Background: an optimization exercise with open tools, aiming at small area and a short achievable clock period. Do not read the settings as production practice.
In this exercise RTL edits were held to simulation tests only and were not proved equivalent to the original.
Not every run is shown, and edits may drop behaviour that the tests do not exercise.
No activity file was given, so power comes from the tool's default toggle rates.

==> flow/design.v <==
module hashed_global_branch_predictor #(
    parameter GHR_WIDTH = 8,
    parameter HASH_KEY  = 8'b10111010   
)(
    input  wire              clk,
    input  wire              rst,
    input  wire              predict_request,
    output reg               predicted_taken,
    input  wire              update_enable,
    input  wire              actual_taken
);
    reg [GHR_WIDTH-1:0] ghr;
    reg [1:0] pht [0:(1 << GHR_WIDTH)-1];
    wire [GHR_WIDTH-1:0] index;
    assign index = ghr ^ HASH_KEY;   
    always @(*) begin
        if (predict_request)
            predicted_taken = (pht[index] >= 2);   
        else
            predicted_taken = 1'b0;
    end
    integer i;
    always @(posedge clk or posedge rst) begin
        if (rst) begin
            ghr <= 0;
            for (i = 0; i < (1 << GHR_WIDTH); i = i + 1)
                pht[i] <= 2'b10;   
        end else if (update_enable) begin
            if (actual_taken) begin
                if (pht[index] < 2'b11)
                    pht[index] <= pht[index] + 1;
            end else begin
                if (pht[index] > 2'b00)
                    pht[index] <= pht[index] - 1;
            end
            ghr <= {ghr[GHR_WIDTH-2:0], actual_taken};
        end
    end
endmodule
==> flow/run.sh <==
#!/bin/bash
# synth_recipe.tcl (not shown) runs the flow's synth.tcl, then flattens the netlist and writes it again
# the make line also repeats each setting of config.mk as NAME=value (left out here)
make -C /OpenROAD-flow-scripts/flow DESIGN_CONFIG=/design/flow/config.mk WORK_HOME=/design/flow/orfs CLKGATE_MAP_FILE= SYNTH_SCRIPT=/design/flow/synth_recipe.tcl finish
==> flow/config.mk <==
export PLATFORM = sky130hd
export DESIGN_NAME = hashed_global_branch_predictor
export DESIGN_NICKNAME = hashed_global_branch_predictor
export VERILOG_FILES = /design/flow/design.v
export SDC_FILE = /design/flow/constraint.sdc
export NUM_CORES = 4
export LEC_CHECK = 0
export CAP_MARGIN = 20
export CORE_MARGIN = 2
export CORE_UTILIZATION = 40
export SETUP_SLACK_MARGIN = 0.3
export SLEW_MARGIN = 20
==> flow/constraint.sdc <==
create_clock -name core_clock -period 6.0 [get_ports {clk}]
set_input_delay 1.2000 -clock core_clock [delete_from_list [all_inputs] [get_ports {clk}]]
set_output_delay 1.2000 -clock core_clock [all_outputs]
set_load 0.01 [all_outputs]
==> flow_summary.toml, run 1 <==
[yosys]
synthMostInstantiatedCell = "mux2_2"
synthCells = 2402
synth_area_mm2 = 0.0279
async_flop_share_pct = 100
synth_common_cells = "493 x mux2_2, 264 x dfrtp_1, 256 x dfstp_2"
yosys_warnings = 2
synth_area_leaders = "dfstp_2 24%, dfrtp_1 24%, mux2_2 20%"
ys_ff_latch = 520
syn-num-nets = 2407
yosysSeqAreaShare_pct = 47.9
syn_avg_cell_area_um2 = 11.6
yosysTopAreaCellShare_pct = 24.2
synth_top_cell_by_area = "dfstp_2"
synth_flop_cell = "dfrtp_1"
ys_types = 78
synth-edff-count = 0

[floorplan]
die_area_mm2 = 0.0718
num_rows = 96
start_util_pct = 40.5
ios = 6
core_area_mm2 = 0.0687
die_h_um = 268
die_x_um = 268

[cells_and_area]
syn2layout_area_growth_pct = 20.1
stdcell_count = 3485
layout_common_cells = "493 x mux2_2, 256 x dfrtp_1, 256 x dfstp_2"
final_common_cell = "mux2_2"
layout-drive-gt1-share_pct = 50.8
final_area_mm2 = 0.0334
nets = 2506

[detailed_routing]
drt_first_pass_iters = 6
drcViolationCount = 0
drt-vias-per-instance = 6.91
wl_um = 138000
ant_nets = 0
vias = 24100
wl_per_cell_um = 39.6
first_iter_violations = 3313

[timing]
fmax_mhz = 184
slew_violations = 0
finalClockSkew_ps = 45.6
rsz0062_at_grt = "false"
whs_ps = 498
setup_violations = 0
hold_violations = 0
min_period_ps = 5430
tightest_slew_ps = 1060
finalCritPeriodShare_pct = 90.5
fin_tns_setup_ps = 0
worst_slew_margin_rel_pct = 29.2

[critical_path]
cp-startpoint = "ghr[1]"
timing.rr.start = "ghr[5]"
end_kind = "output port"
critPathArrivalTime_ps = 4230
slowest_delay_ps = 650
critPathMostFrequentCell = "nand4_1"
critPathMaxFanout = 12
critical_path.cell_chain = "nor2b_1, buf_6, a22o_1, nand3_1, nand4_1, or4_4, nor4_4, nand4_1, buf_4, mux2_2, and2_1, dlymetal6s2s_1"
critical_path_required_ps = 4800
path_buf_inv = 3
crit_type = "reg -> out"
slowest_stage = "or4_4"
start_kind = "flip-flop"
path_delay_family = "simple AND/OR/NAND/NOR gates"

[power]
pwr-share-comb_pct = 39.6
irDropWorstVdd_mv = 0.524
leakage_nw = 14.1
switching_share_pct = 40.7
power_switching_mw = 5.91
power.density_mw_per_mm2 = 434
p_int_mw = 8.60
power_frac_seq_pct = 33.7
clkPwrFrac_pct = 26.7

[placement]
hpwl_um = 99200
port_buffers = 5
postPlaceCellArea_mm2 = 0.0309
gp_congestion = 1.05
place_inst = 3345

[status]
run_status = "timing/DRC/antenna clean"

[clock_network]
cts_tree = "yes"
clock_latency_ps = 650
htreeDepth = 2
cts_hold_buf = 0
cts_sinks = 520
cts-root-buf = "clkbuf_16"
clockBufferDepth = 3
cts_made_buffers = 59
worst_setup_hold_path_clk_slew_ps = 80

[worst_hold_path]
hold_class = "reg -> reg"
hold_start = "pht[106][0]"

[grt]
antenna_found_initial = 7
grt_overflow = 0
grt_max_degree = 161
grt_pass1_vias = 23500
grt_pass1_wl_um = 191000

[run]
drv_cap = 0
run 1: power groups by stage:
stage               sequential [mW]  combinational [mW]  clock (mW)
floorplan                      4.51                2.80           0
global placement               4.89                5.46           0
detailed placement             4.90                5.49           0
CTS                            4.86                5.54        3.92
global route                   4.90                5.88        4.06
finish                         4.90                5.74        3.88
run 1: final cells by class:
cell class	count	area, um^2
antenna	3	7.51
clock buffer	91	1760
clock inverter	20	332
fill	6184	35300
inverter	8	33.8
multi-input combinational	1593	13600
sequential	520	13400
tap	931	1160
timing repair buffer	319	3210
run 1: worst paths after layout:
kind	to	slack [ps]	depth (start not counted)
worst min register to register	pht[106][0]	500	1
worst min-delay path	pht[106][0]	500	1
worst max-delay path	predicted_taken	570	12
max in group asynchronous	ghr[2]	3560	3
min in group asynchronous	pht[126][0]	960	2
worst max register to register	pht[202][0]	570	17
run 1: worst register-to-register path, delay by kind of cell, from the launching register on:
family / cells / cell delay, ps
AND/OR/NAND/NOR: 7 / 1990
buffers and inverters: 6 / 1330
AO/OA/AOI/OAI: 3 / 1020
flip-flops: 1 / 630
multiplexers: 1 / 370
run 1: registers in the layout, indices dropped and copies added (netlist names):
signal,count
ghr,8
pht,512
run 1: stage by stage:
step | power, mW | setup slack, ps
6_report | 14.5 | 569
2_1_floorplan | 7.31 | -2060
3_5_place_dp | 10.4 | 439
3_3_place_gp | 10.3 | -153
5_1_grt | 14.8 | 551
4_1_cts | 14.3 | 301
run 1: cell families (layout without fill, tap and decap cells):
kind of cell / Yosys count / in the layout / synth area share [%]
compound gates: 296 / 296 / 7.89
xor+xnor: 3 / 3 / 0.121
buf+inv: 289 / 438 / 5.01
flops: 520 / 520 / 47.9
mux: 553 / 553 / 22.7
other cells: 0 / 3 / 0
simple gates: 741 / 741 / 16.4
run 1: repair_timing:
item / CTS / global route
pin swaps: 2 / 9
resized for setup: 20 / 20
setup buffers: 5 / 21
endpoints found under the setup margin: 1 / 1
cloned: 0 / 0
run 1: per-layer routing:
layer	track usage [%]	vias up	wire (um)
li1	-	9387	-
met1	51.2	12600	55400
met2	56.6	1660	59400
met3	8.27	428	13500
met4	22.5	6	9690
met5	0	-	36
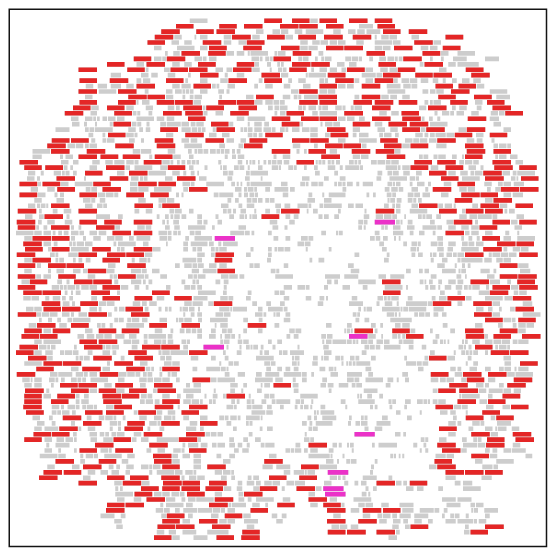
run_1/registers.png
Scale: 2 px per um.
| colour | name in the netlist | placed flops |
|---|---|---|
| magenta | ghr | 8 |
| red | pht | 512 |

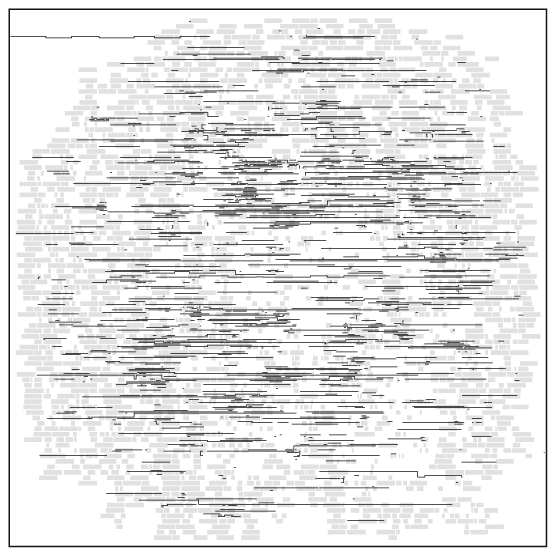
run_1/met3.png
Scale: 2 px per um.
longest straight run: 127 um
nets with wire on the layer: 531

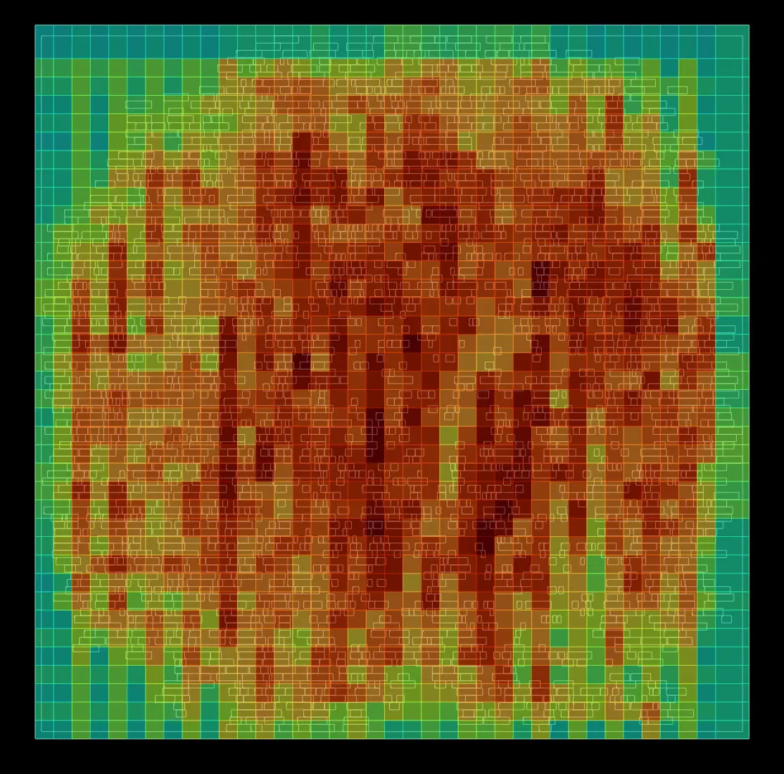
run_1/final_congestion.png
post-route core utilization: 48.7%
layer with the highest usage: met2
GRT Resource Usage Total: 38.1%

run_1/pdn.png
Scale: 1.5 px per um. Pins as bars on the die edge.
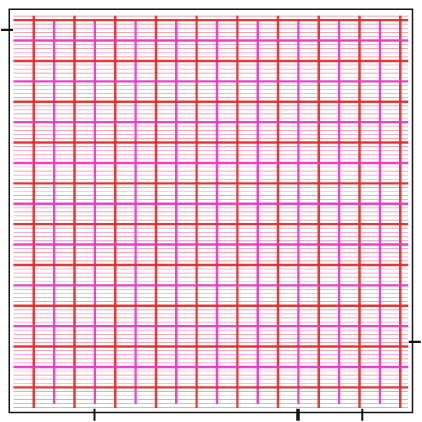

==> inputs of run 2 (changes only) <==
==> flow/design.v (replaced) <==
module hashed_global_branch_predictor #(
    parameter GHR_WIDTH = 8,
    parameter HASH_KEY  = 8'b10111010   
)(
    input  wire              clk,
    input  wire              rst,
    input  wire              predict_request,
    output wire              predicted_taken,
    input  wire              update_enable,
    input  wire              actual_taken
);
    localparam N = 1 << GHR_WIDTH;
    reg  [GHR_WIDTH-1:0] ghr;
    reg  [N-1:0]         pn;       
    reg  [N-1:0]         h;        
    reg                  pred_q;   
    wire [GHR_WIDTH-1:0] index = ghr ^ HASH_KEY;
    assign predicted_taken = predict_request & pred_q;
    wire new_h = ~(pred_q ^ actual_taken);
    wire [15:0] row = 16'd1 << index[7:4];
    wire [15:0] col = update_enable ? (16'd1 << index[3:0]) : 16'd0;
    genvar i;
    generate
        for (i = 0; i < N; i = i + 1) begin : g_entry
            wire sel  = row[i >> 4] & col[i & 15];
            wire selp = sel & ~h[i];
            always @(posedge clk or posedge rst) begin
                if (rst) begin
                    pn[i] <= 1'b0;
                    h[i]  <= 1'b0;
                end else begin
                    if (selp) pn[i] <= ~actual_taken;
                    if (sel)  h[i]  <= new_h;
                end
            end
        end
    endgenerate
    wire [GHR_WIDTH-2:0] pair = ghr[GHR_WIDTH-2:0] ^ HASH_KEY[GHR_WIDTH-1:1];
    wire [N/2-1:0] pn_even, pn_odd;
    generate
        for (i = 0; i < N/2; i = i + 1) begin : g_pair
            assign pn_even[i] = pn[2*i];
            assign pn_odd[i]  = pn[2*i+1];
        end
    endgenerate
    wire rd_even = ~pn_even[pair];
    wire rd_odd  = ~pn_odd[pair];
    wire rd_p    = (actual_taken ^ HASH_KEY[0]) ? rd_odd : rd_even;
    wire same = (ghr[GHR_WIDTH-2:0] == ghr[GHR_WIDTH-1:1]) &&
                (actual_taken == ghr[0]);
    wire h_same = ghr[0] ? h[~HASH_KEY] : h[HASH_KEY];
    wire new_p  = h_same ? pred_q : actual_taken;
    always @(posedge clk or posedge rst) begin
        if (rst) begin
            ghr    <= 0;
            pred_q <= 1'b1;
        end else if (update_enable) begin
            ghr    <= {ghr[GHR_WIDTH-2:0], actual_taken};
            pred_q <= same ? new_p : rd_p;
        end
    end
endmodule
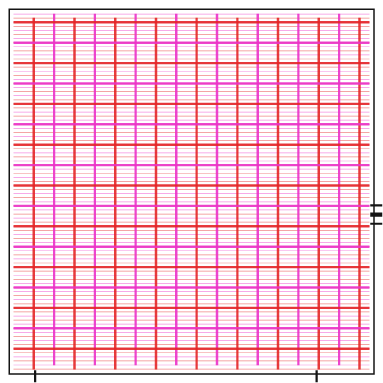
run_2/pdn.png
Scale: 1.5 px per um. Pins as bars on the die edge.
| colour | net |
|---|---|
| red | VSS |
| magenta | VDD |
met5 straps: 17
met4 straps: 17
rows: 87

==> flow_summary.toml, run 2 <==
[floorplan]
die_x_um = 242
core_area_mm2 = 0.0562

[clock_network]
post_cts_resized = 0
clock_latency_ps = 610
cts_setup_buffers = 0
cts_made_buffers = 54

[yosys]
synth_area_mm2 = 0.0227
syn-num-nets = 2221
synth_area_leaders = "dfrtp_1 57%, o21ai_0 11%, nand2_1 8.5%"
syn_avg_cell_area_um2 = 10.3
synthMostInstantiatedCell = "dfrtp_1"
synth_common_cells = "520 x dfrtp_1, 516 x nand2_1, 512 x o21ai_0"

[timing]
setup_violations = 0
slew_violations = 0
finalCritPeriodShare_pct = 58.8
fmax_mhz = 283
rsz0062_at_grt = "false"

[critical_path]
endpoint = "pn[15]"
timing.rr.start = "ghr[2]"
start_kind = "input pin"
end_kind = "flip-flop"
path_buf_inv = 1
critPathMaxFanout = 19
path_delay_family = "simple AND/OR/NAND/NOR gates"

[cells_and_area]
nets = 2153
reg_top3 = "h x256, pn x256, ghr x8"
syn2layout_area_growth_pct = 10.3

[detailed_routing]
drt-vias-per-instance = 5.64
vias = 16600
first_iter_violations = 1305
wl_um = 56900

[power]
switching_share_pct = 28.3
power_switching_mw = 2.43
irDropWorstVdd_mv = 0.446
clkPwrFrac_pct = 37.8
power_frac_seq_pct = 49.1
pwr-share-comb_pct = 13.1
leakage_nw = 10.5

[status]
run_status = "timing/DRC/antenna clean"

[grt]
grt_overflow = 0

[placement]
gp_congestion = 0.782
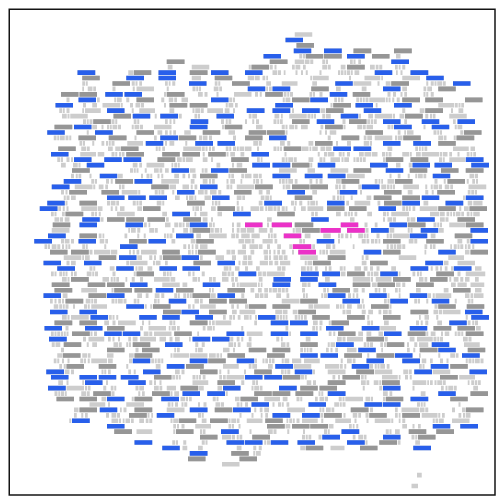
run_2/registers.png
Scale: 2 px per um.
Reg area: 0.0130 mm^2
post-route core utilization: 44.5%
sequential cell power: 4.22 mW
fraction of area in registers: 52.1%

==> run 2: cell count changes after synthesis, sizes merged, moves of 26 or more <==
| cell | previous run | this run |
|---|---|---|
| buf | 154 | 21 |
| dfstp | 256 | 1 |
| mux2 | 539 | 4 |
| nand2 | 71 | 516 |
| dfrtp | 264 | 520 |
| mux4 | 0 | 55 |
| o31ai | 9 | 256 |
| a22oi | 66 | 16 |
| and2 | 4 | 30 |
| and4 | 65 | 2 |
| nand3 | 256 | 10 |
| o21ai | 21 | 514 |
| and3 | 35 | 6 |
| nand4 | 144 | 0 |
==> run 2: logic make-up (layout without fill, tap and decap cells) <==
family | after synthesis | in the layout | synth area share [%]
AOI/OAI and AO/OA | 814 | 814 | 21.2
xor gates and xnor gates | 2 | 2 | 0.0773
adders and majority gates | 8 | 8 | 0.441
buffers and inverters | 162 | 136 | 2.85
DFF | 521 | 521 | 57.5
muxes | 91 | 91 | 7.07
and+or+nand+nor | 610 | 610 | 10.8
==> run 2: how the worst min path moves through the flow <==
stage	end	cells after the start	slack, ps	startpoint
final	pn[243]	1	460	h[243]
after global placement	pn[129]	1	450	h[129]
after global routing	pn[38]	1	480	h[38]
after detailed placement	pn[202]	1	460	h[202]
after floorplan	pn[191]	1	450	h[191]
after CTS	pn[209]	1	470	h[209]
==> run 2: layout make-up <==
class / count / area (um^2)
Inverter: 13 / 52.6
Tap cell: 756 / 946
Clock buffer: 93 / 1670
Timing Repair Buffer: 25 / 262
Fill cell: 5256 / 31100
Clock inverter: 5 / 25.0
Sequential cell: 521 / 13000
Multi-Input combinational cell: 1525 / 9020
==> run 2: per-layer routing <==
metal  vias to the layer above  part of all wire (%)  global-route usage, %
met5                         -                     0                      0
met2                       349                    46                   31.7
li1                       7842                     -                      -
met4                         0                   2.3                   6.08
met1                      8298                    47                   27.6
met3                        79                   4.9                   3.09
==> run 2: through the flow <==
step / util, % / setup slack (ps) / cells / hold slack (ps) / setup TNS (ps)
final: 44.5 / 2470 / 2938 / 462 / 0
after global routing: 44.5 / 2210 / 2938 / 483 / 0
after CTS: 44.5 / 2490 / 2937 / 469 / 0
after detailed placement: 41.5 / 1890 / 2839 / 465 / 0
after global placement: 41.5 / 1990 / 2839 / 454 / 0
after floorplan: - / -2280 / 2208 / 448 / -1184540
run_2/met3.png
Scale: 2 px per um.
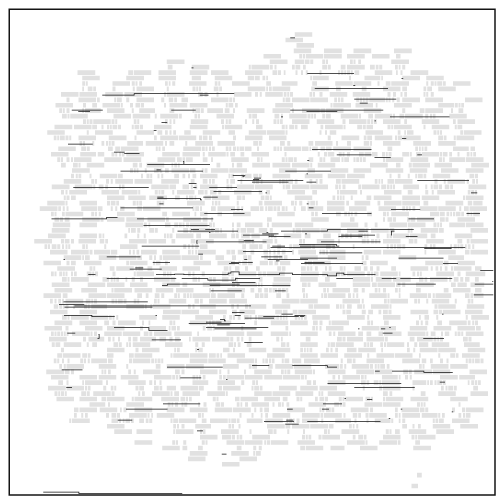

==> inputs of run 3 (changes only) <==
--- a/flow/config.mk
+++ b/flow/config.mk
@@ -8,5 +8,8 @@
 export CAP_MARGIN = 20
 export CORE_MARGIN = 2
 export CORE_UTILIZATION = 40
-export SETUP_SLACK_MARGIN = 0.3
+export CTS_CLUSTER_DIAMETER = 100
+export CTS_CLUSTER_SIZE = 25
+export SETUP_SLACK_MARGIN = 3.38
 export SLEW_MARGIN = 20
+export TNS_END_PERCENT = 100
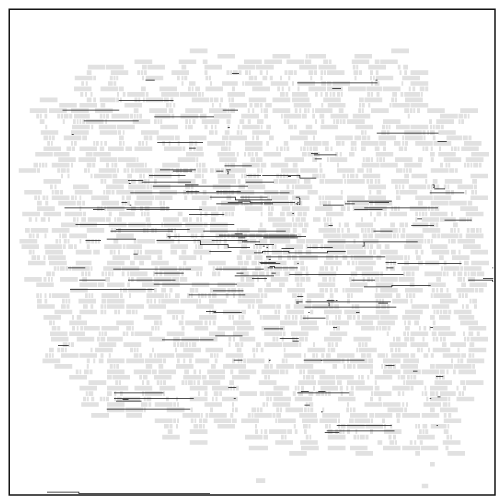
run_3/met3.png
Scale: 2 px per um.
longest straight run: 79.4 um
share of all routed wire: 4.5%
main direction: horizontal

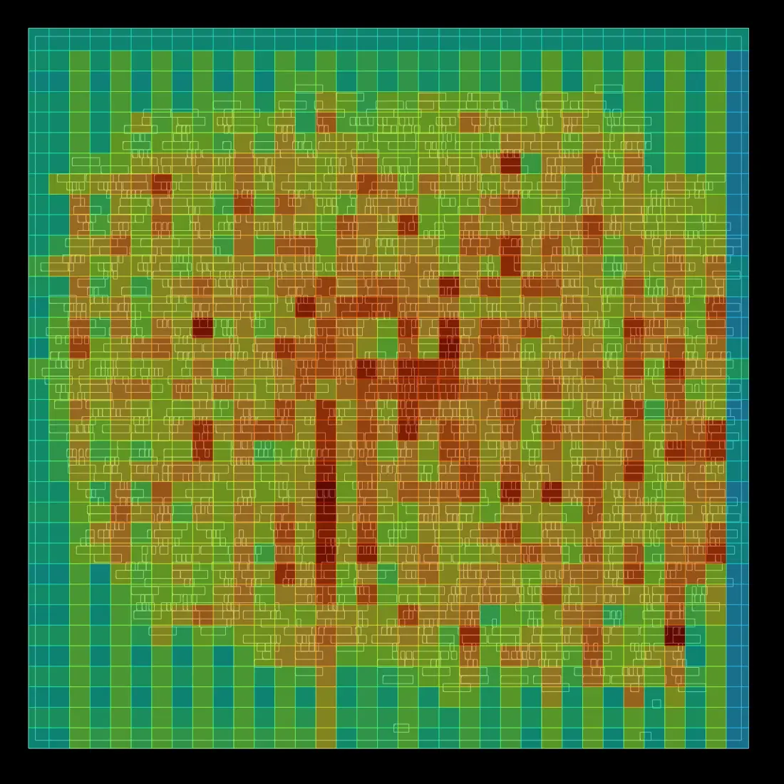
run_3/final_congestion.png
grt met2 use: 32.2%
GRT Resource Usage Total: 19.6%
drt wl/cell: 19.9 um
met3 Use GR: 2.54%

==> flow_summary.toml, run 3 <==
[yosys]
syn_avg_cell_area_um2 = 10.3
synth_common_cells = "520 x dfrtp_1, 516 x nand2_1, 512 x o21ai_0"
yosysTopAreaCellShare_pct = 57.4
synthMostInstantiatedCell = "dfrtp_1"
ys_ff_latch = 521
syn-num-nets = 2221
synth_flop_cell = "dfrtp_1"
yosys_warnings = 1
synth_area_leaders = "dfrtp_1 57%, o21ai_0 11%, nand2_1 8.5%"

[run]
drv_cap = 0

[cells_and_area]
syn2layout_area_growth_pct = 8.04
layout_common_cells = "516 x nand2_1, 514 x dfrtp_1, 512 x o21ai_0"
layout-drive-gt1-share_pct = 8.38
final_common_cell = "nand2_1"
nets = 2152
final_area_mm2 = 0.0245
reg_top3 = "h x256, pn x256, ghr x8"
stdcell_count = 2905

[floorplan]
ios = 6
core_area_mm2 = 0.0562

[critical_path]
critPathArrivalTime_ps = 1520
crit_type = "in -> out"
critical_path_required_ps = 4800

[detailed_routing]
drcViolationCount = 0

[power]
p_int_mw = 5.15
power_switching_mw = 2.21
p_total_mw = 7.36
switching_share_pct = 30.0
irDropWorstVdd_mv = 0.224
leakage_nw = 10.2
pwr-share-comb_pct = 16.9

[clock_network]
cts_sinks = 521
cts_made_buffers = 24
clock_latency_ps = 580
clockBufferDepth = 3
cts_hold_buf = 0
htreeDepth = 1

[placement]
port_buffers = 5
gp_congestion = 0.766
postPlaceCellArea_mm2 = 0.0234

[timing]
finalClockSkew_ps = 18.6
fin_ws_ps = 3280

[status]
run_status = "timing/DRC/antenna clean"

[grt]
grt_max_degree = 131
grt_pass1_wl_um = 92200
[run 3: per-layer routing]
layer | vias to the layer above | routed length (um) | global-route usage (%)
met4 | 0 | 1010 | 3.96
met5 | - | 0 | 0
met1 | 8391 | 27100 | 28.1
li1 | 7801 | - | -
met3 | 65 | 2590 | 2.54
met2 | 324 | 27100 | 32.2
[run 3: cells by family (layout without fill, tap and decap cells)]
| group | Yosys count | after routing | synth area share, % |
|---|---|---|---|
| compound gates | 814 | 814 | 21.2 |
| mux | 91 | 91 | 7.07 |
| fa+ha+maj | 8 | 8 | 0.441 |
| flops | 521 | 521 | 57.5 |
| buf+inv | 162 | 102 | 2.85 |
| simple gates | 610 | 610 | 10.8 |
| xor+xnor | 2 | 3 | 0.0773 |
[run 3: cell type report]
cell class / instances / area (um^2)
inverters: 13 / 56.3
clock buffers: 35 / 663
clock inverters: 1 / 30.0
multi-input cells: 1526 / 9100
well taps: 756 / 946
repair buffers: 53 / 654
fillers: 5306 / 31700
flip-flops and latches: 521 / 13100
[run 3: worst max-delay path: stages]
cell and delay [ps]:
buf_6 90, and2_4 120, buf_6 110
[run 3: path summary, 6_finish.rpt]
| path | from | to | slack (ps) | cells past startpoint |
|---|---|---|---|---|
| min reg2reg | h[101] | pn[101] | 470 | 1 |
| min | h[101] | pn[101] | 470 | 1 |
| max | predict_request | predicted_taken | 3280 | 3 |
| max in group asynchronous | rst | ghr[0] | 3640 | 3 |
| min in group asynchronous | rst | pn[120] | 1120 | 2 |
| max reg2reg | ghr[0] | pred_q | 3310 | 7 |
[run 3: power groups by stage]
| stage | Combinational, mW | Sequential [mW] | Clock (mW) |
|---|---|---|---|
| floorplan | 0.849 | 4.14 | 0 |
| global placement | 1.10 | 4.25 | 0 |
| detailed placement | 1.14 | 4.28 | 0 |
| CTS | 1.20 | 4.18 | 1.99 |
| global route | 1.38 | 4.24 | 2.12 |
| finish | 1.25 | 4.18 | 1.93 |
[run 3: repair_timing]
item / 4_1_cts / 5_1_grt
resized for setup: 50 / 26
setup endpoints to repair: 512 / 387
setup buffers: 8 / 13
gates cloned: 1 / 2
pin swaps: 2 / 3
run_3/pdn.png
Scale: 1.5 px per um. Pins as bars on the die edge.
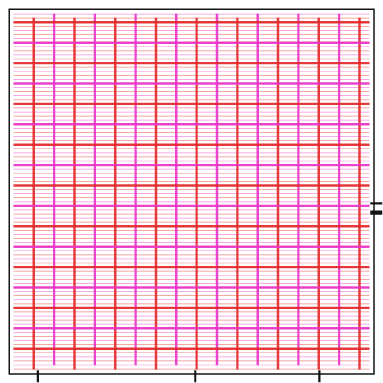

==> inputs of run 4 (changes only) <==
--- a/flow/design.v
+++ b/flow/design.v
@@ -17,21 +17,19 @@
     wire [GHR_WIDTH-1:0] index = ghr ^ HASH_KEY;
     assign predicted_taken = predict_request & pred_q;
     wire new_h = ~(pred_q ^ actual_taken);
-    wire [15:0] row = 16'd1 << index[7:4];
-    wire [15:0] col = update_enable ? (16'd1 << index[3:0]) : 16'd0;
+    wire [15:0] row = rst ? 16'hffff : (16'd1 << index[7:4]);
+    wire [15:0] col = rst ? 16'hffff :
+                      update_enable ? (16'd1 << index[3:0]) : 16'd0;
+    wire wr_pn = ~actual_taken & ~rst;
+    wire wr_h  = new_h & ~rst;
     genvar i;
     generate
         for (i = 0; i < N; i = i + 1) begin : g_entry
             wire sel  = row[i >> 4] & col[i & 15];
-            wire selp = sel & ~h[i];
-            always @(posedge clk or posedge rst) begin
-                if (rst) begin
-                    pn[i] <= 1'b0;
-                    h[i]  <= 1'b0;
-                end else begin
-                    if (selp) pn[i] <= ~actual_taken;
-                    if (sel)  h[i]  <= new_h;
-                end
+            wire selp = sel & (~h[i] | rst);
+            always @(posedge clk) begin
+                if (selp) pn[i] <= wr_pn;
+                if (sel)  h[i]  <= wr_h;
             end
         end
     endgenerate
--- a/flow/config.mk
+++ b/flow/config.mk
@@ -8,8 +8,5 @@
 export CAP_MARGIN = 20
 export CORE_MARGIN = 2
 export CORE_UTILIZATION = 40
-export CTS_CLUSTER_DIAMETER = 100
-export CTS_CLUSTER_SIZE = 25
-export SETUP_SLACK_MARGIN = 3.38
+export SETUP_SLACK_MARGIN = 3.3
 export SLEW_MARGIN = 20
-export TNS_END_PERCENT = 100
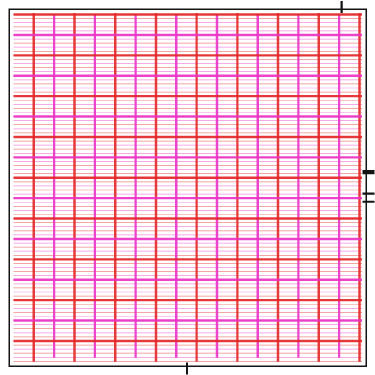
run_4/pdn.png
Scale: 1.5 px per um. Pins as bars on the die edge.
VDD IR max: 0.184 mV
die height: 237 um
core area: 0.0537 mm^2
Die Span X: 237 um

==> flow_summary.toml, run 4 <==
[critical_path]
critical_path_required_ps = 4800
crit_type = "in -> out"
slowest_delay_ps = 120
start_kind = "input pin"
critical_path.cell_chain = "buf_6, and2_4, buf_6"
critPathMostFrequentCell = "buf_6"
r2r_setup_slack_ps = 3290
slowest_stage = "and2_4"
critPathMaxFanout = 1
critPathArrivalTime_ps = 1520

[yosys]
synth_flop_cell = "edfxtp_1"
synthAdderAreaFrac_pct = 0.461
synthCells = 1433
synth-edff-count = 512
synth_area_mm2 = 0.0217
yosys-mux-area-fraction_pct = 6.83
synth_top_family_by_area = "compound AO/OA/AOI/OAI gates"
synth_area_leaders = "edfxtp_1 71%, a211oi_1 8.9%, mux4_2 5.3%"
syn_avg_cell_area_um2 = 15.1
synth_compound_area_share_pct = 11.6

[detailed_routing]
drt_first_pass_iters = 5
drt-vias-per-instance = 5.83
first_iter_violations = 1300
wl_per_cell_um = 23.9

[cells_and_area]
nets = 1415
layout_common_cells = "512 x edfxtp_1, 271 x nor2_1, 252 x a211oi_1"
antennaDiodeCount = 0
final_area_mm2 = 0.0247
fillerInstances = 4618
reg_top3 = "h x256, pn x256, ghr x8"
stdcell_count = 2139
final_common_cell = "edfxtp_1"
fin_util_pct = 46.0

[clock_network]
cts_made_buffers = 52
clockBufferDepth = 3
cts_hold_buf = 0
worst_setup_hold_path_clk_slew_ps = 60

[placement]
port_buffers = 5
postPlaceCellArea_mm2 = 0.0227

[grt]
antenna_found_initial = 0
grt_usage_pct = 18.3
grt_max_degree = 174
grt_pass1_wl_um = 77700

[timing]
fmax_mhz = 368
fin_tns_setup_ps = 0
min_period_ps = 2720
worst_slew_margin_rel_pct = 41.5
tightest_slew_ps = 877
rsz0062_at_grt = "true"

[floorplan]
die_area_mm2 = 0.0562

[worst_hold_path]
hold_class = "reg -> reg"

[status]
run_status = "timing/DRC/antenna clean"

[power]
power.density_mw_per_mm2 = 359
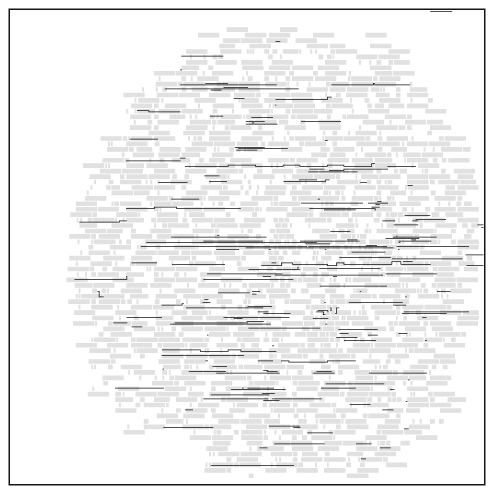
run_4/met3.png
Scale: 2 px per um.
met3 Use GR: 3.57%
DR vias: 12500
DRT Wirelength: 51100 um

-- run 4: power breakdown --
part,internal (mW),switching [mW],leakage [nW]
combinational,0.356,0.759,2.04
clock,1.83,1.32,0.804
sequential,4.49,0.124,5.03
total,6.67,2.20,7.88
-- run 4: cell families (layout without fill, tap and decap cells) --
family,count (synthesis),after routing
DFF,521,521
AOI/OAI and AO/OA,346,346
and+or+nand+nor,320,323
buffers and inverters,167,174
muxes,69,69
adders and majority gates,8,8
xor gates and xnor gates,2,2
-- run 4: worst max-delay path, delay by kind of cell --
kind                   cells  cell delay, ps
buffers and inverters      2             200
and+or+nand+nor            1             120
-- run 4: layout make-up --
cell class | instances | share of cell area [%]
clock buffers | 78 | 5.99
clock inverters | 17 | 0.638
inverters | 10 | 0.218
multi-input cells | 748 | 23.4
flip-flops and latches | 521 | 63.2
well taps | 696 | 3.52
repair buffers | 69 | 3.04
-- run 4: routing by layer --
metal  wire (um)  global-route usage [%]
met1       22400                    25.4
met2       24700                    29.7
met3        3080                    3.57
met4         961                    4.85
met5           0                       0
-- run 4: path summary, 6_finish.rpt --
check | start | to | cells after the start
worst max-delay path | predict_request | predicted_taken | 3
worst min-delay path | h[79] | pn[79] | 1
worst max register to register | ghr[0] | pred_q | 6
worst min register to register | h[79] | pn[79] | 1
max in group asynchronous | rst | ghr[3] | 2
min in group asynchronous | rst | ghr[6] | 2
-- run 4: timing repair --
action	4_1_cts	5_1_grt
endpoints found under the hold margin	0	0
resized for setup	43	9
buffers inserted	13	2
gates cloned	4	1
pin swaps	5	2
setup endpoints to repair	916	211
-- run 4: through the flow --
step / total power, mW / worst slack [ps]
2_1_floorplan: 5.33 / 1850
5_1_grt: 9.19 / 3220
3_3_place_gp: 5.71 / 2000
4_1_cts: 8.94 / 3190
3_5_place_dp: 5.74 / 1940
6_report: 8.88 / 3280
run_4/final_congestion.png
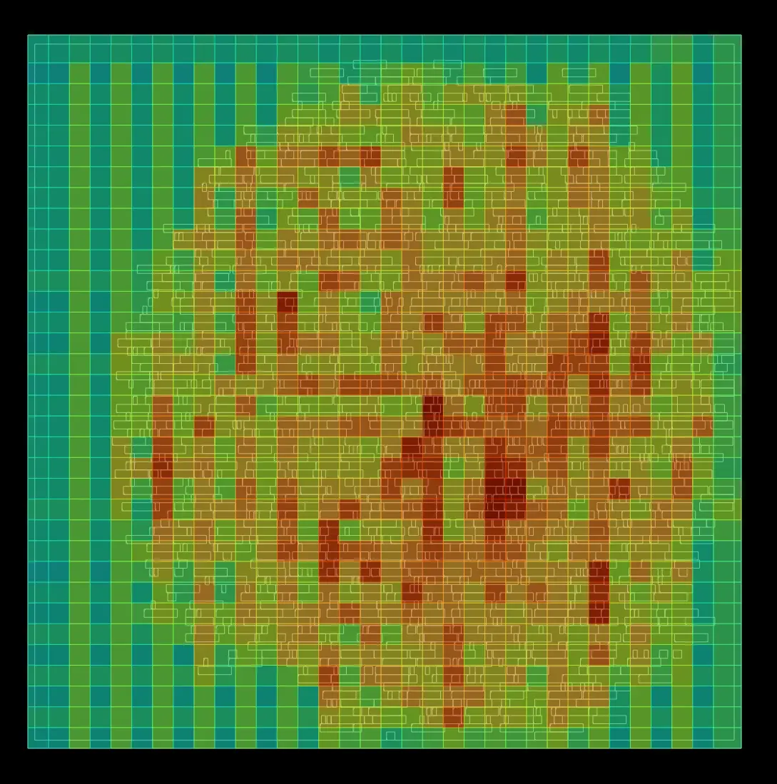

==> inputs of run 5 (changes only) <==
--- a/flow/design.v
+++ b/flow/design.v
@@ -29,7 +29,10 @@
             wire selp = sel & (~h[i] | rst);
             always @(posedge clk) begin
                 if (selp) pn[i] <= wr_pn;
-                if (sel)  h[i]  <= wr_h;
+            end
+            always @(posedge clk) begin
+                if (rst)      h[i] <= 1'b0;
+                else if (sel) h[i] <= wr_h;
             end
         end
     endgenerate
--- a/flow/config.mk
+++ b/flow/config.mk
@@ -8,5 +8,8 @@
 export CAP_MARGIN = 20
 export CORE_MARGIN = 2
 export CORE_UTILIZATION = 40
+export CTS_CLUSTER_DIAMETER = 100
+export CTS_CLUSTER_SIZE = 25
 export SETUP_SLACK_MARGIN = 3.3
 export SLEW_MARGIN = 20
+export TNS_END_PERCENT = 100
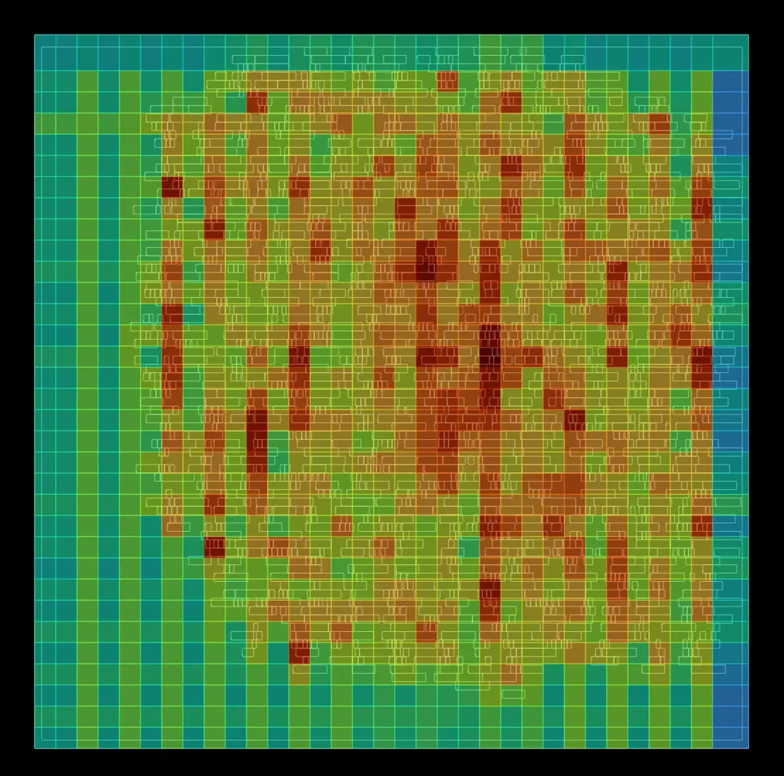
run_5/final_congestion.png
grt met2 use: 31.6%
met3 Use GR: 2.23%
GRT Resource Usage Total: 18.7%
met1 GRT Util: 25.5%
drt wl/cell: 19.7 um

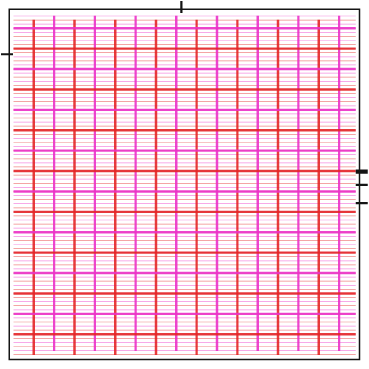
run_5/pdn.png
Scale: 1.5 px per um. Pins as bars on the die edge.
| colour | net |
|---|---|
| magenta | VDD |
| red | VSS |
signal pins: 6
rows: 83
met5 straps: 16
met4 straps: 16
met1 rails: 84

==> flow_summary.toml, run 5 <==
[status]
run_status = "timing/DRC/antenna clean"

[placement]
gp_congestion = 0.815
port_buffers = 5
pre_cts_ws_ps = 1410

[yosys]
synthAdderAreaFrac_pct = 0.479
yosysSeqAreaShare_pct = 62.4
synthMostInstantiatedCell = "nand2_1"
syn-num-nets = 1948
ys_types = 57
synth_flop_cell = "edfxtp_1"
yosys_warnings = 1
syn_avg_cell_area_um2 = 10.8
synth-simple-area-share_pct = 11.0
synth_top_cell_by_area = "edfxtp_1"
async_flop_share_pct = 1.73
synth_area_leaders = "edfxtp_1 37%, dfxtp_1 25%, nand2_1 9.4%"
yosys-mux-area-fraction_pct = 8.78
synth_compound_area_share_pct = 14.0
synthCells = 1935
synth_common_cells = "525 x nand2_1, 259 x a21oi_1, 256 x dfxtp_1, 256 x edfxtp_1, 237 x o21ai_0"

[floorplan]
num_rows = 83
die_x_um = 232
die_area_mm2 = 0.0540
start_util_pct = 40.5

[cells_and_area]
final_common_cell = "nand2_1"
fin_util_pct = 43.7
nets = 1886
reg_top3 = "h x256, pn x256, ghr x8"
layout_common_cells = "512 x nand2_1, 259 x a21oi_1, 256 x dfxtp_1, 256 x edfxtp_1, 237 x o21ai_0"
layout-drive-gt1-share_pct = 8.78
syn2layout_area_growth_pct = 7.85

[timing]
rsz0062_at_grt = "true"
finalClockSkew_ps = 15.4
worst_slew_margin_rel_pct = 41.4
setup_violations = 0
finalCritPeriodShare_pct = 45.4
fin_tns_setup_ps = 0
fin_ws_ps = 3280

[clock_network]
htreeDepth = 1
cts_hold_buf = 0
cts_tree = "yes"
worst_setup_hold_path_clk_slew_ps = 100
cts-root-buf = "clkbuf_16"
clockBufferDepth = 3
clock_latency_ps = 580
cts_made_buffers = 24

[critical_path]
critical_path.cell_chain = "buf_6, and2_4, buf_6"
end_kind = "output port"
critical_path_required_ps = 4800
slowest_stage = "and2_4"
slowest_delay_ps = 120
critPathArrivalTime_ps = 1520
start_kind = "input pin"
crit_type = "in -> out"

[detailed_routing]
drt_first_pass_iters = 5
wl_um = 50600

[grt]
grt_pass1_vias = 13900
grt_max_degree = 168
top_usage_layer = "met2"
grt_overflow = 0

[worst_hold_path]
hold_class = "reg -> reg"

[power]
leakage_nw = 8.36
switching_share_pct = 28.9
power_frac_seq_pct = 58.1
irDropWorstVdd_mv = 0.207
power_switching_mw = 2.35
## run 5: kinds of logic after synthesis
kind of cell	count (synthesis)
xor gates and xnor gates	2
and+or+nand+nor	584
adders and majority gates	8
muxes	108
buffers and inverters	159
DFF	521
AOI/OAI and AO/OA	553
## run 5: critical path: cells and delay by family
family	cells	cell delay [ps]
buffers and inverters	2	200
and+or+nand+nor	1	120
## run 5: final timing paths
check                                 from  cells past startpoint               to  slack (ps)
setup / recovery           predict_request                      3  predicted_taken        3280
hold / removal                      h[239]                      2           h[239]         460
setup reg to reg                    ghr[0]                      7           pred_q        3330
hold reg to reg                     h[239]                      2           h[239]         460
max in group asynchronous              rst                      3           ghr[0]        4070
min in group asynchronous              rst                      2           ghr[6]        1030
## run 5: metal layers
| layer | vias up | share of wire (%) | wire length, um |
|---|---|---|---|
| met2 | 387 | 47 | 24000 |
| li1 | 6777 | - | - |
| met4 | 0 | 2.3 | 1160 |
| met3 | 76 | 5.3 | 2660 |
| met1 | 7048 | 45 | 22800 |
| met5 | - | 0 | 0 |
## run 5: what timing repair did
action | in CTS | in global routing
buffers inserted | 8 | 3
resized for setup | 68 | 8
pin swaps | 1 | 0
gates cloned | 2 | 0
endpoints found under the setup margin | 683 | 110
## run 5: power groups by stage
stage	sequential (mW)	clock, mW	combinational (mW)
after CTS	4.72	1.98	1.46
after global placement	4.78	0	1.33
after global routing	4.80	2.10	1.64
after detailed placement	4.82	0	1.39
final	4.73	1.95	1.46
after floorplan	4.71	0	1.04
## run 5: area by class of cell
class                           count  area, um^2
Fill cell                        4795       29000
Clock buffer                       43         693
Timing Repair Buffer               30         377
Clock inverter                      1        30.0
Inverter                           40         181
Tap cell                          680         851
Sequential cell                   521       13100
Timing Repair inverter              1        8.76
Multi-Input combinational cell   1255        7330
## run 5: per-stage QoR
| step | power (mW) | instances | area, um^2 |
|---|---|---|---|
| 2_1_floorplan | 5.75 | 1935 | 20900 |
| 3_3_place_gp | 6.12 | 2514 | 21400 |
| 3_5_place_dp | 6.21 | 2514 | 21400 |
| 4_1_cts | 8.16 | 2568 | 22500 |
| 5_1_grt | 8.55 | 2571 | 22500 |
| 6_report | 8.14 | 2571 | 22500 |
run_5/zoom.png
Window x 162 to 187, y 162 to 187 um. Cells in grey, sequential cells in the stronger grey; small squares are vias.
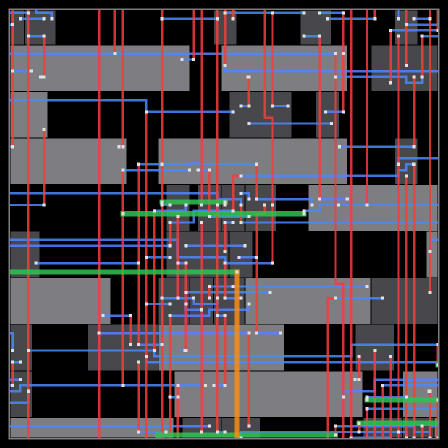

==> inputs of run 6 (changes only) <==
--- a/flow/config.mk
+++ b/flow/config.mk
@@ -10,6 +10,6 @@
 export CORE_UTILIZATION = 40
 export CTS_CLUSTER_DIAMETER = 100
 export CTS_CLUSTER_SIZE = 25
-export SETUP_SLACK_MARGIN = 3.3
+export SETUP_SLACK_MARGIN = 3.38
 export SLEW_MARGIN = 20
 export TNS_END_PERCENT = 100
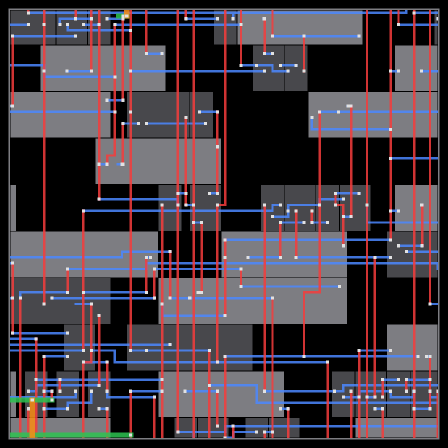
run_6/zoom.png
Window x 162 to 187, y 162 to 187 um. Cells in grey, sequential cells in the stronger grey; small squares are vias.
| colour | layer |
|---|---|
| red | met2 |
| blue | met1 |
| green | met3 |
| orange | met4 |
cells with their middle in the window: 34
netlist names of flops here include: h (6), pn (3)
most frequent: nand2_1 (10), dfxtp_1 (6)
sequential cells in the window: 9

==> flow_summary.toml, run 6 <==
[detailed_routing]
drt-vias-per-instance = 5.46
ant_nets = 0
dr.max_layer_used = "met4"

[worst_hold_path]
min_delay_worst_endpoint = "h[127]"
hold_start = "h[127]"

[floorplan]
ios = 6
start_util_pct = 40.5
die_h_um = 232
die_area_mm2 = 0.0540

[yosys]
synthMostInstantiatedCell = "nand2_1"
synth_area_mm2 = 0.0209
synth_flop_cell = "edfxtp_1"
synth-edff-count = 256
syn_avg_cell_area_um2 = 10.8
yosysSeqAreaShare_pct = 62.4
synth_top_cell_by_area = "edfxtp_1"
syn-num-nets = 1948
synthCells = 1935
async_flop_share_pct = 1.73
ys_types = 57
synth_common_cells = "525 x nand2_1, 259 x a21oi_1, 256 x dfxtp_1, 256 x edfxtp_1, 237 x o21ai_0"
yosysTopAreaCellShare_pct = 36.8

[grt]
grt_pass1_wl_um = 77700
grt_max_degree = 163

[critical_path]
slowest_delay_ps = 120
critPathMostFrequentCell = "buf_6"
end_kind = "output port"
critical_path_required_ps = 4800
critPathMaxFanout = 1
start_kind = "input pin"
rr_endpoint = "pred_q"

[cells_and_area]
final_common_cell = "nand2_1"
reg_top3 = "h x256, pn x256, ghr x8"
layout-drive-gt1-share_pct = 10.5

[clock_network]
cts_sinks = 521
cts-root-buf = "clkbuf_16"
worst_setup_hold_path_clk_slew_ps = 90
clock_latency_ps = 580
cts_made_buffers = 24
cts_tree = "yes"
htreeDepth = 1

[power]
irDropWorstVdd_mv = 0.203
p_total_mw = 8.19

[timing]
hold_violations = 0
min_period_ps = 2720
worst_slew_margin_rel_pct = 37.2
slew_violations = 0
tightest_slew_ps = 942
fin_ws_ps = 3280
fin_tns_setup_ps = 0
finalClockSkew_ps = 19.3
setup_violations = 0
fmax_mhz = 368

[placement]
port_buffers = 5
gp_congestion = 0.843

[run]
drv_cap = 0

[status]
run_status = "timing/DRC/antenna clean"
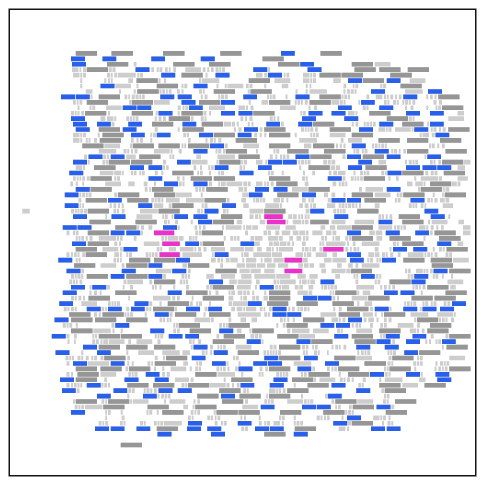
run_6/registers.png
Scale: 2 px per um.
Reg area: 0.0131 mm^2
fraction of area in registers: 56.7%
sequential cell power: 4.73 mW
post-route core utilization: 44.7%

-- run 6: cell counts after synthesis --
Identical to the previous run, type by type.
-- run 6: power breakdown --
part           leakage (nW)  internal (mW)  switching (mW)
clock network         0.343          0.836            1.09
logic                  3.53          0.583           0.945
registers              4.69           4.42           0.307
total                  8.57           5.84            2.34
-- run 6: worst max path at each step --
stage	cells after the start	slack, ps	to	startpoint
detailed placement	5	1470	h[192]	rst
global placement	5	1620	h[130]	rst
CTS	3	3270	predicted_taken	predict_request
global route	3	3270	predicted_taken	predict_request
floorplan	2	1980	pn[0]	rst
finish	3	3280	predicted_taken	predict_request
-- run 6: layout make-up --
cell class / instances / share of cell area [%]
Timing Repair Buffer: 52 / 3.31
Clock inverter: 1 / 0.131
Clock buffer: 43 / 3.01
Sequential cell: 521 / 56.7
Inverter: 40 / 0.783
Multi-Input combinational cell: 1257 / 32.3
Tap cell: 680 / 3.70
Timing Repair inverter: 1 / 0.0381
-- run 6: worst reg2reg max path, cell delays in order, from the launching register on --
cell and delay [ps]:
dfrtp_4 520, buf_12 160, buf_12 140, mux4_2 420, mux4_2 510, inv_2 110
o22ai_4 80, or4_4 500, o2111ai_2 100
-- run 6: what timing repair did --
action	4_1_cts	5_1_grt
pin swaps	3	8
buffers inserted	16	17
endpoints found under the setup margin	772	81
gates cloned	2	3
gates resized for setup	84	17
-- run 6: logic make-up after synthesis --
group	count (synthesis)	share of synthesized area [%]
adder cells (fa/ha/maj)	8	0.479
AO/OA/AOI/OAI	553	14.0
flip-flops	521	62.4
AND/OR/NAND/NOR	584	11.0
multiplexers	108	8.78
XOR/XNOR	2	0.0839
buffers and inverters	159	3.21
-- run 6: routing by layer --
metal | vias to the layer above | global-route usage (%)
met5 | - | 0
met4 | 0 | 4.06
met3 | 75 | 2.02
met2 | 385 | 30.8
met1 | 6904 | 26.2
li1 | 6814 | -
-- run 6: stage by stage --
step                      cell area, um^2  cells
after floorplan                     20900   1935
after global routing                23000   2595
after global placement              21400   2513
after detailed placement            21400   2513
after CTS                           22700   2575
final                               23000   2595
run_6/met3.png
Scale: 2 px per um.
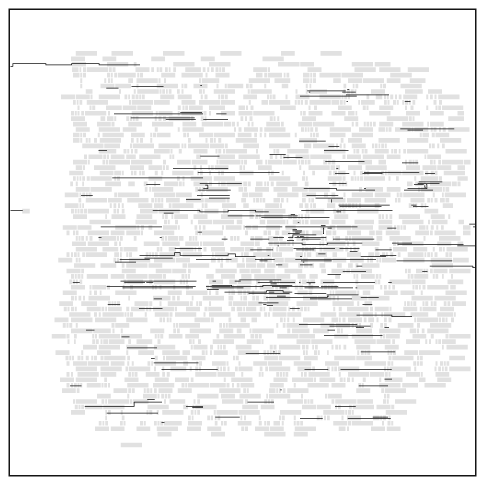

==> inputs of run 7 (changes only) <==
--- a/flow/config.mk
+++ b/flow/config.mk
@@ -10,6 +10,6 @@
 export CORE_UTILIZATION = 40
 export CTS_CLUSTER_DIAMETER = 100
 export CTS_CLUSTER_SIZE = 25
-export SETUP_SLACK_MARGIN = 3.38
+export SETUP_SLACK_MARGIN = 3.22
 export SLEW_MARGIN = 20
 export TNS_END_PERCENT = 100
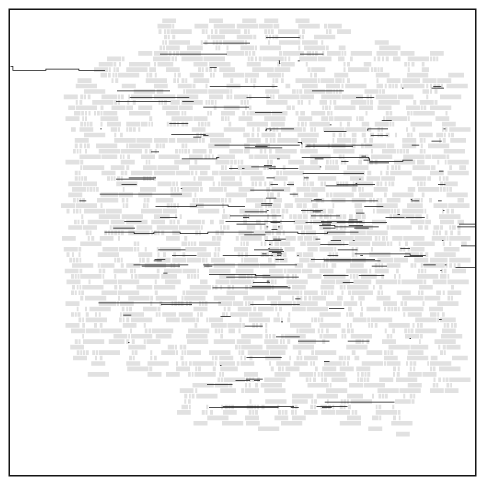
run_7/met3.png
Scale: 2 px per um.
wire length on this layer: 2330 um
main direction: horizontal
share of all routed wire: 4.6%

==> flow_summary.toml, run 7 <==
[clock_network]
cts_made_buffers = 24
htreeDepth = 1
cts-root-buf = "clkbuf_16"
cts_sinks = 521
clockBufferDepth = 3

[grt]
antenna_found_initial = 0
grt_overflow = 0
grt_pass1_wl_um = 79700
grt_max_degree = 97
grt_pass1_vias = 13600
grt_usage_pct = 19.0

[yosys]
synthCells = 1935
syn-num-nets = 1948
synth-edff-count = 256
synth_top_family_by_area = "compound AO/OA/AOI/OAI gates"
synth-simple-area-share_pct = 11.0
synth-xor-area-share_pct = 0.0839
syn_avg_cell_area_um2 = 10.8
synth_area_leaders = "edfxtp_1 37%, dfxtp_1 25%, nand2_1 9.4%"
ys_ff_latch = 521
yosysSeqAreaShare_pct = 62.4
synthMostInstantiatedCell = "nand2_1"

[cells_and_area]
nets = 1893
final_common_cell = "nand2_1"
layout_common_cells = "512 x nand2_1, 259 x a21oi_1, 256 x dfxtp_1, 256 x edfxtp_1, 237 x o21ai_0"
syn2layout_area_growth_pct = 8.26
fin_util_pct = 43.9
reg_top3 = "h x256, pn x256, ghr x8"
fillerInstances = 4772

[run]
drv_cap = 0

[timing]
fin_tns_setup_ps = 0
fmax_mhz = 364
setup_violations = 0
tightest_slew_ps = 852
fin_ws_ps = 3250
slew_violations = 0
rsz0062_at_grt = "true"
min_period_ps = 2750

[status]
run_status = "timing/DRC/antenna clean"

[critical_path]
end_kind = "flip-flop"
start_kind = "input pin"
critPathArrivalTime_ps = 3020
critPathMaxFanout = 16

[power]
switching_share_pct = 28.8
irDropWorstVdd_mv = 0.223
power.density_mw_per_mm2 = 360
leakage_nw = 8.40
pwr-share-comb_pct = 18.1
power_switching_mw = 2.34

[detailed_routing]
dr.max_layer_used = "met4"
drcViolationCount = 0
dr_wl_met3_um = 2330
dr_wl_met2_um = 24100
drt-vias-per-instance = 5.50
wl_per_cell_um = 19.9
first_iter_violations = 1345
wl_um = 51200

[floorplan]
die_area_mm2 = 0.0540
ios = 6

[placement]
port_buffers = 5
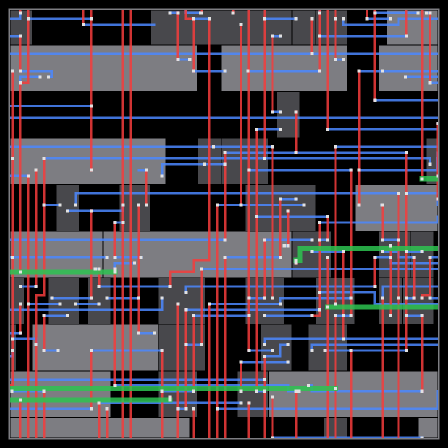
run_7/zoom.png
Window x 162 to 187, y 162 to 187 um. Cells in grey, sequential cells in the stronger grey; small squares are vias.
| colour | layer |
|---|---|
| green | met3 |
| red | met2 |
| blue | met1 |
netlist names of flops here include: h (4), pn (3)
sequential cells in the window: 8
cells with their middle in the window: 34
most frequent: nand2_1 (6), a21oi_1 (4), dfxtp_1 (4)

run 7: changes by cell type in the layout (fill, tap and decap cells not counted), moves of 2 or more:
cell      delta
a21o_4       -3
buf_12       -9
buf_2        +2
buf_4        -6
clkinv_1     +2
nand2_2      +2
nand2_4      -2
nor2_1       +2
nor2_2       -2
run 7: layout make-up:
class,count,area [um^2],share of cell area (%)
Clock buffer,43,693,3.07
Tap cell,680,851,3.76
Timing Repair inverter,1,8.76,0.0387
Timing Repair Buffer,37,480,2.13
Multi-Input combinational cell,1255,7330,32.4
Sequential cell,521,13100,57.7
Inverter,40,166,0.736
Clock inverter,1,30.0,0.133
run 7: timing repair:
item,CTS,global route
setup buffers,11,3
cloned,1,1
setup endpoints to repair,757,254
pin swaps,2,3
resized for setup,61,12
run 7: kinds of logic (layout without fill, tap and decap cells):
group	Yosys count	in the layout
AOI/OAI and AO/OA	553	553
xor gates and xnor gates	2	2
adders and majority gates	8	8
buffers and inverters	159	122
DFF	521	521
muxes	108	108
and+or+nand+nor	584	584
run 7: metrics by stage:
stage          cell area (um^2)  power, mW  std cells  hold WS [ps]
3_3_place_gp              21500       6.13       2518           433
3_5_place_dp              21500       6.23       2518           442
4_1_cts                   22500       8.17       2574           461
2_1_floorplan             20900       5.75       1935           425
6_report                  22600       8.13       2578           459
5_1_grt                   22600       8.54       2578           478
run 7: per-layer routing:
layer | vias up | track usage, %
li1 | 6776 | -
met5 | - | 0
met1 | 6982 | 26.8
met4 | 0 | 4.60
met2 | 354 | 31.3
met3 | 79 | 2.03
run 7: worst paths after layout:
check	startpoint	slack, ps	cells after the start	end
max	update_enable	3250	6	pn[2]
min	h[159]	460	2	h[159]
max reg2reg	ghr[0]	3290	7	pred_q
min reg2reg	h[159]	460	2	h[159]
max in group asynchronous	rst	4170	3	ghr[0]
min in group asynchronous	rst	1350	3	ghr[7]
run 7: power groups by stage:
stage                     combinational (mW)  sequential, mW  clock, mW
after floorplan                         1.04            4.71          0
after global placement                  1.33            4.80          0
after detailed placement                1.39            4.84          0
after CTS                               1.46            4.73       1.98
after global routing                    1.64            4.81       2.09
final                                   1.47            4.74       1.92
run 7: worst max-delay path, stage by stage:
cell           delay, ps
dlygate4sd2_1        520
nand2_1              150
nor2_1               380
a21o_4               420
nand2_1              150
a21oi_1              190
run_7/final_congestion.png
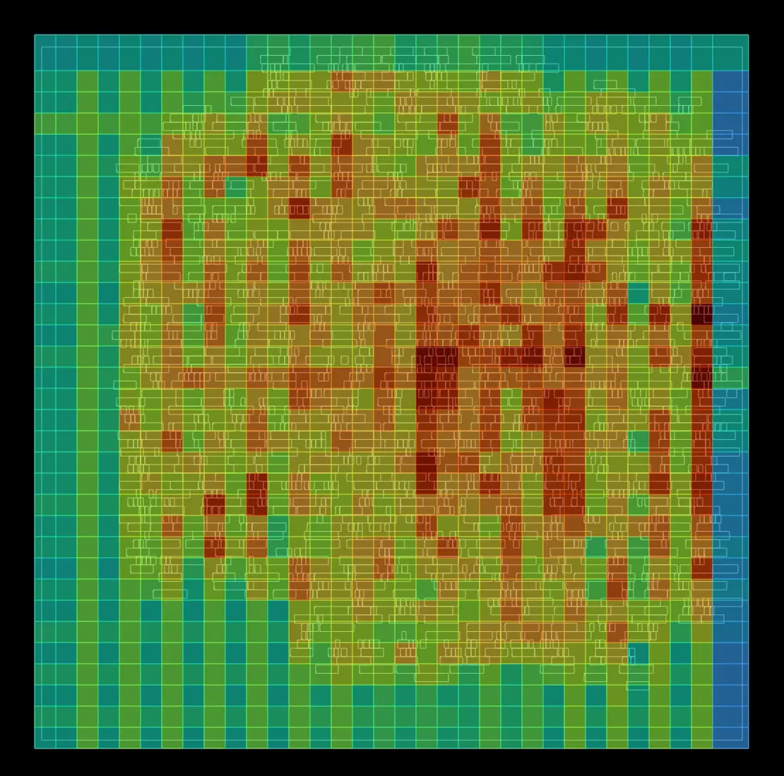

==> inputs of run 8 (changes only) <==
--- a/flow/config.mk
+++ b/flow/config.mk
@@ -7,9 +7,10 @@
 export LEC_CHECK = 0
 export CAP_MARGIN = 20
 export CORE_MARGIN = 2
-export CORE_UTILIZATION = 40
+export CORE_UTILIZATION = 50
 export CTS_CLUSTER_DIAMETER = 100
 export CTS_CLUSTER_SIZE = 25
-export SETUP_SLACK_MARGIN = 3.22
+export PLACE_DENSITY = 0.65
+export SETUP_SLACK_MARGIN = 3.3
 export SLEW_MARGIN = 20
 export TNS_END_PERCENT = 100
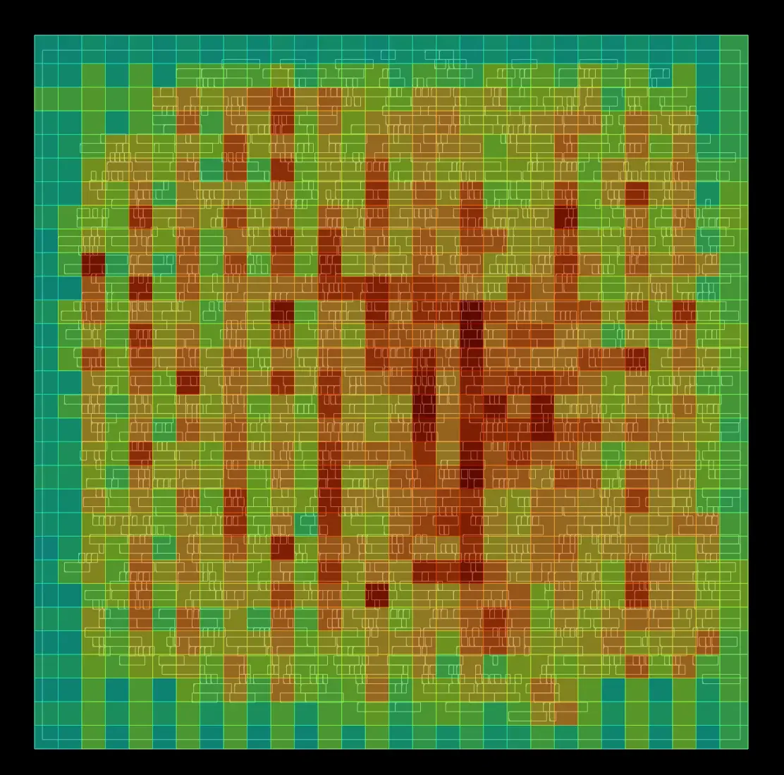
run_8/final_congestion.png
GRT Resource Usage Total: 22.9%
met3 Use GR: 3.00%
drt wl/cell: 20.7 um
post-route core utilization: 54.9%

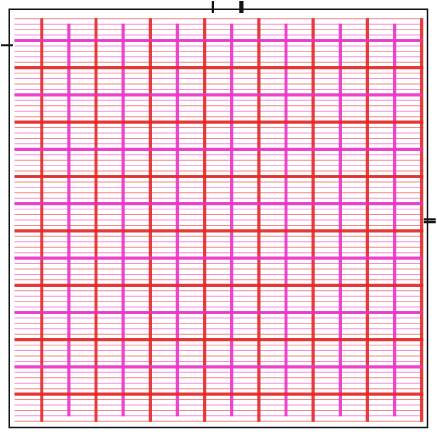
run_8/pdn.png
Scale: 2 px per um. Pins as bars on the die edge.
| colour | net |
|---|---|
| magenta | VDD |
| red | VSS |
signal pins: 6
met4 straps: 15

==> flow_summary.toml, run 8 <==
[clock_network]
cts-root-buf = "clkbuf_16"
worst_setup_hold_path_clk_slew_ps = 100
cts_made_buffers = 24
htreeDepth = 1
clockBufferDepth = 3
cts_hold_buf = 0
clock_latency_ps = 580

[timing]
fin_tns_setup_ps = 0
min_period_ps = 2720
rsz0062_at_grt = "true"
tightest_slew_ps = 796
finalClockSkew_ps = 25.8
slew_violations = 0
worst_slew_margin_rel_pct = 46.9
setup_violations = 0
fmax_mhz = 368

[grt]
grt_max_degree = 102
grt_pass1_vias = 13700
top_usage_layer = "met2"
met1_usage_pct = 31.3
grt_overflow = 0
grt_pass1_wl_um = 77500
antenna_found_initial = 0

[detailed_routing]
ant_nets = 0
vias = 14300
drt_first_pass_iters = 6
first_iter_violations = 1593
wl_um = 50300
drcViolationCount = 0
drt-vias-per-instance = 5.87

[critical_path]
cp.depth = 3
critical_path.cell_chain = "buf_6, and2_4, buf_6"
path_delay_family = "buffers and inverters"
critPathMaxFanout = 1
end_kind = "output port"
rr_endpoint = "pred_q"
slowest_delay_ps = 120
start_kind = "input pin"
timing.rr.start = "ghr[0]"
path_buf_inv = 2
reg2reg_depth = 8
slowest_stage = "and2_4"
critPathArrivalTime_ps = 1520
crit_type = "in -> out"

[worst_hold_path]
hold_class = "reg -> reg"
holdPathStages = 2
hold_start = "h[111]"
min_delay_worst_endpoint = "h[111]"

[cells_and_area]
seqCellArea_mm2 = 0.0131
fillerInstances = 3402
stdcell_count = 2428
layout-drive-gt1-share_pct = 9.23
reg_top3 = "h x256, pn x256, ghr x8"
layout_common_cells = "512 x nand2_1, 258 x a21oi_1, 256 x dfxtp_1, 256 x edfxtp_1, 237 x o21ai_0"
antennaDiodeCount = 0
nets = 1892

[yosys]
synthCells = 1935
yosys_warnings = 1
synth_common_cells = "525 x nand2_1, 259 x a21oi_1, 256 x dfxtp_1, 256 x edfxtp_1, 237 x o21ai_0"
yosysTopAreaCellShare_pct = 36.8
syn_avg_cell_area_um2 = 10.8
syn-num-nets = 1948
ys_ff_latch = 521
ys_types = 57
synth_area_leaders = "edfxtp_1 37%, dfxtp_1 25%, nand2_1 9.4%"
synth_area_mm2 = 0.0209
synthMostInstantiatedCell = "nand2_1"
async_flop_share_pct = 1.73
synth_flop_cell = "edfxtp_1"
synth_top_cell_by_area = "edfxtp_1"

[placement]
port_buffers = 5
hpwl_um = 27600
place_inst = 2366
gp_congestion = 0.847

[floorplan]
die_x_um = 208
die_area_mm2 = 0.0434
num_rows = 74
die_h_um = 208

[status]
run_status = "timing/DRC/antenna clean"

[power]
leakage_nw = 8.42
irDropWorstVdd_mv = 0.184
power.density_mw_per_mm2 = 361

[run]
drv_cap = 0
-- run 8: changes by cell type in the layout (fill, tap and decap cells not counted), sizes merged --
cell	delta
bufinv	+1
clkdlybuf4s15	+1
buf	-1
clkbuf	-1
dlygate4sd2	-1
clkinv	-1
-- run 8: what timing repair did --
| action | CTS | global route |
|---|---|---|
| setup endpoints to repair | 584 | 387 |
| buffers inserted | 10 | 7 |
| pin swaps | 1 | 4 |
| cloned | 1 | 1 |
| gates resized for setup | 66 | 18 |
-- run 8: worst max path at each step --
| stage | start | to | slack, ps |
|---|---|---|---|
| after floorplan | rst | pn[0] | 1980 |
| after global routing | update_enable | pn[237] | 3270 |
| after detailed placement | rst | pn[215] | 1580 |
| after CTS | rst | pn[100] | 3260 |
| final | predict_request | predicted_taken | 3280 |
| after global placement | rst | pn[7] | 1620 |
-- run 8: cell families after synthesis --
group	share of synthesized area [%]
flip-flops	62.4
XOR/XNOR	0.0839
AND/OR/NAND/NOR	11.0
buffers and inverters	3.21
multiplexers	8.78
AO/OA/AOI/OAI	14.0
adder cells (fa/ha/maj)	0.479
-- run 8: per-layer routing --
metal,vias to the layer above,part of all wire (%)
met4,0,3.1
met5,-,0
met2,467,48
met1,6902,43
li1,6782,-
met3,100,6.4
-- run 8: power by group --
part           internal [mW]  leakage (nW)  switching, mW
Combinational          0.544          3.39          0.927
Sequential              4.42          4.69          0.319
Clock                  0.833         0.342           1.09
Total                   5.80          8.42           2.34
-- run 8: area by class of cell --
cell class / count / share of cell area, %
inverter: 40 / 0.806
timing repair inverter: 1 / 0.0389
sequential: 521 / 58.0
tap: 532 / 2.96
timing repair buffer: 36 / 2.36
clock buffer: 42 / 3.06
multi-input combinational: 1255 / 32.7
clock inverter: 1 / 0.133
-- run 8: metrics by stage --
stage	power [mW]	hold WS [ps]	setup slack, ps	area, um^2	util (%)
CTS	8.14	460	3260	22300	54.4
global placement	6.12	433	1620	21300	51.8
detailed placement	6.20	442	1580	21300	51.8
global route	8.51	479	3270	22500	54.9
floorplan	5.75	425	1980	20900	-
finish	8.14	457	3280	22500	54.9
-- run 8: worst reg2reg max path, stage by stage (launching register included) --
cell and delay [ps]:
dfrtp_4 490, buf_4 240, buf_4 150, mux4_2 540, mux2i_2 280, a221oi_1 130
o31a_1 140, or4_1 500, o2111ai_1 110
run_8/zoom.png
Window x 144 to 169, y 144 to 169 um. Cells in grey, sequential cells in the stronger grey; small squares are vias.
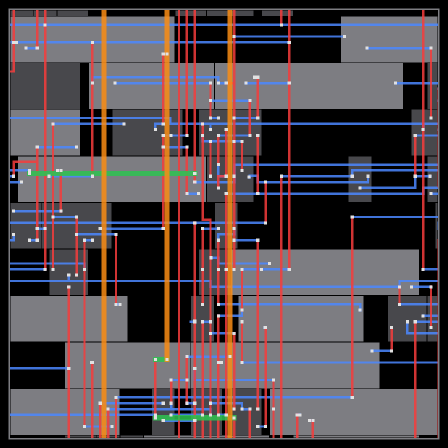

==> inputs of run 9 (changes only) <==
--- a/flow/design.v
+++ b/flow/design.v
@@ -28,11 +28,13 @@
             wire sel  = row[i >> 4] & col[i & 15];
             wire selp = sel & (~h[i] | rst);
             always @(posedge clk) begin
-                if (selp) pn[i] <= wr_pn;
-            end
-            always @(posedge clk) begin
-                if (rst)      h[i] <= 1'b0;
-                else if (sel) h[i] <= wr_h;
+                if (rst) begin
+                    pn[i] <= 1'b0;
+                    h[i]  <= 1'b0;
+                end else begin
+                    if (selp) pn[i] <= wr_pn;
+                    if (sel)  h[i]  <= wr_h;
+                end
             end
         end
     endgenerate
--- a/flow/config.mk
+++ b/flow/config.mk
@@ -7,10 +7,8 @@
 export LEC_CHECK = 0
 export CAP_MARGIN = 20
 export CORE_MARGIN = 2
-export CORE_UTILIZATION = 50
+export CORE_UTILIZATION = 40
 export CTS_CLUSTER_DIAMETER = 100
 export CTS_CLUSTER_SIZE = 25
-export PLACE_DENSITY = 0.65
 export SETUP_SLACK_MARGIN = 3.3
 export SLEW_MARGIN = 20
-export TNS_END_PERCENT = 100
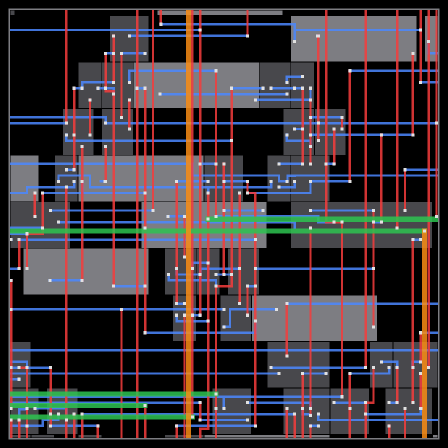
run_9/zoom.png
Window x 163 to 188, y 163 to 188 um. Cells in grey, sequential cells in the stronger grey; small squares are vias.
| colour | layer |
|---|---|
| red | met2 |
| orange | met4 |
| blue | met1 |
| green | met3 |
cells with their middle in the window: 36
sequential cells in the window: 6
netlist names of flops here include: h (3), pn (3)
most frequent: nand2_1 (7), o21ai_0 (7), dfxtp_1 (6)

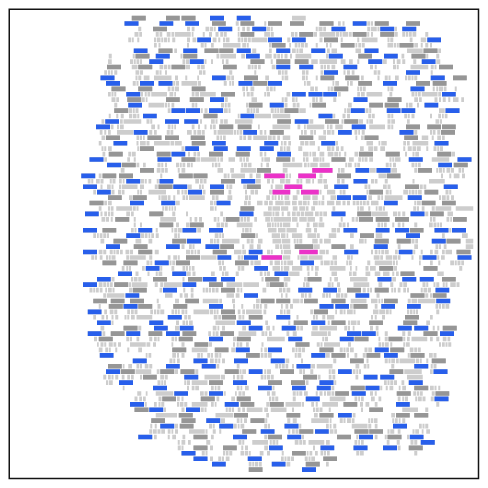
run_9/registers.png
Scale: 2 px per um.
| colour | name in the netlist | placed flops |
|---|---|---|
| magenta | ghr | 8 |
| blue | h | 256 |

==> flow_summary.toml, run 9 <==
[floorplan]
die_x_um = 234
die_h_um = 234
core_area_mm2 = 0.0524
num_rows = 84
start_util_pct = 40.3
die_area_mm2 = 0.0547

[worst_hold_path]
hold_start = "h[106]"

[yosys]
yosysSeqAreaShare_pct = 49.6
yosys_warnings = 1
syn_avg_cell_area_um2 = 8.60
synth_top_cell_by_area = "dfxtp_1"
synth_area_leaders = "dfxtp_1 48%, o21ai_0 12%, nand2_1 10%"
ys_ff_latch = 521
async_flop_share_pct = 1.73
synthCells = 2458
synth_area_mm2 = 0.0211
synthMostInstantiatedCell = "nand2_1"

[cells_and_area]
fillerInstances = 4982
nets = 2385
multiInputGateArea_mm2 = 0.0102
final_common_cell = "nand2_1"

[placement]
gp_congestion = 0.802

[grt]
met1_usage_pct = 26.4
grt_pass1_vias = 16600
met3_usage_pct = 2.75
grt_pass1_wl_um = 89000
antenna_found_initial = 2
grt_max_degree = 183

[clock_network]
cts_tree = "yes"
cts_made_buffers = 24
clock_latency_ps = 580
htreeDepth = 1

[detailed_routing]
drt_first_pass_iters = 6
drcViolationCount = 0

[timing]
finalClockSkew_ps = 16.5
slew_violations = 0
rsz0062_at_grt = "true"
tightest_slew_ps = 952
min_period_ps = 2720

[critical_path]
critPathMaxFanout = 1
reg2reg_depth = 9
timing.rr.start = "ghr[0]"
critical_path_required_ps = 4800
r2r_setup_slack_ps = 3330
end_kind = "output port"

[run]
drv_cap = 0

[status]
run_status = "timing/DRC/antenna clean"

[power]
irDropWorstVdd_mv = 0.200
[run 9: worst max path at each step]
stage                                 end  depth (start not counted)       startpoint  slack, ps
after floorplan                   pn[200]                          8    update_enable       3320
after global placement            pn[182]                          6              rst       1770
after detailed placement           pn[22]                          6              rst       1690
after CTS                 predicted_taken                          3  predict_request       3270
after global routing               pn[50]                          7    update_enable       3160
final                     predicted_taken                          3  predict_request       3280
[run 9: logic make-up after synthesis]
| kind of cell | synth area share [%] |
|---|---|
| simple gates | 18.4 |
| compound gates | 20.5 |
| flops | 49.6 |
| buf+inv | 3.21 |
| mux | 7.84 |
| fa+ha+maj | 0.474 |
| xor+xnor | 0.0829 |
[run 9: layout make-up]
class | count | share of cell area [%]
Sequential cell | 521 | 46.3
Tap cell | 688 | 3.80
Antenna cell | 1 | 0.0111
Timing Repair inverter | 1 | 0.0332
Clock inverter | 1 | 0.133
Timing Repair Buffer | 34 | 1.81
Clock buffer | 29 | 2.83
Inverter | 9 | 0.177
Multi-Input combinational cell | 1781 | 44.9
[run 9: per-layer routing]
layer | part of all wire (%) | up-vias
met4 | 2.8 | 2
met2 | 47 | 398
met5 | 0.023 | -
met3 | 5.0 | 88
li1 | - | 8525
met1 | 45 | 8400
[run 9: what timing repair did]
| item | 4_1_cts | 5_1_grt |
|---|---|---|
| endpoints found under the setup margin | 513 | 282 |
| cloned | 1 | 1 |
| endpoints found under the hold margin | 0 | 0 |
| gates resized for setup | 61 | 19 |
| setup buffers | 15 | 0 |
| pin swaps | 1 | 0 |
[run 9: stage by stage]
step,area [um^2],worst slack (ps),util [%],hold slack (ps),std cells
after floorplan,21200,3320,-,434,2458
after global placement,21600,1770,41.1,444,3017
after detailed placement,21600,1690,41.1,454,3017
after CTS,22500,3270,43.0,476,3063
after global routing,22600,3160,43.2,496,3065
final,22600,3280,43.2,471,3065
[run 9: power by group]
part	internal [mW]	switching, mW	total [mW]
registers	4.00	0.332	4.33
clock network	0.802	1.10	1.90
logic	0.485	0.830	1.32
total	5.29	2.26	7.55
[run 9: critical path, stage by stage]
cell and delay (ps):
buf_6 90, and2_4 120, buf_6 110
run_9/met3.png
Scale: 2 px per um.
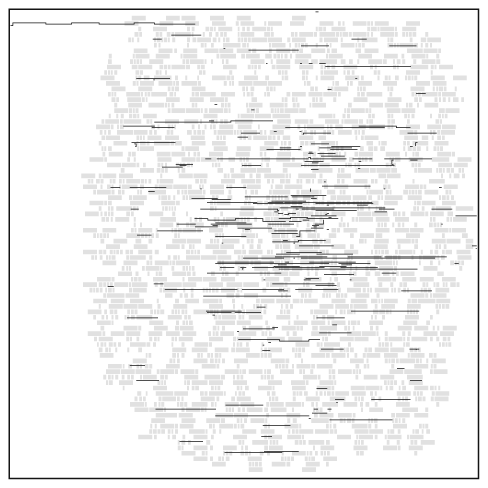

==> inputs of run 10 (changes only) <==
--- a/flow/config.mk
+++ b/flow/config.mk
@@ -7,7 +7,7 @@
 export LEC_CHECK = 0
 export CAP_MARGIN = 20
 export CORE_MARGIN = 2
-export CORE_UTILIZATION = 40
+export CORE_UTILIZATION = 60
 export CTS_CLUSTER_DIAMETER = 100
 export CTS_CLUSTER_SIZE = 25
 export SETUP_SLACK_MARGIN = 3.3
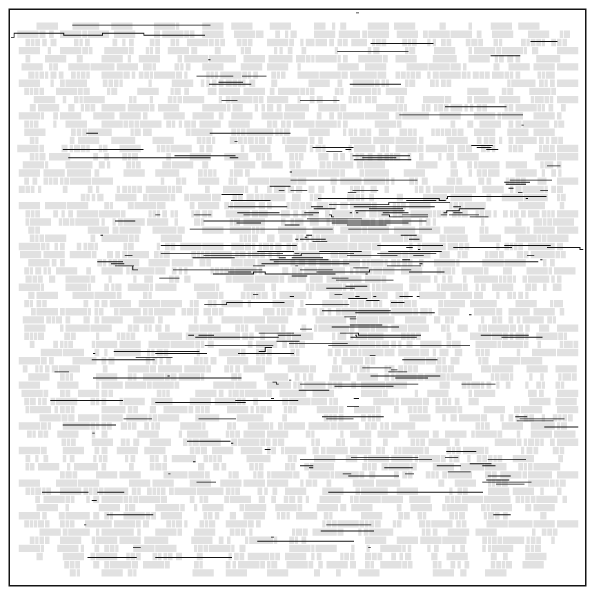
run_10/met3.png
Scale: 3 px per um.
DRT Wirelength: 54100 um
DR vias: 17600
met3 Use GR: 3.33%

==> flow_summary.toml, run 10 <==
[status]
run_status = "timing/DRC/antenna clean"

[critical_path]
path_buf_inv = 3
critPathMaxFanout = 82
critPathArrivalTime_ps = 3240
slowest_delay_ps = 360
end_kind = "flip-flop"
path_delay_family = "buffers and inverters"
critical_path_required_ps = 6500
slowest_stage = "buf_4"
crit_type = "in -> reg"
start_kind = "input pin"
critical_path.cell_chain = "clkbuf_16, clkinvlp_4, buf_4, nand2_4, nand2_1, or3_1, a21oi_1"

[detailed_routing]
drt_first_pass_iters = 8
drt-vias-per-instance = 6.20
wl_per_cell_um = 19.1
drcViolationCount = 0
first_iter_violations = 1369
ant_nets = 0

[grt]
grt_usage_pct = 29.5
antenna_found_initial = 1
grt_max_degree = 105
grt_pass1_vias = 16400
grt_overflow = 0
grt_pass1_wl_um = 86000

[timing]
fin_tns_setup_ps = 0
hold_violations = 0
rsz0062_at_grt = "true"
fmax_mhz = 364
finalCritPeriodShare_pct = 45.8
setup_violations = 0
min_period_ps = 2750
whs_ps = 472
tightest_slew_ps = 895
slew_violations = 0
fin_ws_ps = 3250
finalClockSkew_ps = 12.9
worst_slew_margin_rel_pct = 40.4

[floorplan]
die_x_um = 192
num_rows = 68
ios = 6
core_area_mm2 = 0.0346
die_area_mm2 = 0.0367
die_h_um = 192
start_util_pct = 61.0

[placement]
place_inst = 2786
postPlaceCellArea_mm2 = 0.0213
port_buffers = 5
hpwl_um = 31100
gp_congestion = 0.809
pre_cts_ws_ps = 1860

[clock_network]
cts-root-buf = "clkbuf_16"
htreeDepth = 1
clockBufferDepth = 3
cts_sinks = 521
clock_latency_ps = 570
cts_hold_buf = 0
cts_tree = "yes"
worst_setup_hold_path_clk_slew_ps = 100
cts_made_buffers = 24

[yosys]
synth_flop_cell = "dfxtp_1"
yosysSeqAreaShare_pct = 49.6
synth_top_cell_by_area = "dfxtp_1"
synth_common_cells = "565 x nand2_1, 521 x o21ai_0, 512 x dfxtp_1"
yosysTopAreaCellShare_pct = 48.5
synthCells = 2458
yosys_warnings = 1
syn_avg_cell_area_um2 = 8.60
synth_area_leaders = "dfxtp_1 48%, o21ai_0 12%, nand2_1 10%"
synthMostInstantiatedCell = "nand2_1"
syn-num-nets = 2471
synth-edff-count = 0
async_flop_share_pct = 1.73
ys_types = 50
synth_area_mm2 = 0.0211
ys_ff_latch = 521

[cells_and_area]
fin_util_pct = 64.8
layout_common_cells = "543 x nand2_1, 520 x o21ai_0, 512 x dfxtp_1"
final_area_mm2 = 0.0224
stdcell_count = 2833
reg_top3 = "h x256, pn x256, ghr x8"
layout-drive-gt1-share_pct = 7.36
syn2layout_area_growth_pct = 6.11
nets = 2386
final_common_cell = "nand2_1"

[power]
leakage_nw = 8.08
irDropWorstVdd_mv = 0.280
p_total_mw = 7.53
power.density_mw_per_mm2 = 336

[run]
drv_cap = 0

[worst_hold_path]
hold_class = "reg -> reg"
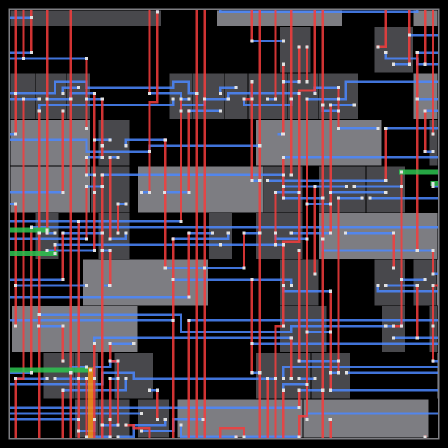
run_10/zoom.png
Window x 131 to 156, y 131 to 156 um. Cells in grey, sequential cells in the stronger grey; small squares are vias.
| colour | layer |
|---|---|
| blue | met1 |
| green | met3 |
| red | met2 |
| orange | met4 |
most frequent: nand2_1 (9), dfxtp_1 (9), o21ai_0 (7)
cells with their middle in the window: 42
netlist names of flops here include: h (5), pn (4)
sequential cells in the window: 9

run 10: final timing paths:
| check | from | to | slack, ps | cells after the start |
|---|---|---|---|---|
| min | h[236] | h[236] | 470 | 2 |
| max | rst | pn[153] | 3250 | 7 |
| min in group asynchronous | rst | ghr[0] | 970 | 3 |
| max reg2reg | ghr[1] | pred_q | 3260 | 8 |
| min reg2reg | h[236] | h[236] | 470 | 2 |
| max in group asynchronous | rst | ghr[4] | 4400 | 3 |
run 10: cells by family (layout without fill, tap and decap cells):
logic type	after synthesis	count (layout)	synth area share (%)
simple gates	864	864	18.4
buf+inv	156	75	3.21
compound gates	821	821	20.5
mux	86	86	7.84
flops	521	521	49.6
other cells	0	1	0
xor+xnor	2	2	0.0829
fa+ha+maj	8	8	0.474
run 10: worst reg2reg max path, delay by kind of cell (launching register included):
| family | cells | cell delay, ps |
|---|---|---|
| compound gates | 3 | 800 |
| buf+inv | 1 | 270 |
| flops | 1 | 580 |
| mux | 2 | 770 |
| simple gates | 2 | 290 |
run 10: metal layers:
layer | vias to the layer above | global-route usage, % | wire length, um
met5 | - | 0 | 0
met4 | 0 | 8.82 | 1380
met3 | 90 | 3.33 | 3220
met2 | 473 | 50.7 | 25800
met1 | 8481 | 39.1 | 23700
li1 | 8525 | - | -
run 10: layout make-up:
type,count,area [um^2]
well taps,455,569
clock buffers,29,641
inverters,9,40.0
diodes,1,2.50
fillers,2784,12200
multi-input cells,1781,10200
clock inverters,1,30.0
flip-flops and latches,521,10500
repair buffers,36,425
run 10: timing repair:
action,in CTS,in global routing
buffers inserted,15,1
resized for setup,71,19
pin swaps,1,0
endpoints found under the setup margin,512,388
run 10: report_power, final:
part / internal (mW) / switching [mW]
Sequential: 4.00 / 0.334
Clock: 0.800 / 1.08
Combinational: 0.487 / 0.821
Total: 5.29 / 2.24
run_10/final_congestion.png
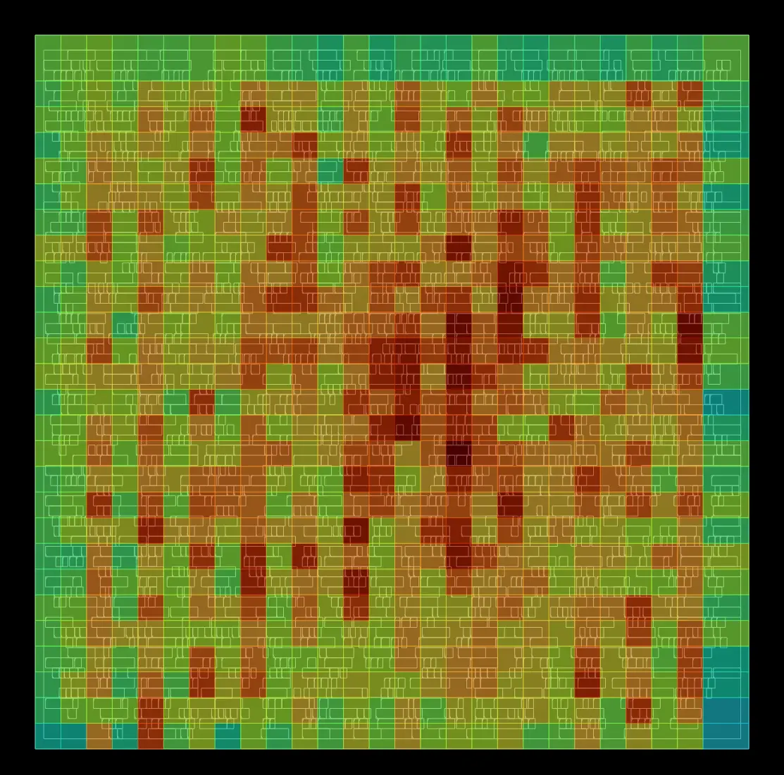

==> inputs of run 11 (changes only) <==
--- a/flow/config.mk
+++ b/flow/config.mk
@@ -7,8 +7,8 @@
 export LEC_CHECK = 0
 export CAP_MARGIN = 20
 export CORE_MARGIN = 2
-export CORE_UTILIZATION = 60
+export CORE_UTILIZATION = 40
 export CTS_CLUSTER_DIAMETER = 100
 export CTS_CLUSTER_SIZE = 25
-export SETUP_SLACK_MARGIN = 3.3
+export SETUP_SLACK_MARGIN = 3.45
 export SLEW_MARGIN = 20
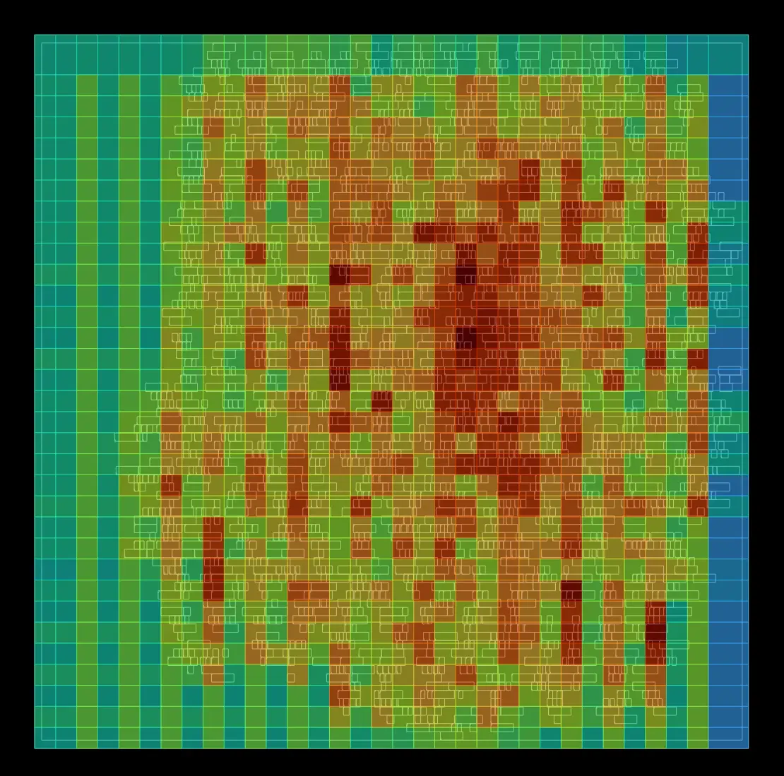
run_11/final_congestion.png
GRT Resource Usage Total: 20.9%
post-route core utilization: 44.1%

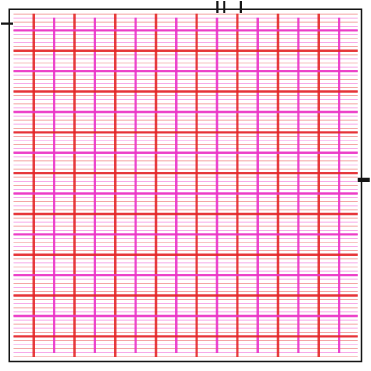
run_11/pdn.png
Scale: 1.5 px per um. Pins as bars on the die edge.
| colour | net |
|---|---|
| red | VSS |
| magenta | VDD |
met4 straps: 16
signal pins: 6
rows: 84
met5 straps: 16
met1 rails: 85

==> flow_summary.toml, run 11 <==
[status]
run_status = "timing/DRC/antenna clean"

[cells_and_area]
reg_top3 = "h x256, pn x256, ghr x8"
fillerInstances = 4988
layout_common_cells = "541 x nand2_1, 520 x o21ai_0, 512 x dfxtp_1"
final_area_mm2 = 0.0231
layout-drive-gt1-share_pct = 8.37
nets = 2399
stdcell_count = 3078
final_common_cell = "nand2_1"
syn2layout_area_growth_pct = 9.37

[yosys]
syn_avg_cell_area_um2 = 8.60
syn-num-nets = 2471
yosys_warnings = 1
synth_area_mm2 = 0.0211
ys_ff_latch = 521
synth_top_cell_by_area = "dfxtp_1"
ys_types = 50
yosysSeqAreaShare_pct = 49.6
async_flop_share_pct = 1.73
synthMostInstantiatedCell = "nand2_1"
synth_area_leaders = "dfxtp_1 48%, o21ai_0 12%, nand2_1 10%"
synth_flop_cell = "dfxtp_1"
synth_common_cells = "565 x nand2_1, 521 x o21ai_0, 512 x dfxtp_1"
synth-edff-count = 0
yosysTopAreaCellShare_pct = 48.5
synthCells = 2458

[detailed_routing]
drcViolationCount = 0
dr_wl_met3_um = 2810
first_iter_violations = 1516
wl_per_cell_um = 19.0
vias = 17700
dr.max_layer_used = "met4"
ant_nets = 0
drt-vias-per-instance = 5.75
met1_length_um = 26400
wl_um = 58500
drt_first_pass_iters = 5
dr_wl_met2_um = 28000

[critical_path]
critPathArrivalTime_ps = 1540
critical_path_required_ps = 4800
critPathMaxFanout = 1
critical_path.cell_chain = "buf_6, and2_4, buf_6"
path_delay_family = "buffers and inverters"
end_kind = "output port"
crit_type = "in -> out"
slowest_stage = "and2_4"
start_kind = "input pin"
slowest_delay_ps = 140
critPathMostFrequentCell = "buf_6"
path_buf_inv = 2

[power]
irDropWorstVdd_mv = 0.178
power.density_mw_per_mm2 = 330
leakage_nw = 8.23

[timing]
finalCritPeriodShare_pct = 45.6
worst_slew_margin_rel_pct = 29.2
whs_ps = 471
slew_violations = 0
finalClockSkew_ps = 19.7
tightest_slew_ps = 1060
rsz0062_at_grt = "true"
fin_tns_setup_ps = 0
min_period_ps = 2740
hold_violations = 0
fin_ws_ps = 3260
setup_violations = 0
fmax_mhz = 365

[clock_network]
worst_setup_hold_path_clk_slew_ps = 90
clockBufferDepth = 3
clock_latency_ps = 590
cts-root-buf = "clkbuf_16"
cts_tree = "yes"
htreeDepth = 1
cts_sinks = 521
cts_made_buffers = 24
cts_hold_buf = 0

[placement]
port_buffers = 5
gp_congestion = 0.773
hpwl_um = 32500
postPlaceCellArea_mm2 = 0.0216
place_inst = 3018
pre_cts_ws_ps = 1800

[grt]
grt_pass1_vias = 16700
grt_overflow = 0
grt_pass1_wl_um = 90600
grt_max_degree = 118
antenna_found_initial = 1

[floorplan]
start_util_pct = 40.3
die_area_mm2 = 0.0547
die_h_um = 234
ios = 6
die_x_um = 234
num_rows = 84
core_area_mm2 = 0.0524

[worst_hold_path]
hold_class = "reg -> reg"

[run]
drv_cap = 0
## run 11: layout make-up
| class | instances | area (um^2) | area share [%] |
|---|---|---|---|
| diodes | 1 | 2.50 | 0.0108 |
| clock buffers | 28 | 637 | 2.75 |
| clock inverters | 1 | 30.0 | 0.130 |
| inverters | 9 | 50.0 | 0.216 |
| multi-input cells | 1784 | 10400 | 45.0 |
| flip-flops and latches | 521 | 10500 | 45.4 |
| well taps | 688 | 861 | 3.72 |
| repair buffers | 46 | 636 | 2.75 |
## run 11: repair_timing
action	in CTS	in global routing
buffers inserted	11	11
cloned	5	3
gates resized for setup	81	30
pin swaps	2	7
endpoints found under the setup margin	514	337
## run 11: worst paths after layout
path                                    to             from  slack, ps  cells after the start
setup / recovery           predicted_taken  predict_request       3260                      3
hold / removal                       h[50]            h[50]        470                      2
setup reg to reg                    pred_q           ghr[0]       3400                      8
hold reg to reg                      h[50]            h[50]        470                      2
max in group asynchronous           ghr[0]              rst       4420                      4
min in group asynchronous           ghr[6]              rst       1200                      4
## run 11: logic make-up after synthesis
family	Yosys count	synth area share, %
AO/OA/AOI/OAI	821	20.5
buffers and inverters	156	3.21
multiplexers	86	7.84
flip-flops	521	49.6
AND/OR/NAND/NOR	864	18.4
adder cells (fa/ha/maj)	8	0.474
XOR/XNOR	2	0.0829
## run 11: per-stage QoR
| step | total power, mW | util, % |
|---|---|---|
| 2_1_floorplan | 5.26 | - |
| 3_3_place_gp | 5.56 | 41.2 |
| 3_5_place_dp | 5.66 | 41.2 |
| 4_1_cts | 7.62 | 43.5 |
| 5_1_grt | 8.02 | 44.1 |
| 6_report | 7.63 | 44.1 |
## run 11: worst reg2reg max path: cells and delay by family, from the launching register on
kind,cells,cell delay (ps)
and+or+nand+nor,2,180
buffers and inverters,1,180
AOI/OAI and AO/OA,2,270
muxes,3,1370
DFF,1,570
## run 11: report_power, final
part / switching (mW) / leakage (nW) / internal [mW] / total, mW
clock network: 1.10 / 0.326 / 0.798 / 1.90
registers: 0.332 / 4.32 / 4.00 / 4.33
logic: 0.868 / 3.58 / 0.528 / 1.40
## run 11: metal layers
layer  track usage [%]  up-vias
li1                  -     8590
met1              27.3     8634
met2              35.8      399
met3              2.40       90
met4              6.96        0
met5                 0        -
run_11/registers.png
Scale: 2 px per um.
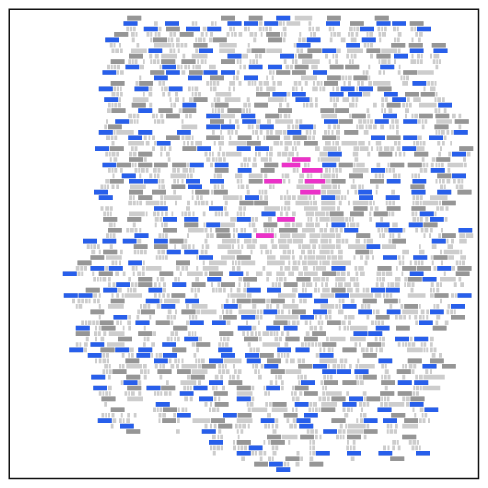

==> inputs of run 12 (changes only) <==
--- a/flow/config.mk
+++ b/flow/config.mk
@@ -10,5 +10,6 @@
 export CORE_UTILIZATION = 40
 export CTS_CLUSTER_DIAMETER = 100
 export CTS_CLUSTER_SIZE = 25
-export SETUP_SLACK_MARGIN = 3.45
+export SETUP_SLACK_MARGIN = 3.38
 export SLEW_MARGIN = 20
+export TNS_END_PERCENT = 100
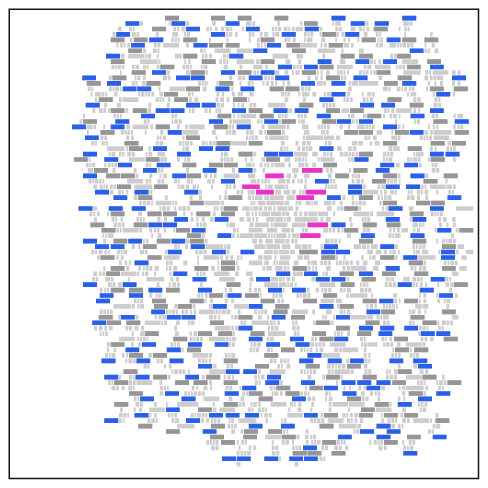
run_12/registers.png
Scale: 2 px per um.
| colour | name in the netlist | placed flops |
|---|---|---|
| magenta | ghr | 8 |
| blue | h | 256 |

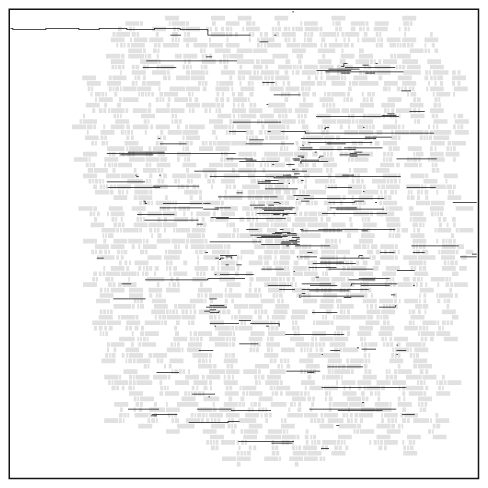
run_12/met3.png
Scale: 2 px per um.
met3 Use GR: 2.20%
DRT Wirelength: 57600 um
DR vias: 17500

==> flow_summary.toml, run 12 <==
[critical_path]
critical_path_required_ps = 4800
start_kind = "input pin"
critPathMaxFanout = 1
critPathArrivalTime_ps = 1520
end_kind = "output port"
crit_type = "in -> out"

[detailed_routing]
wl_per_cell_um = 18.8
drt-vias-per-instance = 5.70
drt_first_pass_iters = 5
drcViolationCount = 0
first_iter_violations = 1500
ant_nets = 0

[grt]
grt_overflow = 0
grt_pass1_wl_um = 90100
grt_usage_pct = 20.6
grt_pass1_vias = 16600
grt_max_degree = 98
antenna_found_initial = 1

[power]
pwr-share-comb_pct = 17.6
p_total_mw = 7.59
leakage_nw = 8.13
irDropWorstVdd_mv = 0.167
power_frac_seq_pct = 57.2
switching_share_pct = 30.2
p_int_mw = 5.30
power.density_mw_per_mm2 = 332
power_switching_mw = 2.29
clkPwrFrac_pct = 25.1

[yosys]
yosys_warnings = 1
synth_flop_cell = "dfxtp_1"
synth_area_leaders = "dfxtp_1 48%, o21ai_0 12%, nand2_1 10%"
synth-edff-count = 0
async_flop_share_pct = 1.73
yosysTopAreaCellShare_pct = 48.5
synth_common_cells = "565 x nand2_1, 521 x o21ai_0, 512 x dfxtp_1"
ys_ff_latch = 521
syn-num-nets = 2471
syn_avg_cell_area_um2 = 8.60
yosysSeqAreaShare_pct = 49.6
synthMostInstantiatedCell = "nand2_1"
synth_area_mm2 = 0.0211
synthCells = 2458
ys_types = 50
synth_top_cell_by_area = "dfxtp_1"

[cells_and_area]
layout_common_cells = "542 x nand2_1, 519 x o21ai_0, 512 x dfxtp_1"
fillerInstances = 4939
reg_top3 = "h x256, pn x256, ghr x8"
seqCellArea_mm2 = 0.0105
syn2layout_area_growth_pct = 8.19
nets = 2392
layout-drive-gt1-share_pct = 7.89
final_common_cell = "nand2_1"
multiInputGateArea_mm2 = 0.0103

[timing]
tightest_slew_ps = 1080
slew_violations = 0
fin_tns_setup_ps = 0
finalCritPeriodShare_pct = 45.3
worst_slew_margin_rel_pct = 28.3
setup_violations = 0
fmax_mhz = 368
whs_ps = 474
rsz0062_at_grt = "true"
hold_violations = 0
finalClockSkew_ps = 16.3
min_period_ps = 2720

[floorplan]
die_area_mm2 = 0.0547
die_h_um = 234
num_rows = 84
start_util_pct = 40.3
core_area_mm2 = 0.0524
ios = 6
die_x_um = 234

[run]
drv_cap = 0

[worst_hold_path]
hold_class = "reg -> reg"

[placement]
hpwl_um = 32700
gp_congestion = 0.792
port_buffers = 5

[clock_network]
cts_made_buffers = 24
clockBufferDepth = 3
cts_sinks = 521
worst_setup_hold_path_clk_slew_ps = 100
clock_latency_ps = 590
cts_tree = "yes"
cts_hold_buf = 0
cts-root-buf = "clkbuf_16"
htreeDepth = 1

[status]
run_status = "timing/DRC/antenna clean"
==> run 12: layer usage <==
layer,routed length [um],part of all wire (%),GRT usage [%]
met1,26000,45,27.0
met2,27400,48,35.9
met3,2830,4.9,2.20
met4,1360,2.4,6.29
met5,0,0,0
==> run 12: path summary, 6_finish.rpt <==
check                      depth (start not counted)  slack (ps)         endpoint       startpoint
setup / recovery                                   3        3280  predicted_taken  predict_request
hold / removal                                     2         470           h[227]           h[227]
setup reg to reg                                   8        3360           pred_q           ghr[2]
hold reg to reg                                    2         470           h[227]           h[227]
max in group asynchronous                          4        4930           ghr[5]              rst
min in group asynchronous                          3         810           ghr[3]              rst
==> run 12: cell families after synthesis <==
kind of cell / count (synthesis) / share of synthesized area [%]
AND/OR/NAND/NOR: 864 / 18.4
AO/OA/AOI/OAI: 821 / 20.5
flip-flops: 521 / 49.6
buffers and inverters: 156 / 3.21
multiplexers: 86 / 7.84
adder cells (fa/ha/maj): 8 / 0.474
XOR/XNOR: 2 / 0.0829
==> run 12: layout make-up <==
class | count | area share (%)
inverters | 9 | 0.186
repair inverters | 1 | 0.0328
clock buffers | 28 | 2.78
diodes | 1 | 0.0109
multi-input cells | 1782 | 44.9
repair buffers | 40 | 2.28
clock inverters | 1 | 0.131
well taps | 688 | 3.76
flip-flops and latches | 521 | 45.9
==> run 12: repair_timing <==
action | 4_1_cts | 5_1_grt
pin swaps | 1 | 4
resized for setup | 78 | 23
cloned | 3 | 1
setup buffers | 15 | 6
endpoints found under the hold margin | 0 | 0
setup endpoints to repair | 513 | 309
==> run 12: critical path, cell delays in order <==
cell	delay, ps
buf_6	90
and2_4	120
buf_6	110
==> run 12: power groups by stage <==
stage                     logic, mW  clock network (mW)  registers (mW)
final                          1.34                1.91            4.35
after global routing           1.50                2.06            4.41
after CTS                      1.31                1.94            4.34
after detailed placement       1.24                   0            4.43
after global placement         1.18                   0            4.39
after floorplan               0.956                   0            4.30
==> run 12: per-stage QoR <==
stage                     setup WS [ps]  instances  area, um^2  util, %
final                              3280       3071       22900     43.6
after floorplan                    3390       2458       21200        -
after CTS                          3270       3063       22700     43.2
after global routing               3270       3071       22900     43.6
after detailed placement           1630       3016       21600     41.1
after global placement             1710       3016       21600     41.1
run_12/final_congestion.png
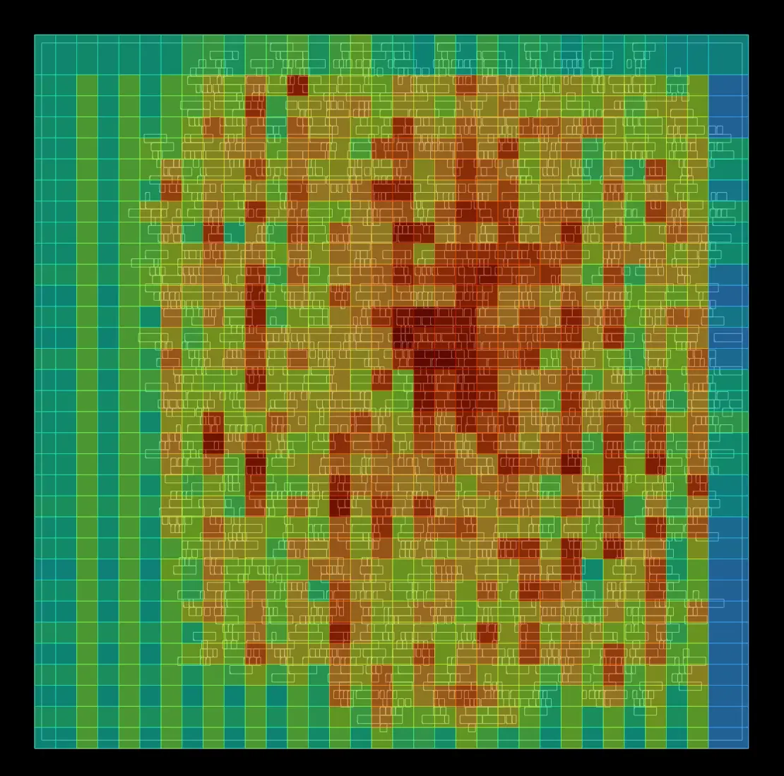

==> inputs of run 13 (changes only) <==
--- a/flow/config.mk
+++ b/flow/config.mk
@@ -10,6 +10,6 @@
 export CORE_UTILIZATION = 40
 export CTS_CLUSTER_DIAMETER = 100
 export CTS_CLUSTER_SIZE = 25
-export SETUP_SLACK_MARGIN = 3.38
+export SETUP_SLACK_MARGIN = 3.42
 export SLEW_MARGIN = 20
 export TNS_END_PERCENT = 100
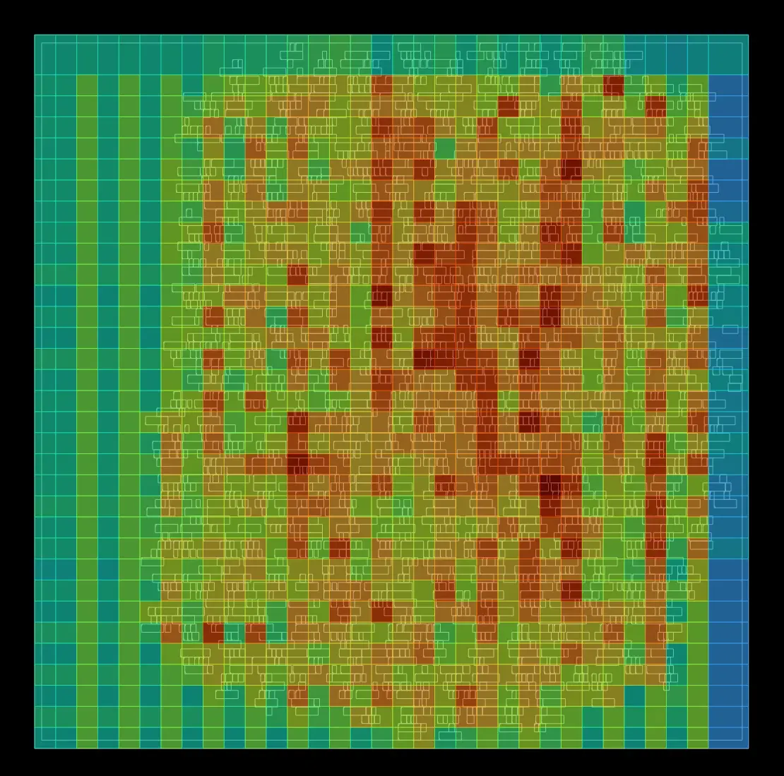
run_13/final_congestion.png
met1 GRT Util: 26.5%
post-route core utilization: 43.7%
grt met2 use: 35.1%

==> flow_summary.toml, run 13 <==
[yosys]
synthMostInstantiatedCell = "nand2_1"
yosysTopAreaCellShare_pct = 48.5
synth-edff-count = 0
yosysSeqAreaShare_pct = 49.6
async_flop_share_pct = 1.73
syn_avg_cell_area_um2 = 8.60
synth_common_cells = "565 x nand2_1, 521 x o21ai_0, 512 x dfxtp_1"
yosys_warnings = 1
syn-num-nets = 2471
synth_area_mm2 = 0.0211
synth_top_cell_by_area = "dfxtp_1"
ys_ff_latch = 521
synth_flop_cell = "dfxtp_1"
synth_area_leaders = "dfxtp_1 48%, o21ai_0 12%, nand2_1 10%"
synthCells = 2458
ys_types = 50

[cells_and_area]
fillerInstances = 4988
final_area_mm2 = 0.0229
reg_top3 = "h x256, pn x256, ghr x8"
nets = 2388
antennaDiodeCount = 0
layout-drive-gt1-share_pct = 7.57
layout_common_cells = "542 x nand2_1, 519 x o21ai_0, 512 x dfxtp_1"
syn2layout_area_growth_pct = 8.38

[clock_network]
htreeDepth = 1
cts_tree = "yes"
cts_hold_buf = 0
cts_made_buffers = 24
clock_latency_ps = 580
cts_sinks = 521
worst_setup_hold_path_clk_slew_ps = 100

[timing]
finalClockSkew_ps = 15.9
worst_slew_margin_rel_pct = 43.2
tightest_slew_ps = 852
fin_tns_setup_ps = 0
slew_violations = 0
min_period_ps = 2720
hold_violations = 0
finalCritPeriodShare_pct = 45.4
setup_violations = 0
rsz0062_at_grt = "true"

[critical_path]
start_kind = "input pin"
slowest_delay_ps = 120
crit_type = "in -> out"
cp.depth = 3
rr_endpoint = "pred_q"
path_buf_inv = 2
critPathArrivalTime_ps = 1520
reg2reg_depth = 7
critical_path_required_ps = 4800
cp-startpoint = "predict_request"
endpoint = "predicted_taken"
critPathMaxFanout = 1
timing.rr.start = "ghr[0]"
slowest_stage = "and2_4"
critical_path.cell_chain = "buf_6, and2_4, buf_6"
critPathMostFrequentCell = "buf_6"

[placement]
hpwl_um = 32400
gp_congestion = 0.794
port_buffers = 5
postPlaceCellArea_mm2 = 0.0216

[floorplan]
num_rows = 84
start_util_pct = 40.3
die_area_mm2 = 0.0547

[grt]
grt_max_degree = 112
grt_usage_pct = 20.0
grt_pass1_vias = 16300
grt_overflow = 0
grt_pass1_wl_um = 87600

[power]
irDropWorstVdd_mv = 0.190
p_total_mw = 7.55
leakage_nw = 8.16
power.density_mw_per_mm2 = 329

[detailed_routing]
ant_nets = 0
wl_per_cell_um = 18.2
drt_first_pass_iters = 7
first_iter_violations = 1443
drt-vias-per-instance = 5.70
drcViolationCount = 0
vias = 17500
wl_um = 55700

[status]
run_status = "timing/DRC/antenna clean"

[run]
drv_cap = 0

[worst_hold_path]
hold_class = "reg -> reg"
hold_start = "h[161]"
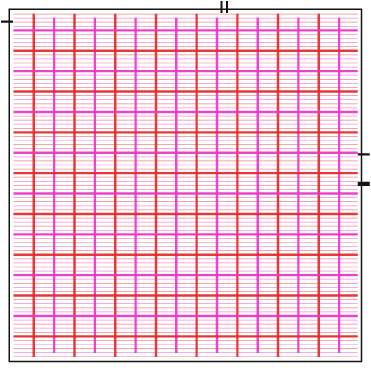
run_13/pdn.png
Scale: 1.5 px per um. Pins as bars on the die edge.
Die Span X: 234 um
core area: 0.0524 mm^2

[run 13: metal layers]
layer	up-vias	part of all wire (%)	track usage, %	wire length [um]
met1	8510	46	26.5	25400
li1	8543	-	-	-
met4	0	2.0	4.67	1110
met2	343	48	35.1	27000
met5	-	0	0	0
met3	64	4.0	1.88	2250
[run 13: area by class of cell]
type                            count  area [um^2]  area share, %
Inverter                            9         36.3          0.158
Multi-Input combinational cell   1782        10300           45.0
Sequential cell                   521        10500           45.8
Clock inverter                      1         30.0          0.131
Tap cell                          688          861           3.76
Timing Repair Buffer               37          547           2.39
Clock buffer                       27          633           2.76
[run 13: worst min-delay path by stage]
stage | slack (ps) | cells after the start | end
floorplan | 430 | 2 | h[223]
global placement | 440 | 2 | h[220]
detailed placement | 450 | 2 | h[149]
CTS | 480 | 2 | h[146]
global route | 490 | 2 | pn[181]
finish | 470 | 2 | h[161]
[run 13: report_power, final]
part / switching [mW] / total (mW) / internal [mW]
combinational: 0.826 / 1.33 / 0.502
sequential: 0.337 / 4.34 / 4.00
clock: 1.09 / 1.88 / 0.795
[run 13: cells by family (layout without fill, tap and decap cells)]
logic type                 Yosys count  count (layout)  synth area share [%]
AOI/OAI and AO/OA                  821             821                  20.5
xor gates and xnor gates             2               2                0.0829
adders and majority gates            8               8                 0.474
buffers and inverters              156              74                  3.21
DFF                                521             521                  49.6
muxes                               86              86                  7.84
and+or+nand+nor                    864             865                  18.4
[run 13: metrics by stage]
step | instances | setup slack, ps | hold slack (ps)
after floorplan | 2458 | 3370 | 434
after global placement | 3016 | 2020 | 445
after detailed placement | 3016 | 1930 | 454
after CTS | 3053 | 3240 | 478
after global routing | 3065 | 3260 | 493
final | 3065 | 3280 | 472
[run 13: worst register-to-register path: cells and delay by family (launching register included)]
kind            cells  cell delay, ps
buf+inv             1             270
mux                 3            1300
flops               1             560
compound gates      3             480
[run 13: what timing repair did]
| item | 4_1_cts | 5_1_grt |
|---|---|---|
| pin swaps | 2 | 5 |
| resized for setup | 53 | 60 |
| setup endpoints to repair | 511 | 450 |
| gates cloned | 0 | 1 |
| buffers inserted | 9 | 10 |
run_13/met3.png
Scale: 2 px per um.
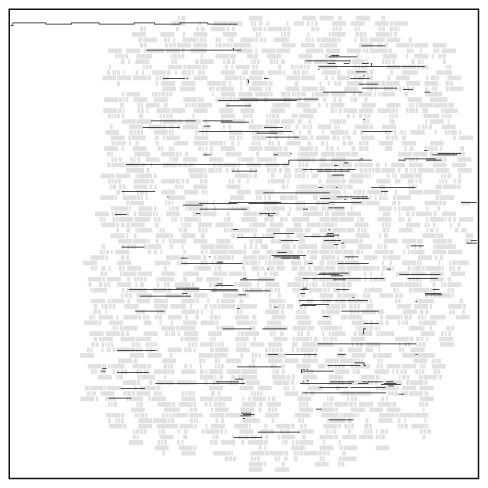

==> inputs of run 14 (changes only) <==
--- a/flow/config.mk
+++ b/flow/config.mk
@@ -7,9 +7,10 @@
 export LEC_CHECK = 0
 export CAP_MARGIN = 20
 export CORE_MARGIN = 2
-export CORE_UTILIZATION = 40
+export CORE_UTILIZATION = 50
 export CTS_CLUSTER_DIAMETER = 100
 export CTS_CLUSTER_SIZE = 25
-export SETUP_SLACK_MARGIN = 3.42
+export PLACE_DENSITY = 0.65
+export SETUP_SLACK_MARGIN = 3.38
 export SLEW_MARGIN = 20
 export TNS_END_PERCENT = 100
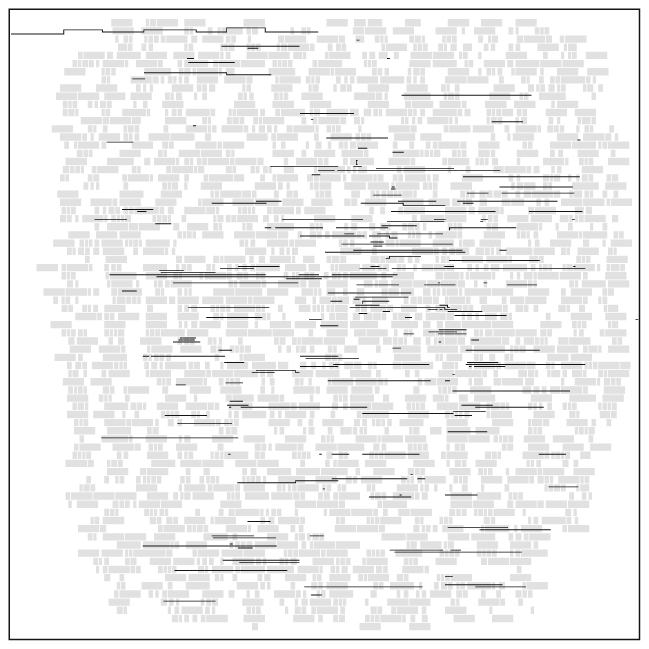
run_14/met3.png
Scale: 3 px per um.
DR vias: 17500
met3 Use GR: 2.50%
DRT Wirelength: 55000 um

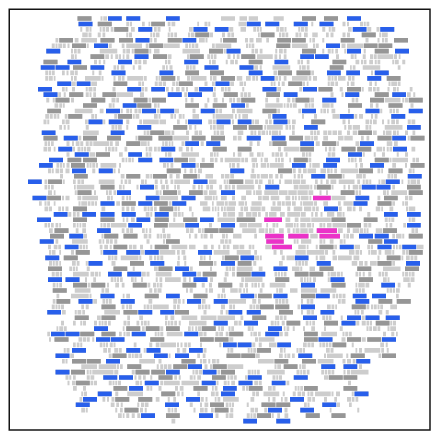
run_14/registers.png
Scale: 2 px per um.
Reg area: 0.0105 mm^2
fraction of area in registers: 46.5%

==> flow_summary.toml, run 14 <==
[status]
run_status = "timing/DRC/antenna clean"

[floorplan]
num_rows = 75
ios = 6
die_x_um = 210
die_area_mm2 = 0.0439
core_area_mm2 = 0.0419

[timing]
finalClockSkew_ps = 21.8
rsz0062_at_grt = "true"
worst_slew_margin_rel_pct = 43.8
whs_ps = 472
fmax_mhz = 367
min_period_ps = 2720
slew_violations = 0
fin_tns_setup_ps = 0
finalCritPeriodShare_pct = 45.4
setup_violations = 0
tightest_slew_ps = 844

[yosys]
synth_top_cell_by_area = "dfxtp_1"
synth_flop_cell = "dfxtp_1"
synth_top_family_by_area = "compound AO/OA/AOI/OAI gates"
synth_compound_area_share_pct = 20.5
yosys_warnings = 1
ys_types = 50
synth_area_leaders = "dfxtp_1 48%, o21ai_0 12%, nand2_1 10%"
synth-xor-area-share_pct = 0.0829
yosysTopAreaCellShare_pct = 48.5
yosysSeqAreaShare_pct = 49.6
synth-simple-area-share_pct = 18.4
synth_common_cells = "565 x nand2_1, 521 x o21ai_0, 512 x dfxtp_1"
async_flop_share_pct = 1.73
synth_area_mm2 = 0.0211
synthMostInstantiatedCell = "nand2_1"
syn_avg_cell_area_um2 = 8.60
synth-edff-count = 0
ys_ff_latch = 521

[critical_path]
crit_type = "in -> out"
critPathArrivalTime_ps = 1520
end_kind = "output port"
critPathMaxFanout = 1
start_kind = "input pin"
critical_path_required_ps = 4800

[cells_and_area]
fillerInstances = 3771
layout_common_cells = "542 x nand2_1, 519 x o21ai_0, 512 x dfxtp_1"
syn2layout_area_growth_pct = 6.74
layout-drive-gt1-share_pct = 7.58
antennaDiodeCount = 0
reg_top3 = "h x256, pn x256, ghr x8"
final_common_cell = "nand2_1"
nets = 2385

[worst_hold_path]
hold_class = "reg -> reg"

[placement]
hpwl_um = 31700
pre_cts_ws_ps = 1940
gp_congestion = 0.776

[power]
leakage_nw = 8.08
irDropWorstVdd_mv = 0.174
clkPwrFrac_pct = 24.9
switching_share_pct = 29.8
power_switching_mw = 2.25
pwr-share-comb_pct = 17.5
power_frac_seq_pct = 57.6
p_total_mw = 7.53
power.density_mw_per_mm2 = 334
p_int_mw = 5.29

[detailed_routing]
drt-vias-per-instance = 6.02
ant_nets = 0
met1_length_um = 24900
first_iter_violations = 1601
wl_per_cell_um = 18.9
dr_wl_met3_um = 2730
drcViolationCount = 0

[clock_network]
clockBufferDepth = 3
cts-root-buf = "clkbuf_16"
worst_setup_hold_path_clk_slew_ps = 100
cts_tree = "yes"
htreeDepth = 1
clock_latency_ps = 580
cts_made_buffers = 24

[grt]
grt_pass1_vias = 16800
grt_max_degree = 168
grt_pass1_wl_um = 88200
grt_usage_pct = 24.8
==> run 14: cell counts after synthesis <==
No cell type changed its count.
==> run 14: timing repair <==
item,4_1_cts,5_1_grt
gates resized for setup,63,36
cloned,1,1
setup endpoints to repair,510,356
buffers inserted,12,3
hold endpoints to repair,0,0
pin swaps,1,0
==> run 14: power groups by stage <==
stage	sequential, mW	combinational (mW)	clock [mW]
2_1_floorplan	4.30	0.956	0
3_3_place_gp	4.39	1.17	0
3_5_place_dp	4.43	1.23	0
4_1_cts	4.33	1.29	1.92
5_1_grt	4.41	1.49	2.04
6_report	4.34	1.32	1.88
==> run 14: final cells by class <==
class                           count  area, um^2  share of cell area (%)
Timing Repair inverter              1        7.51                  0.0333
Inverter                            9        40.0                   0.177
Clock inverter                      1        30.0                   0.133
Tap cell                          539         674                    2.99
Multi-Input combinational cell   1781       10200                    45.4
Timing Repair Buffer               34         445                    1.97
Clock buffer                       27         633                    2.81
Sequential cell                   521       10500                    46.5
==> run 14: final timing paths <==
kind	endpoint	cells past startpoint	startpoint	slack, ps
min reg2reg	h[219]	2	h[219]	470
min	h[219]	2	h[219]	470
max in group asynchronous	pred_q	3	rst	4830
max reg2reg	pred_q	7	ghr[0]	3420
min in group asynchronous	ghr[2]	3	rst	960
max	predicted_taken	3	predict_request	3280
==> run 14: cells by family after synthesis <==
kind of cell	count (synthesis)
and+or+nand+nor	864
AOI/OAI and AO/OA	821
DFF	521
buffers and inverters	156
muxes	86
adders and majority gates	8
xor gates and xnor gates	2
==> run 14: critical path: stages <==
cell and delay, ps:
buf_6 90, and2_4 120, buf_6 110
==> run 14: per-stage QoR <==
stage | utilization, % | area, um^2 | std cells
after floorplan | - | 21200 | 2458
after global placement | 51.1 | 21400 | 2868
after detailed placement | 51.1 | 21400 | 2868
after CTS | 53.5 | 22400 | 2909
after global routing | 53.9 | 22600 | 2913
final | 53.9 | 22600 | 2913
==> run 14: routing by layer <==
layer / up-vias / global-route usage, %
met5: - / 0
met4: 0 / 6.80
met3: 76 / 2.50
met2: 349 / 42.7
met1: 8556 / 33.3
li1: 8548 / -

==> layout pictures side by side <==
Routing congestion.
shot_01.png
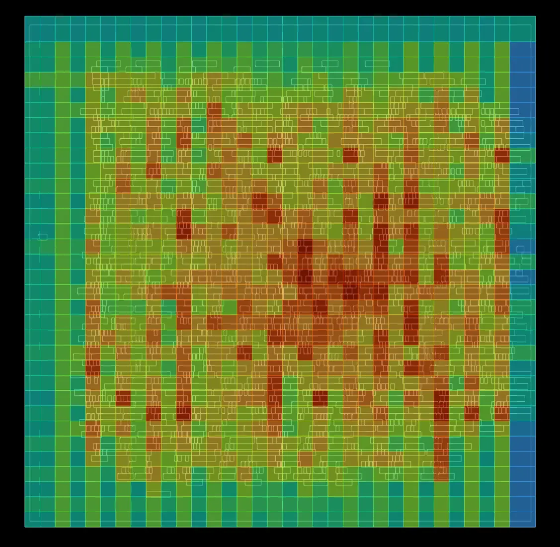
shot_02.png
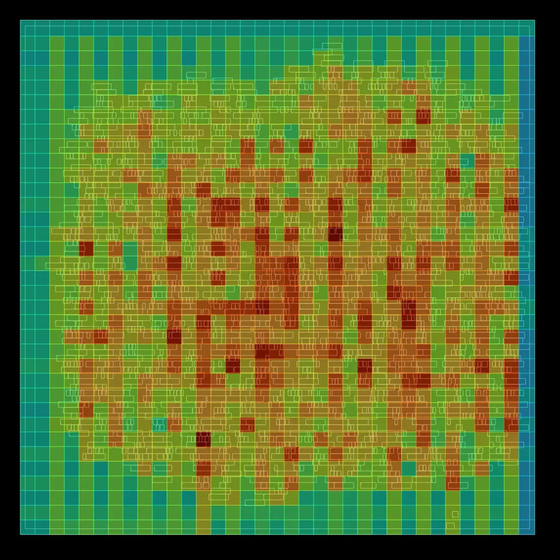
shot_03.png
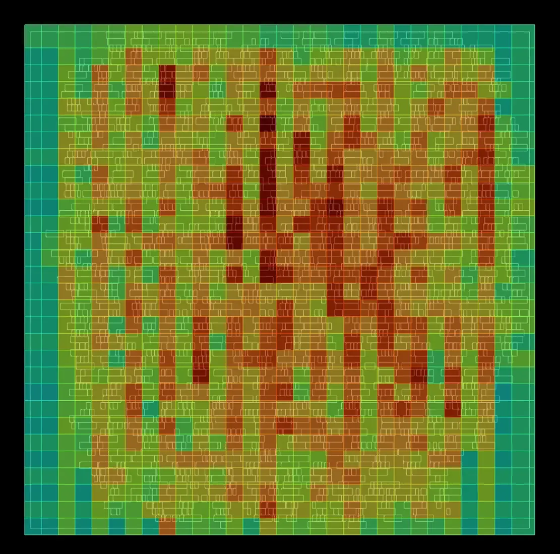
shot_04.png
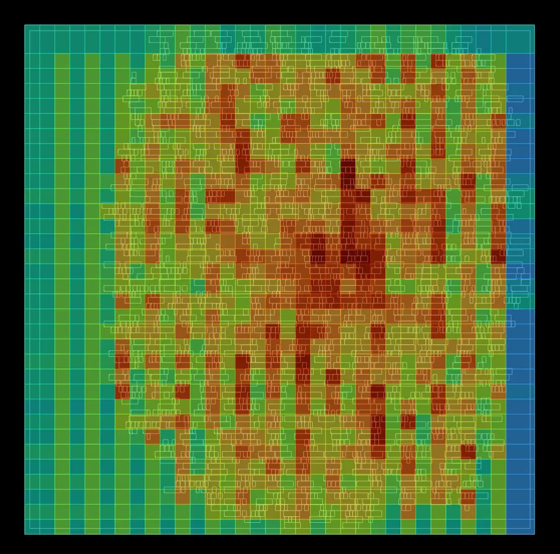
- highest track usage: shot_03.png
- highest utilization: shot_03.png
shot_02.png: run 2
shot_04.png: run 9
shot_01.png: run 6
shot_03.png: run 14


## Gallery

Sequential cells coloured by netlist name.
Scale: 2 px per um.
image #1
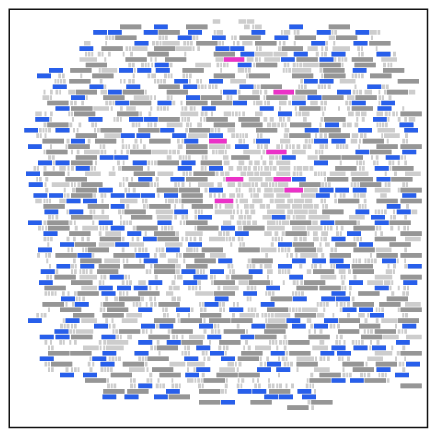
image #2
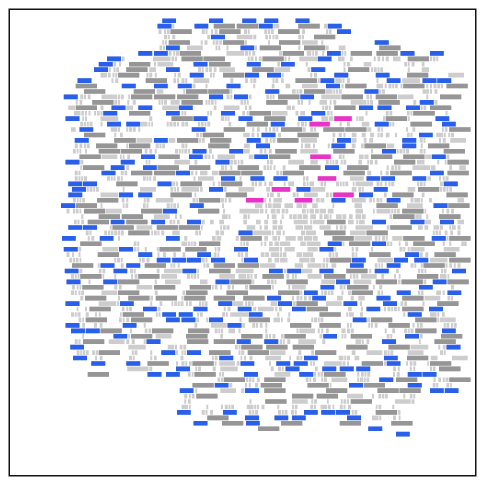
image #3
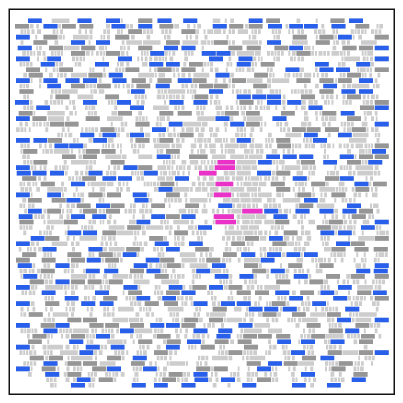
image #4
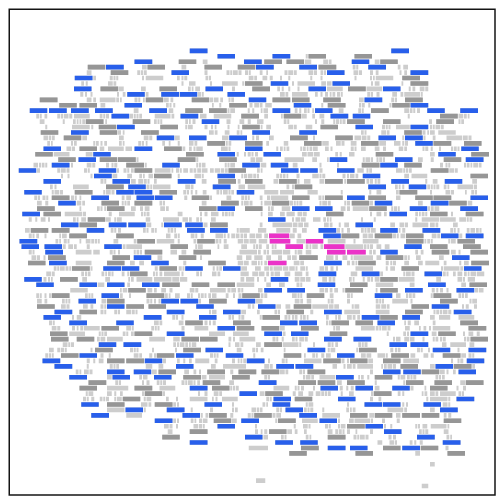
image #5
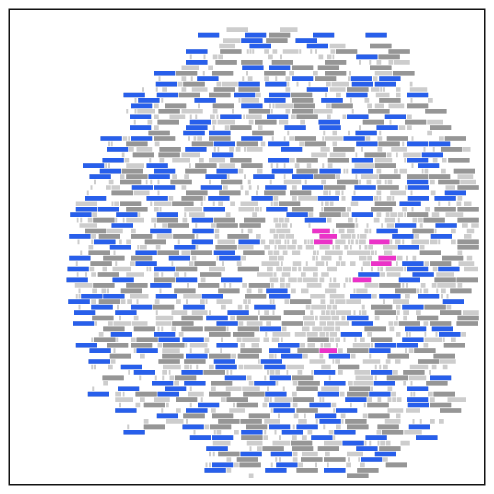
run 3: image #4
run 10: image #3
run 8: image #1
run 7: image #2
run 4: image #5
Of these, smallest die: image #3

Key to image #4:
| colour | name in the netlist | placed flops | where |
|---|---|---|---|
| magenta | ghr | 8 | centre |
| blue | h | 256 | all over the die |
not coloured: 257

static timing again, ports no longer ideal:
In the flow no input, the clock included, has a driving cell. The finished layouts below were timed again as built, in two steps.
Step 1 assumes that a clkbuf_16 drives the clock port and a buf_2 every other input.
Step 2 times the ports against the registers' clock, not the clock port: input delays grow and output delays shrink by t, the midpoint of the rising clock arrivals with the driver on.
Slacks: ideal / step 1 / step 2; pairs: ideal / step 1.
run | t (ns) | setup slack, ns | worst slew at a driven data input, ns | pins driven straight from the clock port
run 1 | 0.698 | 0.569 / 0.502 / 0.573 | 0.05 | 1
run 2 | 0.659 | 2.471 / 2.443 / 1.785 | 0.08 | 1
run 3 | 0.631 | 3.281 / 3.245 / 2.788 | 0.09 | 1
run 4 | 0.639 | 3.281 / 3.248 / 2.712 | 0.06 | 1
run 5 | 0.633 | 3.275 / 3.242 / 2.764 | 0.09 | 1
run 6 | 0.631 | 3.280 / 3.248 / 2.772 | 0.08 | 1
run 7 | 0.623 | 3.254 / 3.236 / 2.666 | 0.09 | 1
run 8 | 0.624 | 3.281 / 3.250 / 2.734 | 0.07 | 1
run 9 | 0.635 | 3.280 / 3.249 / 2.620 | 0.09 | 1
run 10 | 0.623 | 3.254 / 3.245 / 2.622 | 0.08 | 1
run 11 | 0.645 | 3.264 / 3.231 / 2.769 | 0.17 | 1
run 12 | 0.638 | 3.282 / 3.248 / 2.699 | 0.15 | 1
run 13 | 0.638 | 3.279 / 3.246 / 2.834 | 0.08 | 1
run 14 | 0.631 | 3.279 / 3.247 / 2.847 | 0.06 | 1
After both steps every run listed still meets setup and hold. For run 2, which loses most, drivers alone change the setup slack by -0.028 ns; drivers and shift together by -0.686 ns.
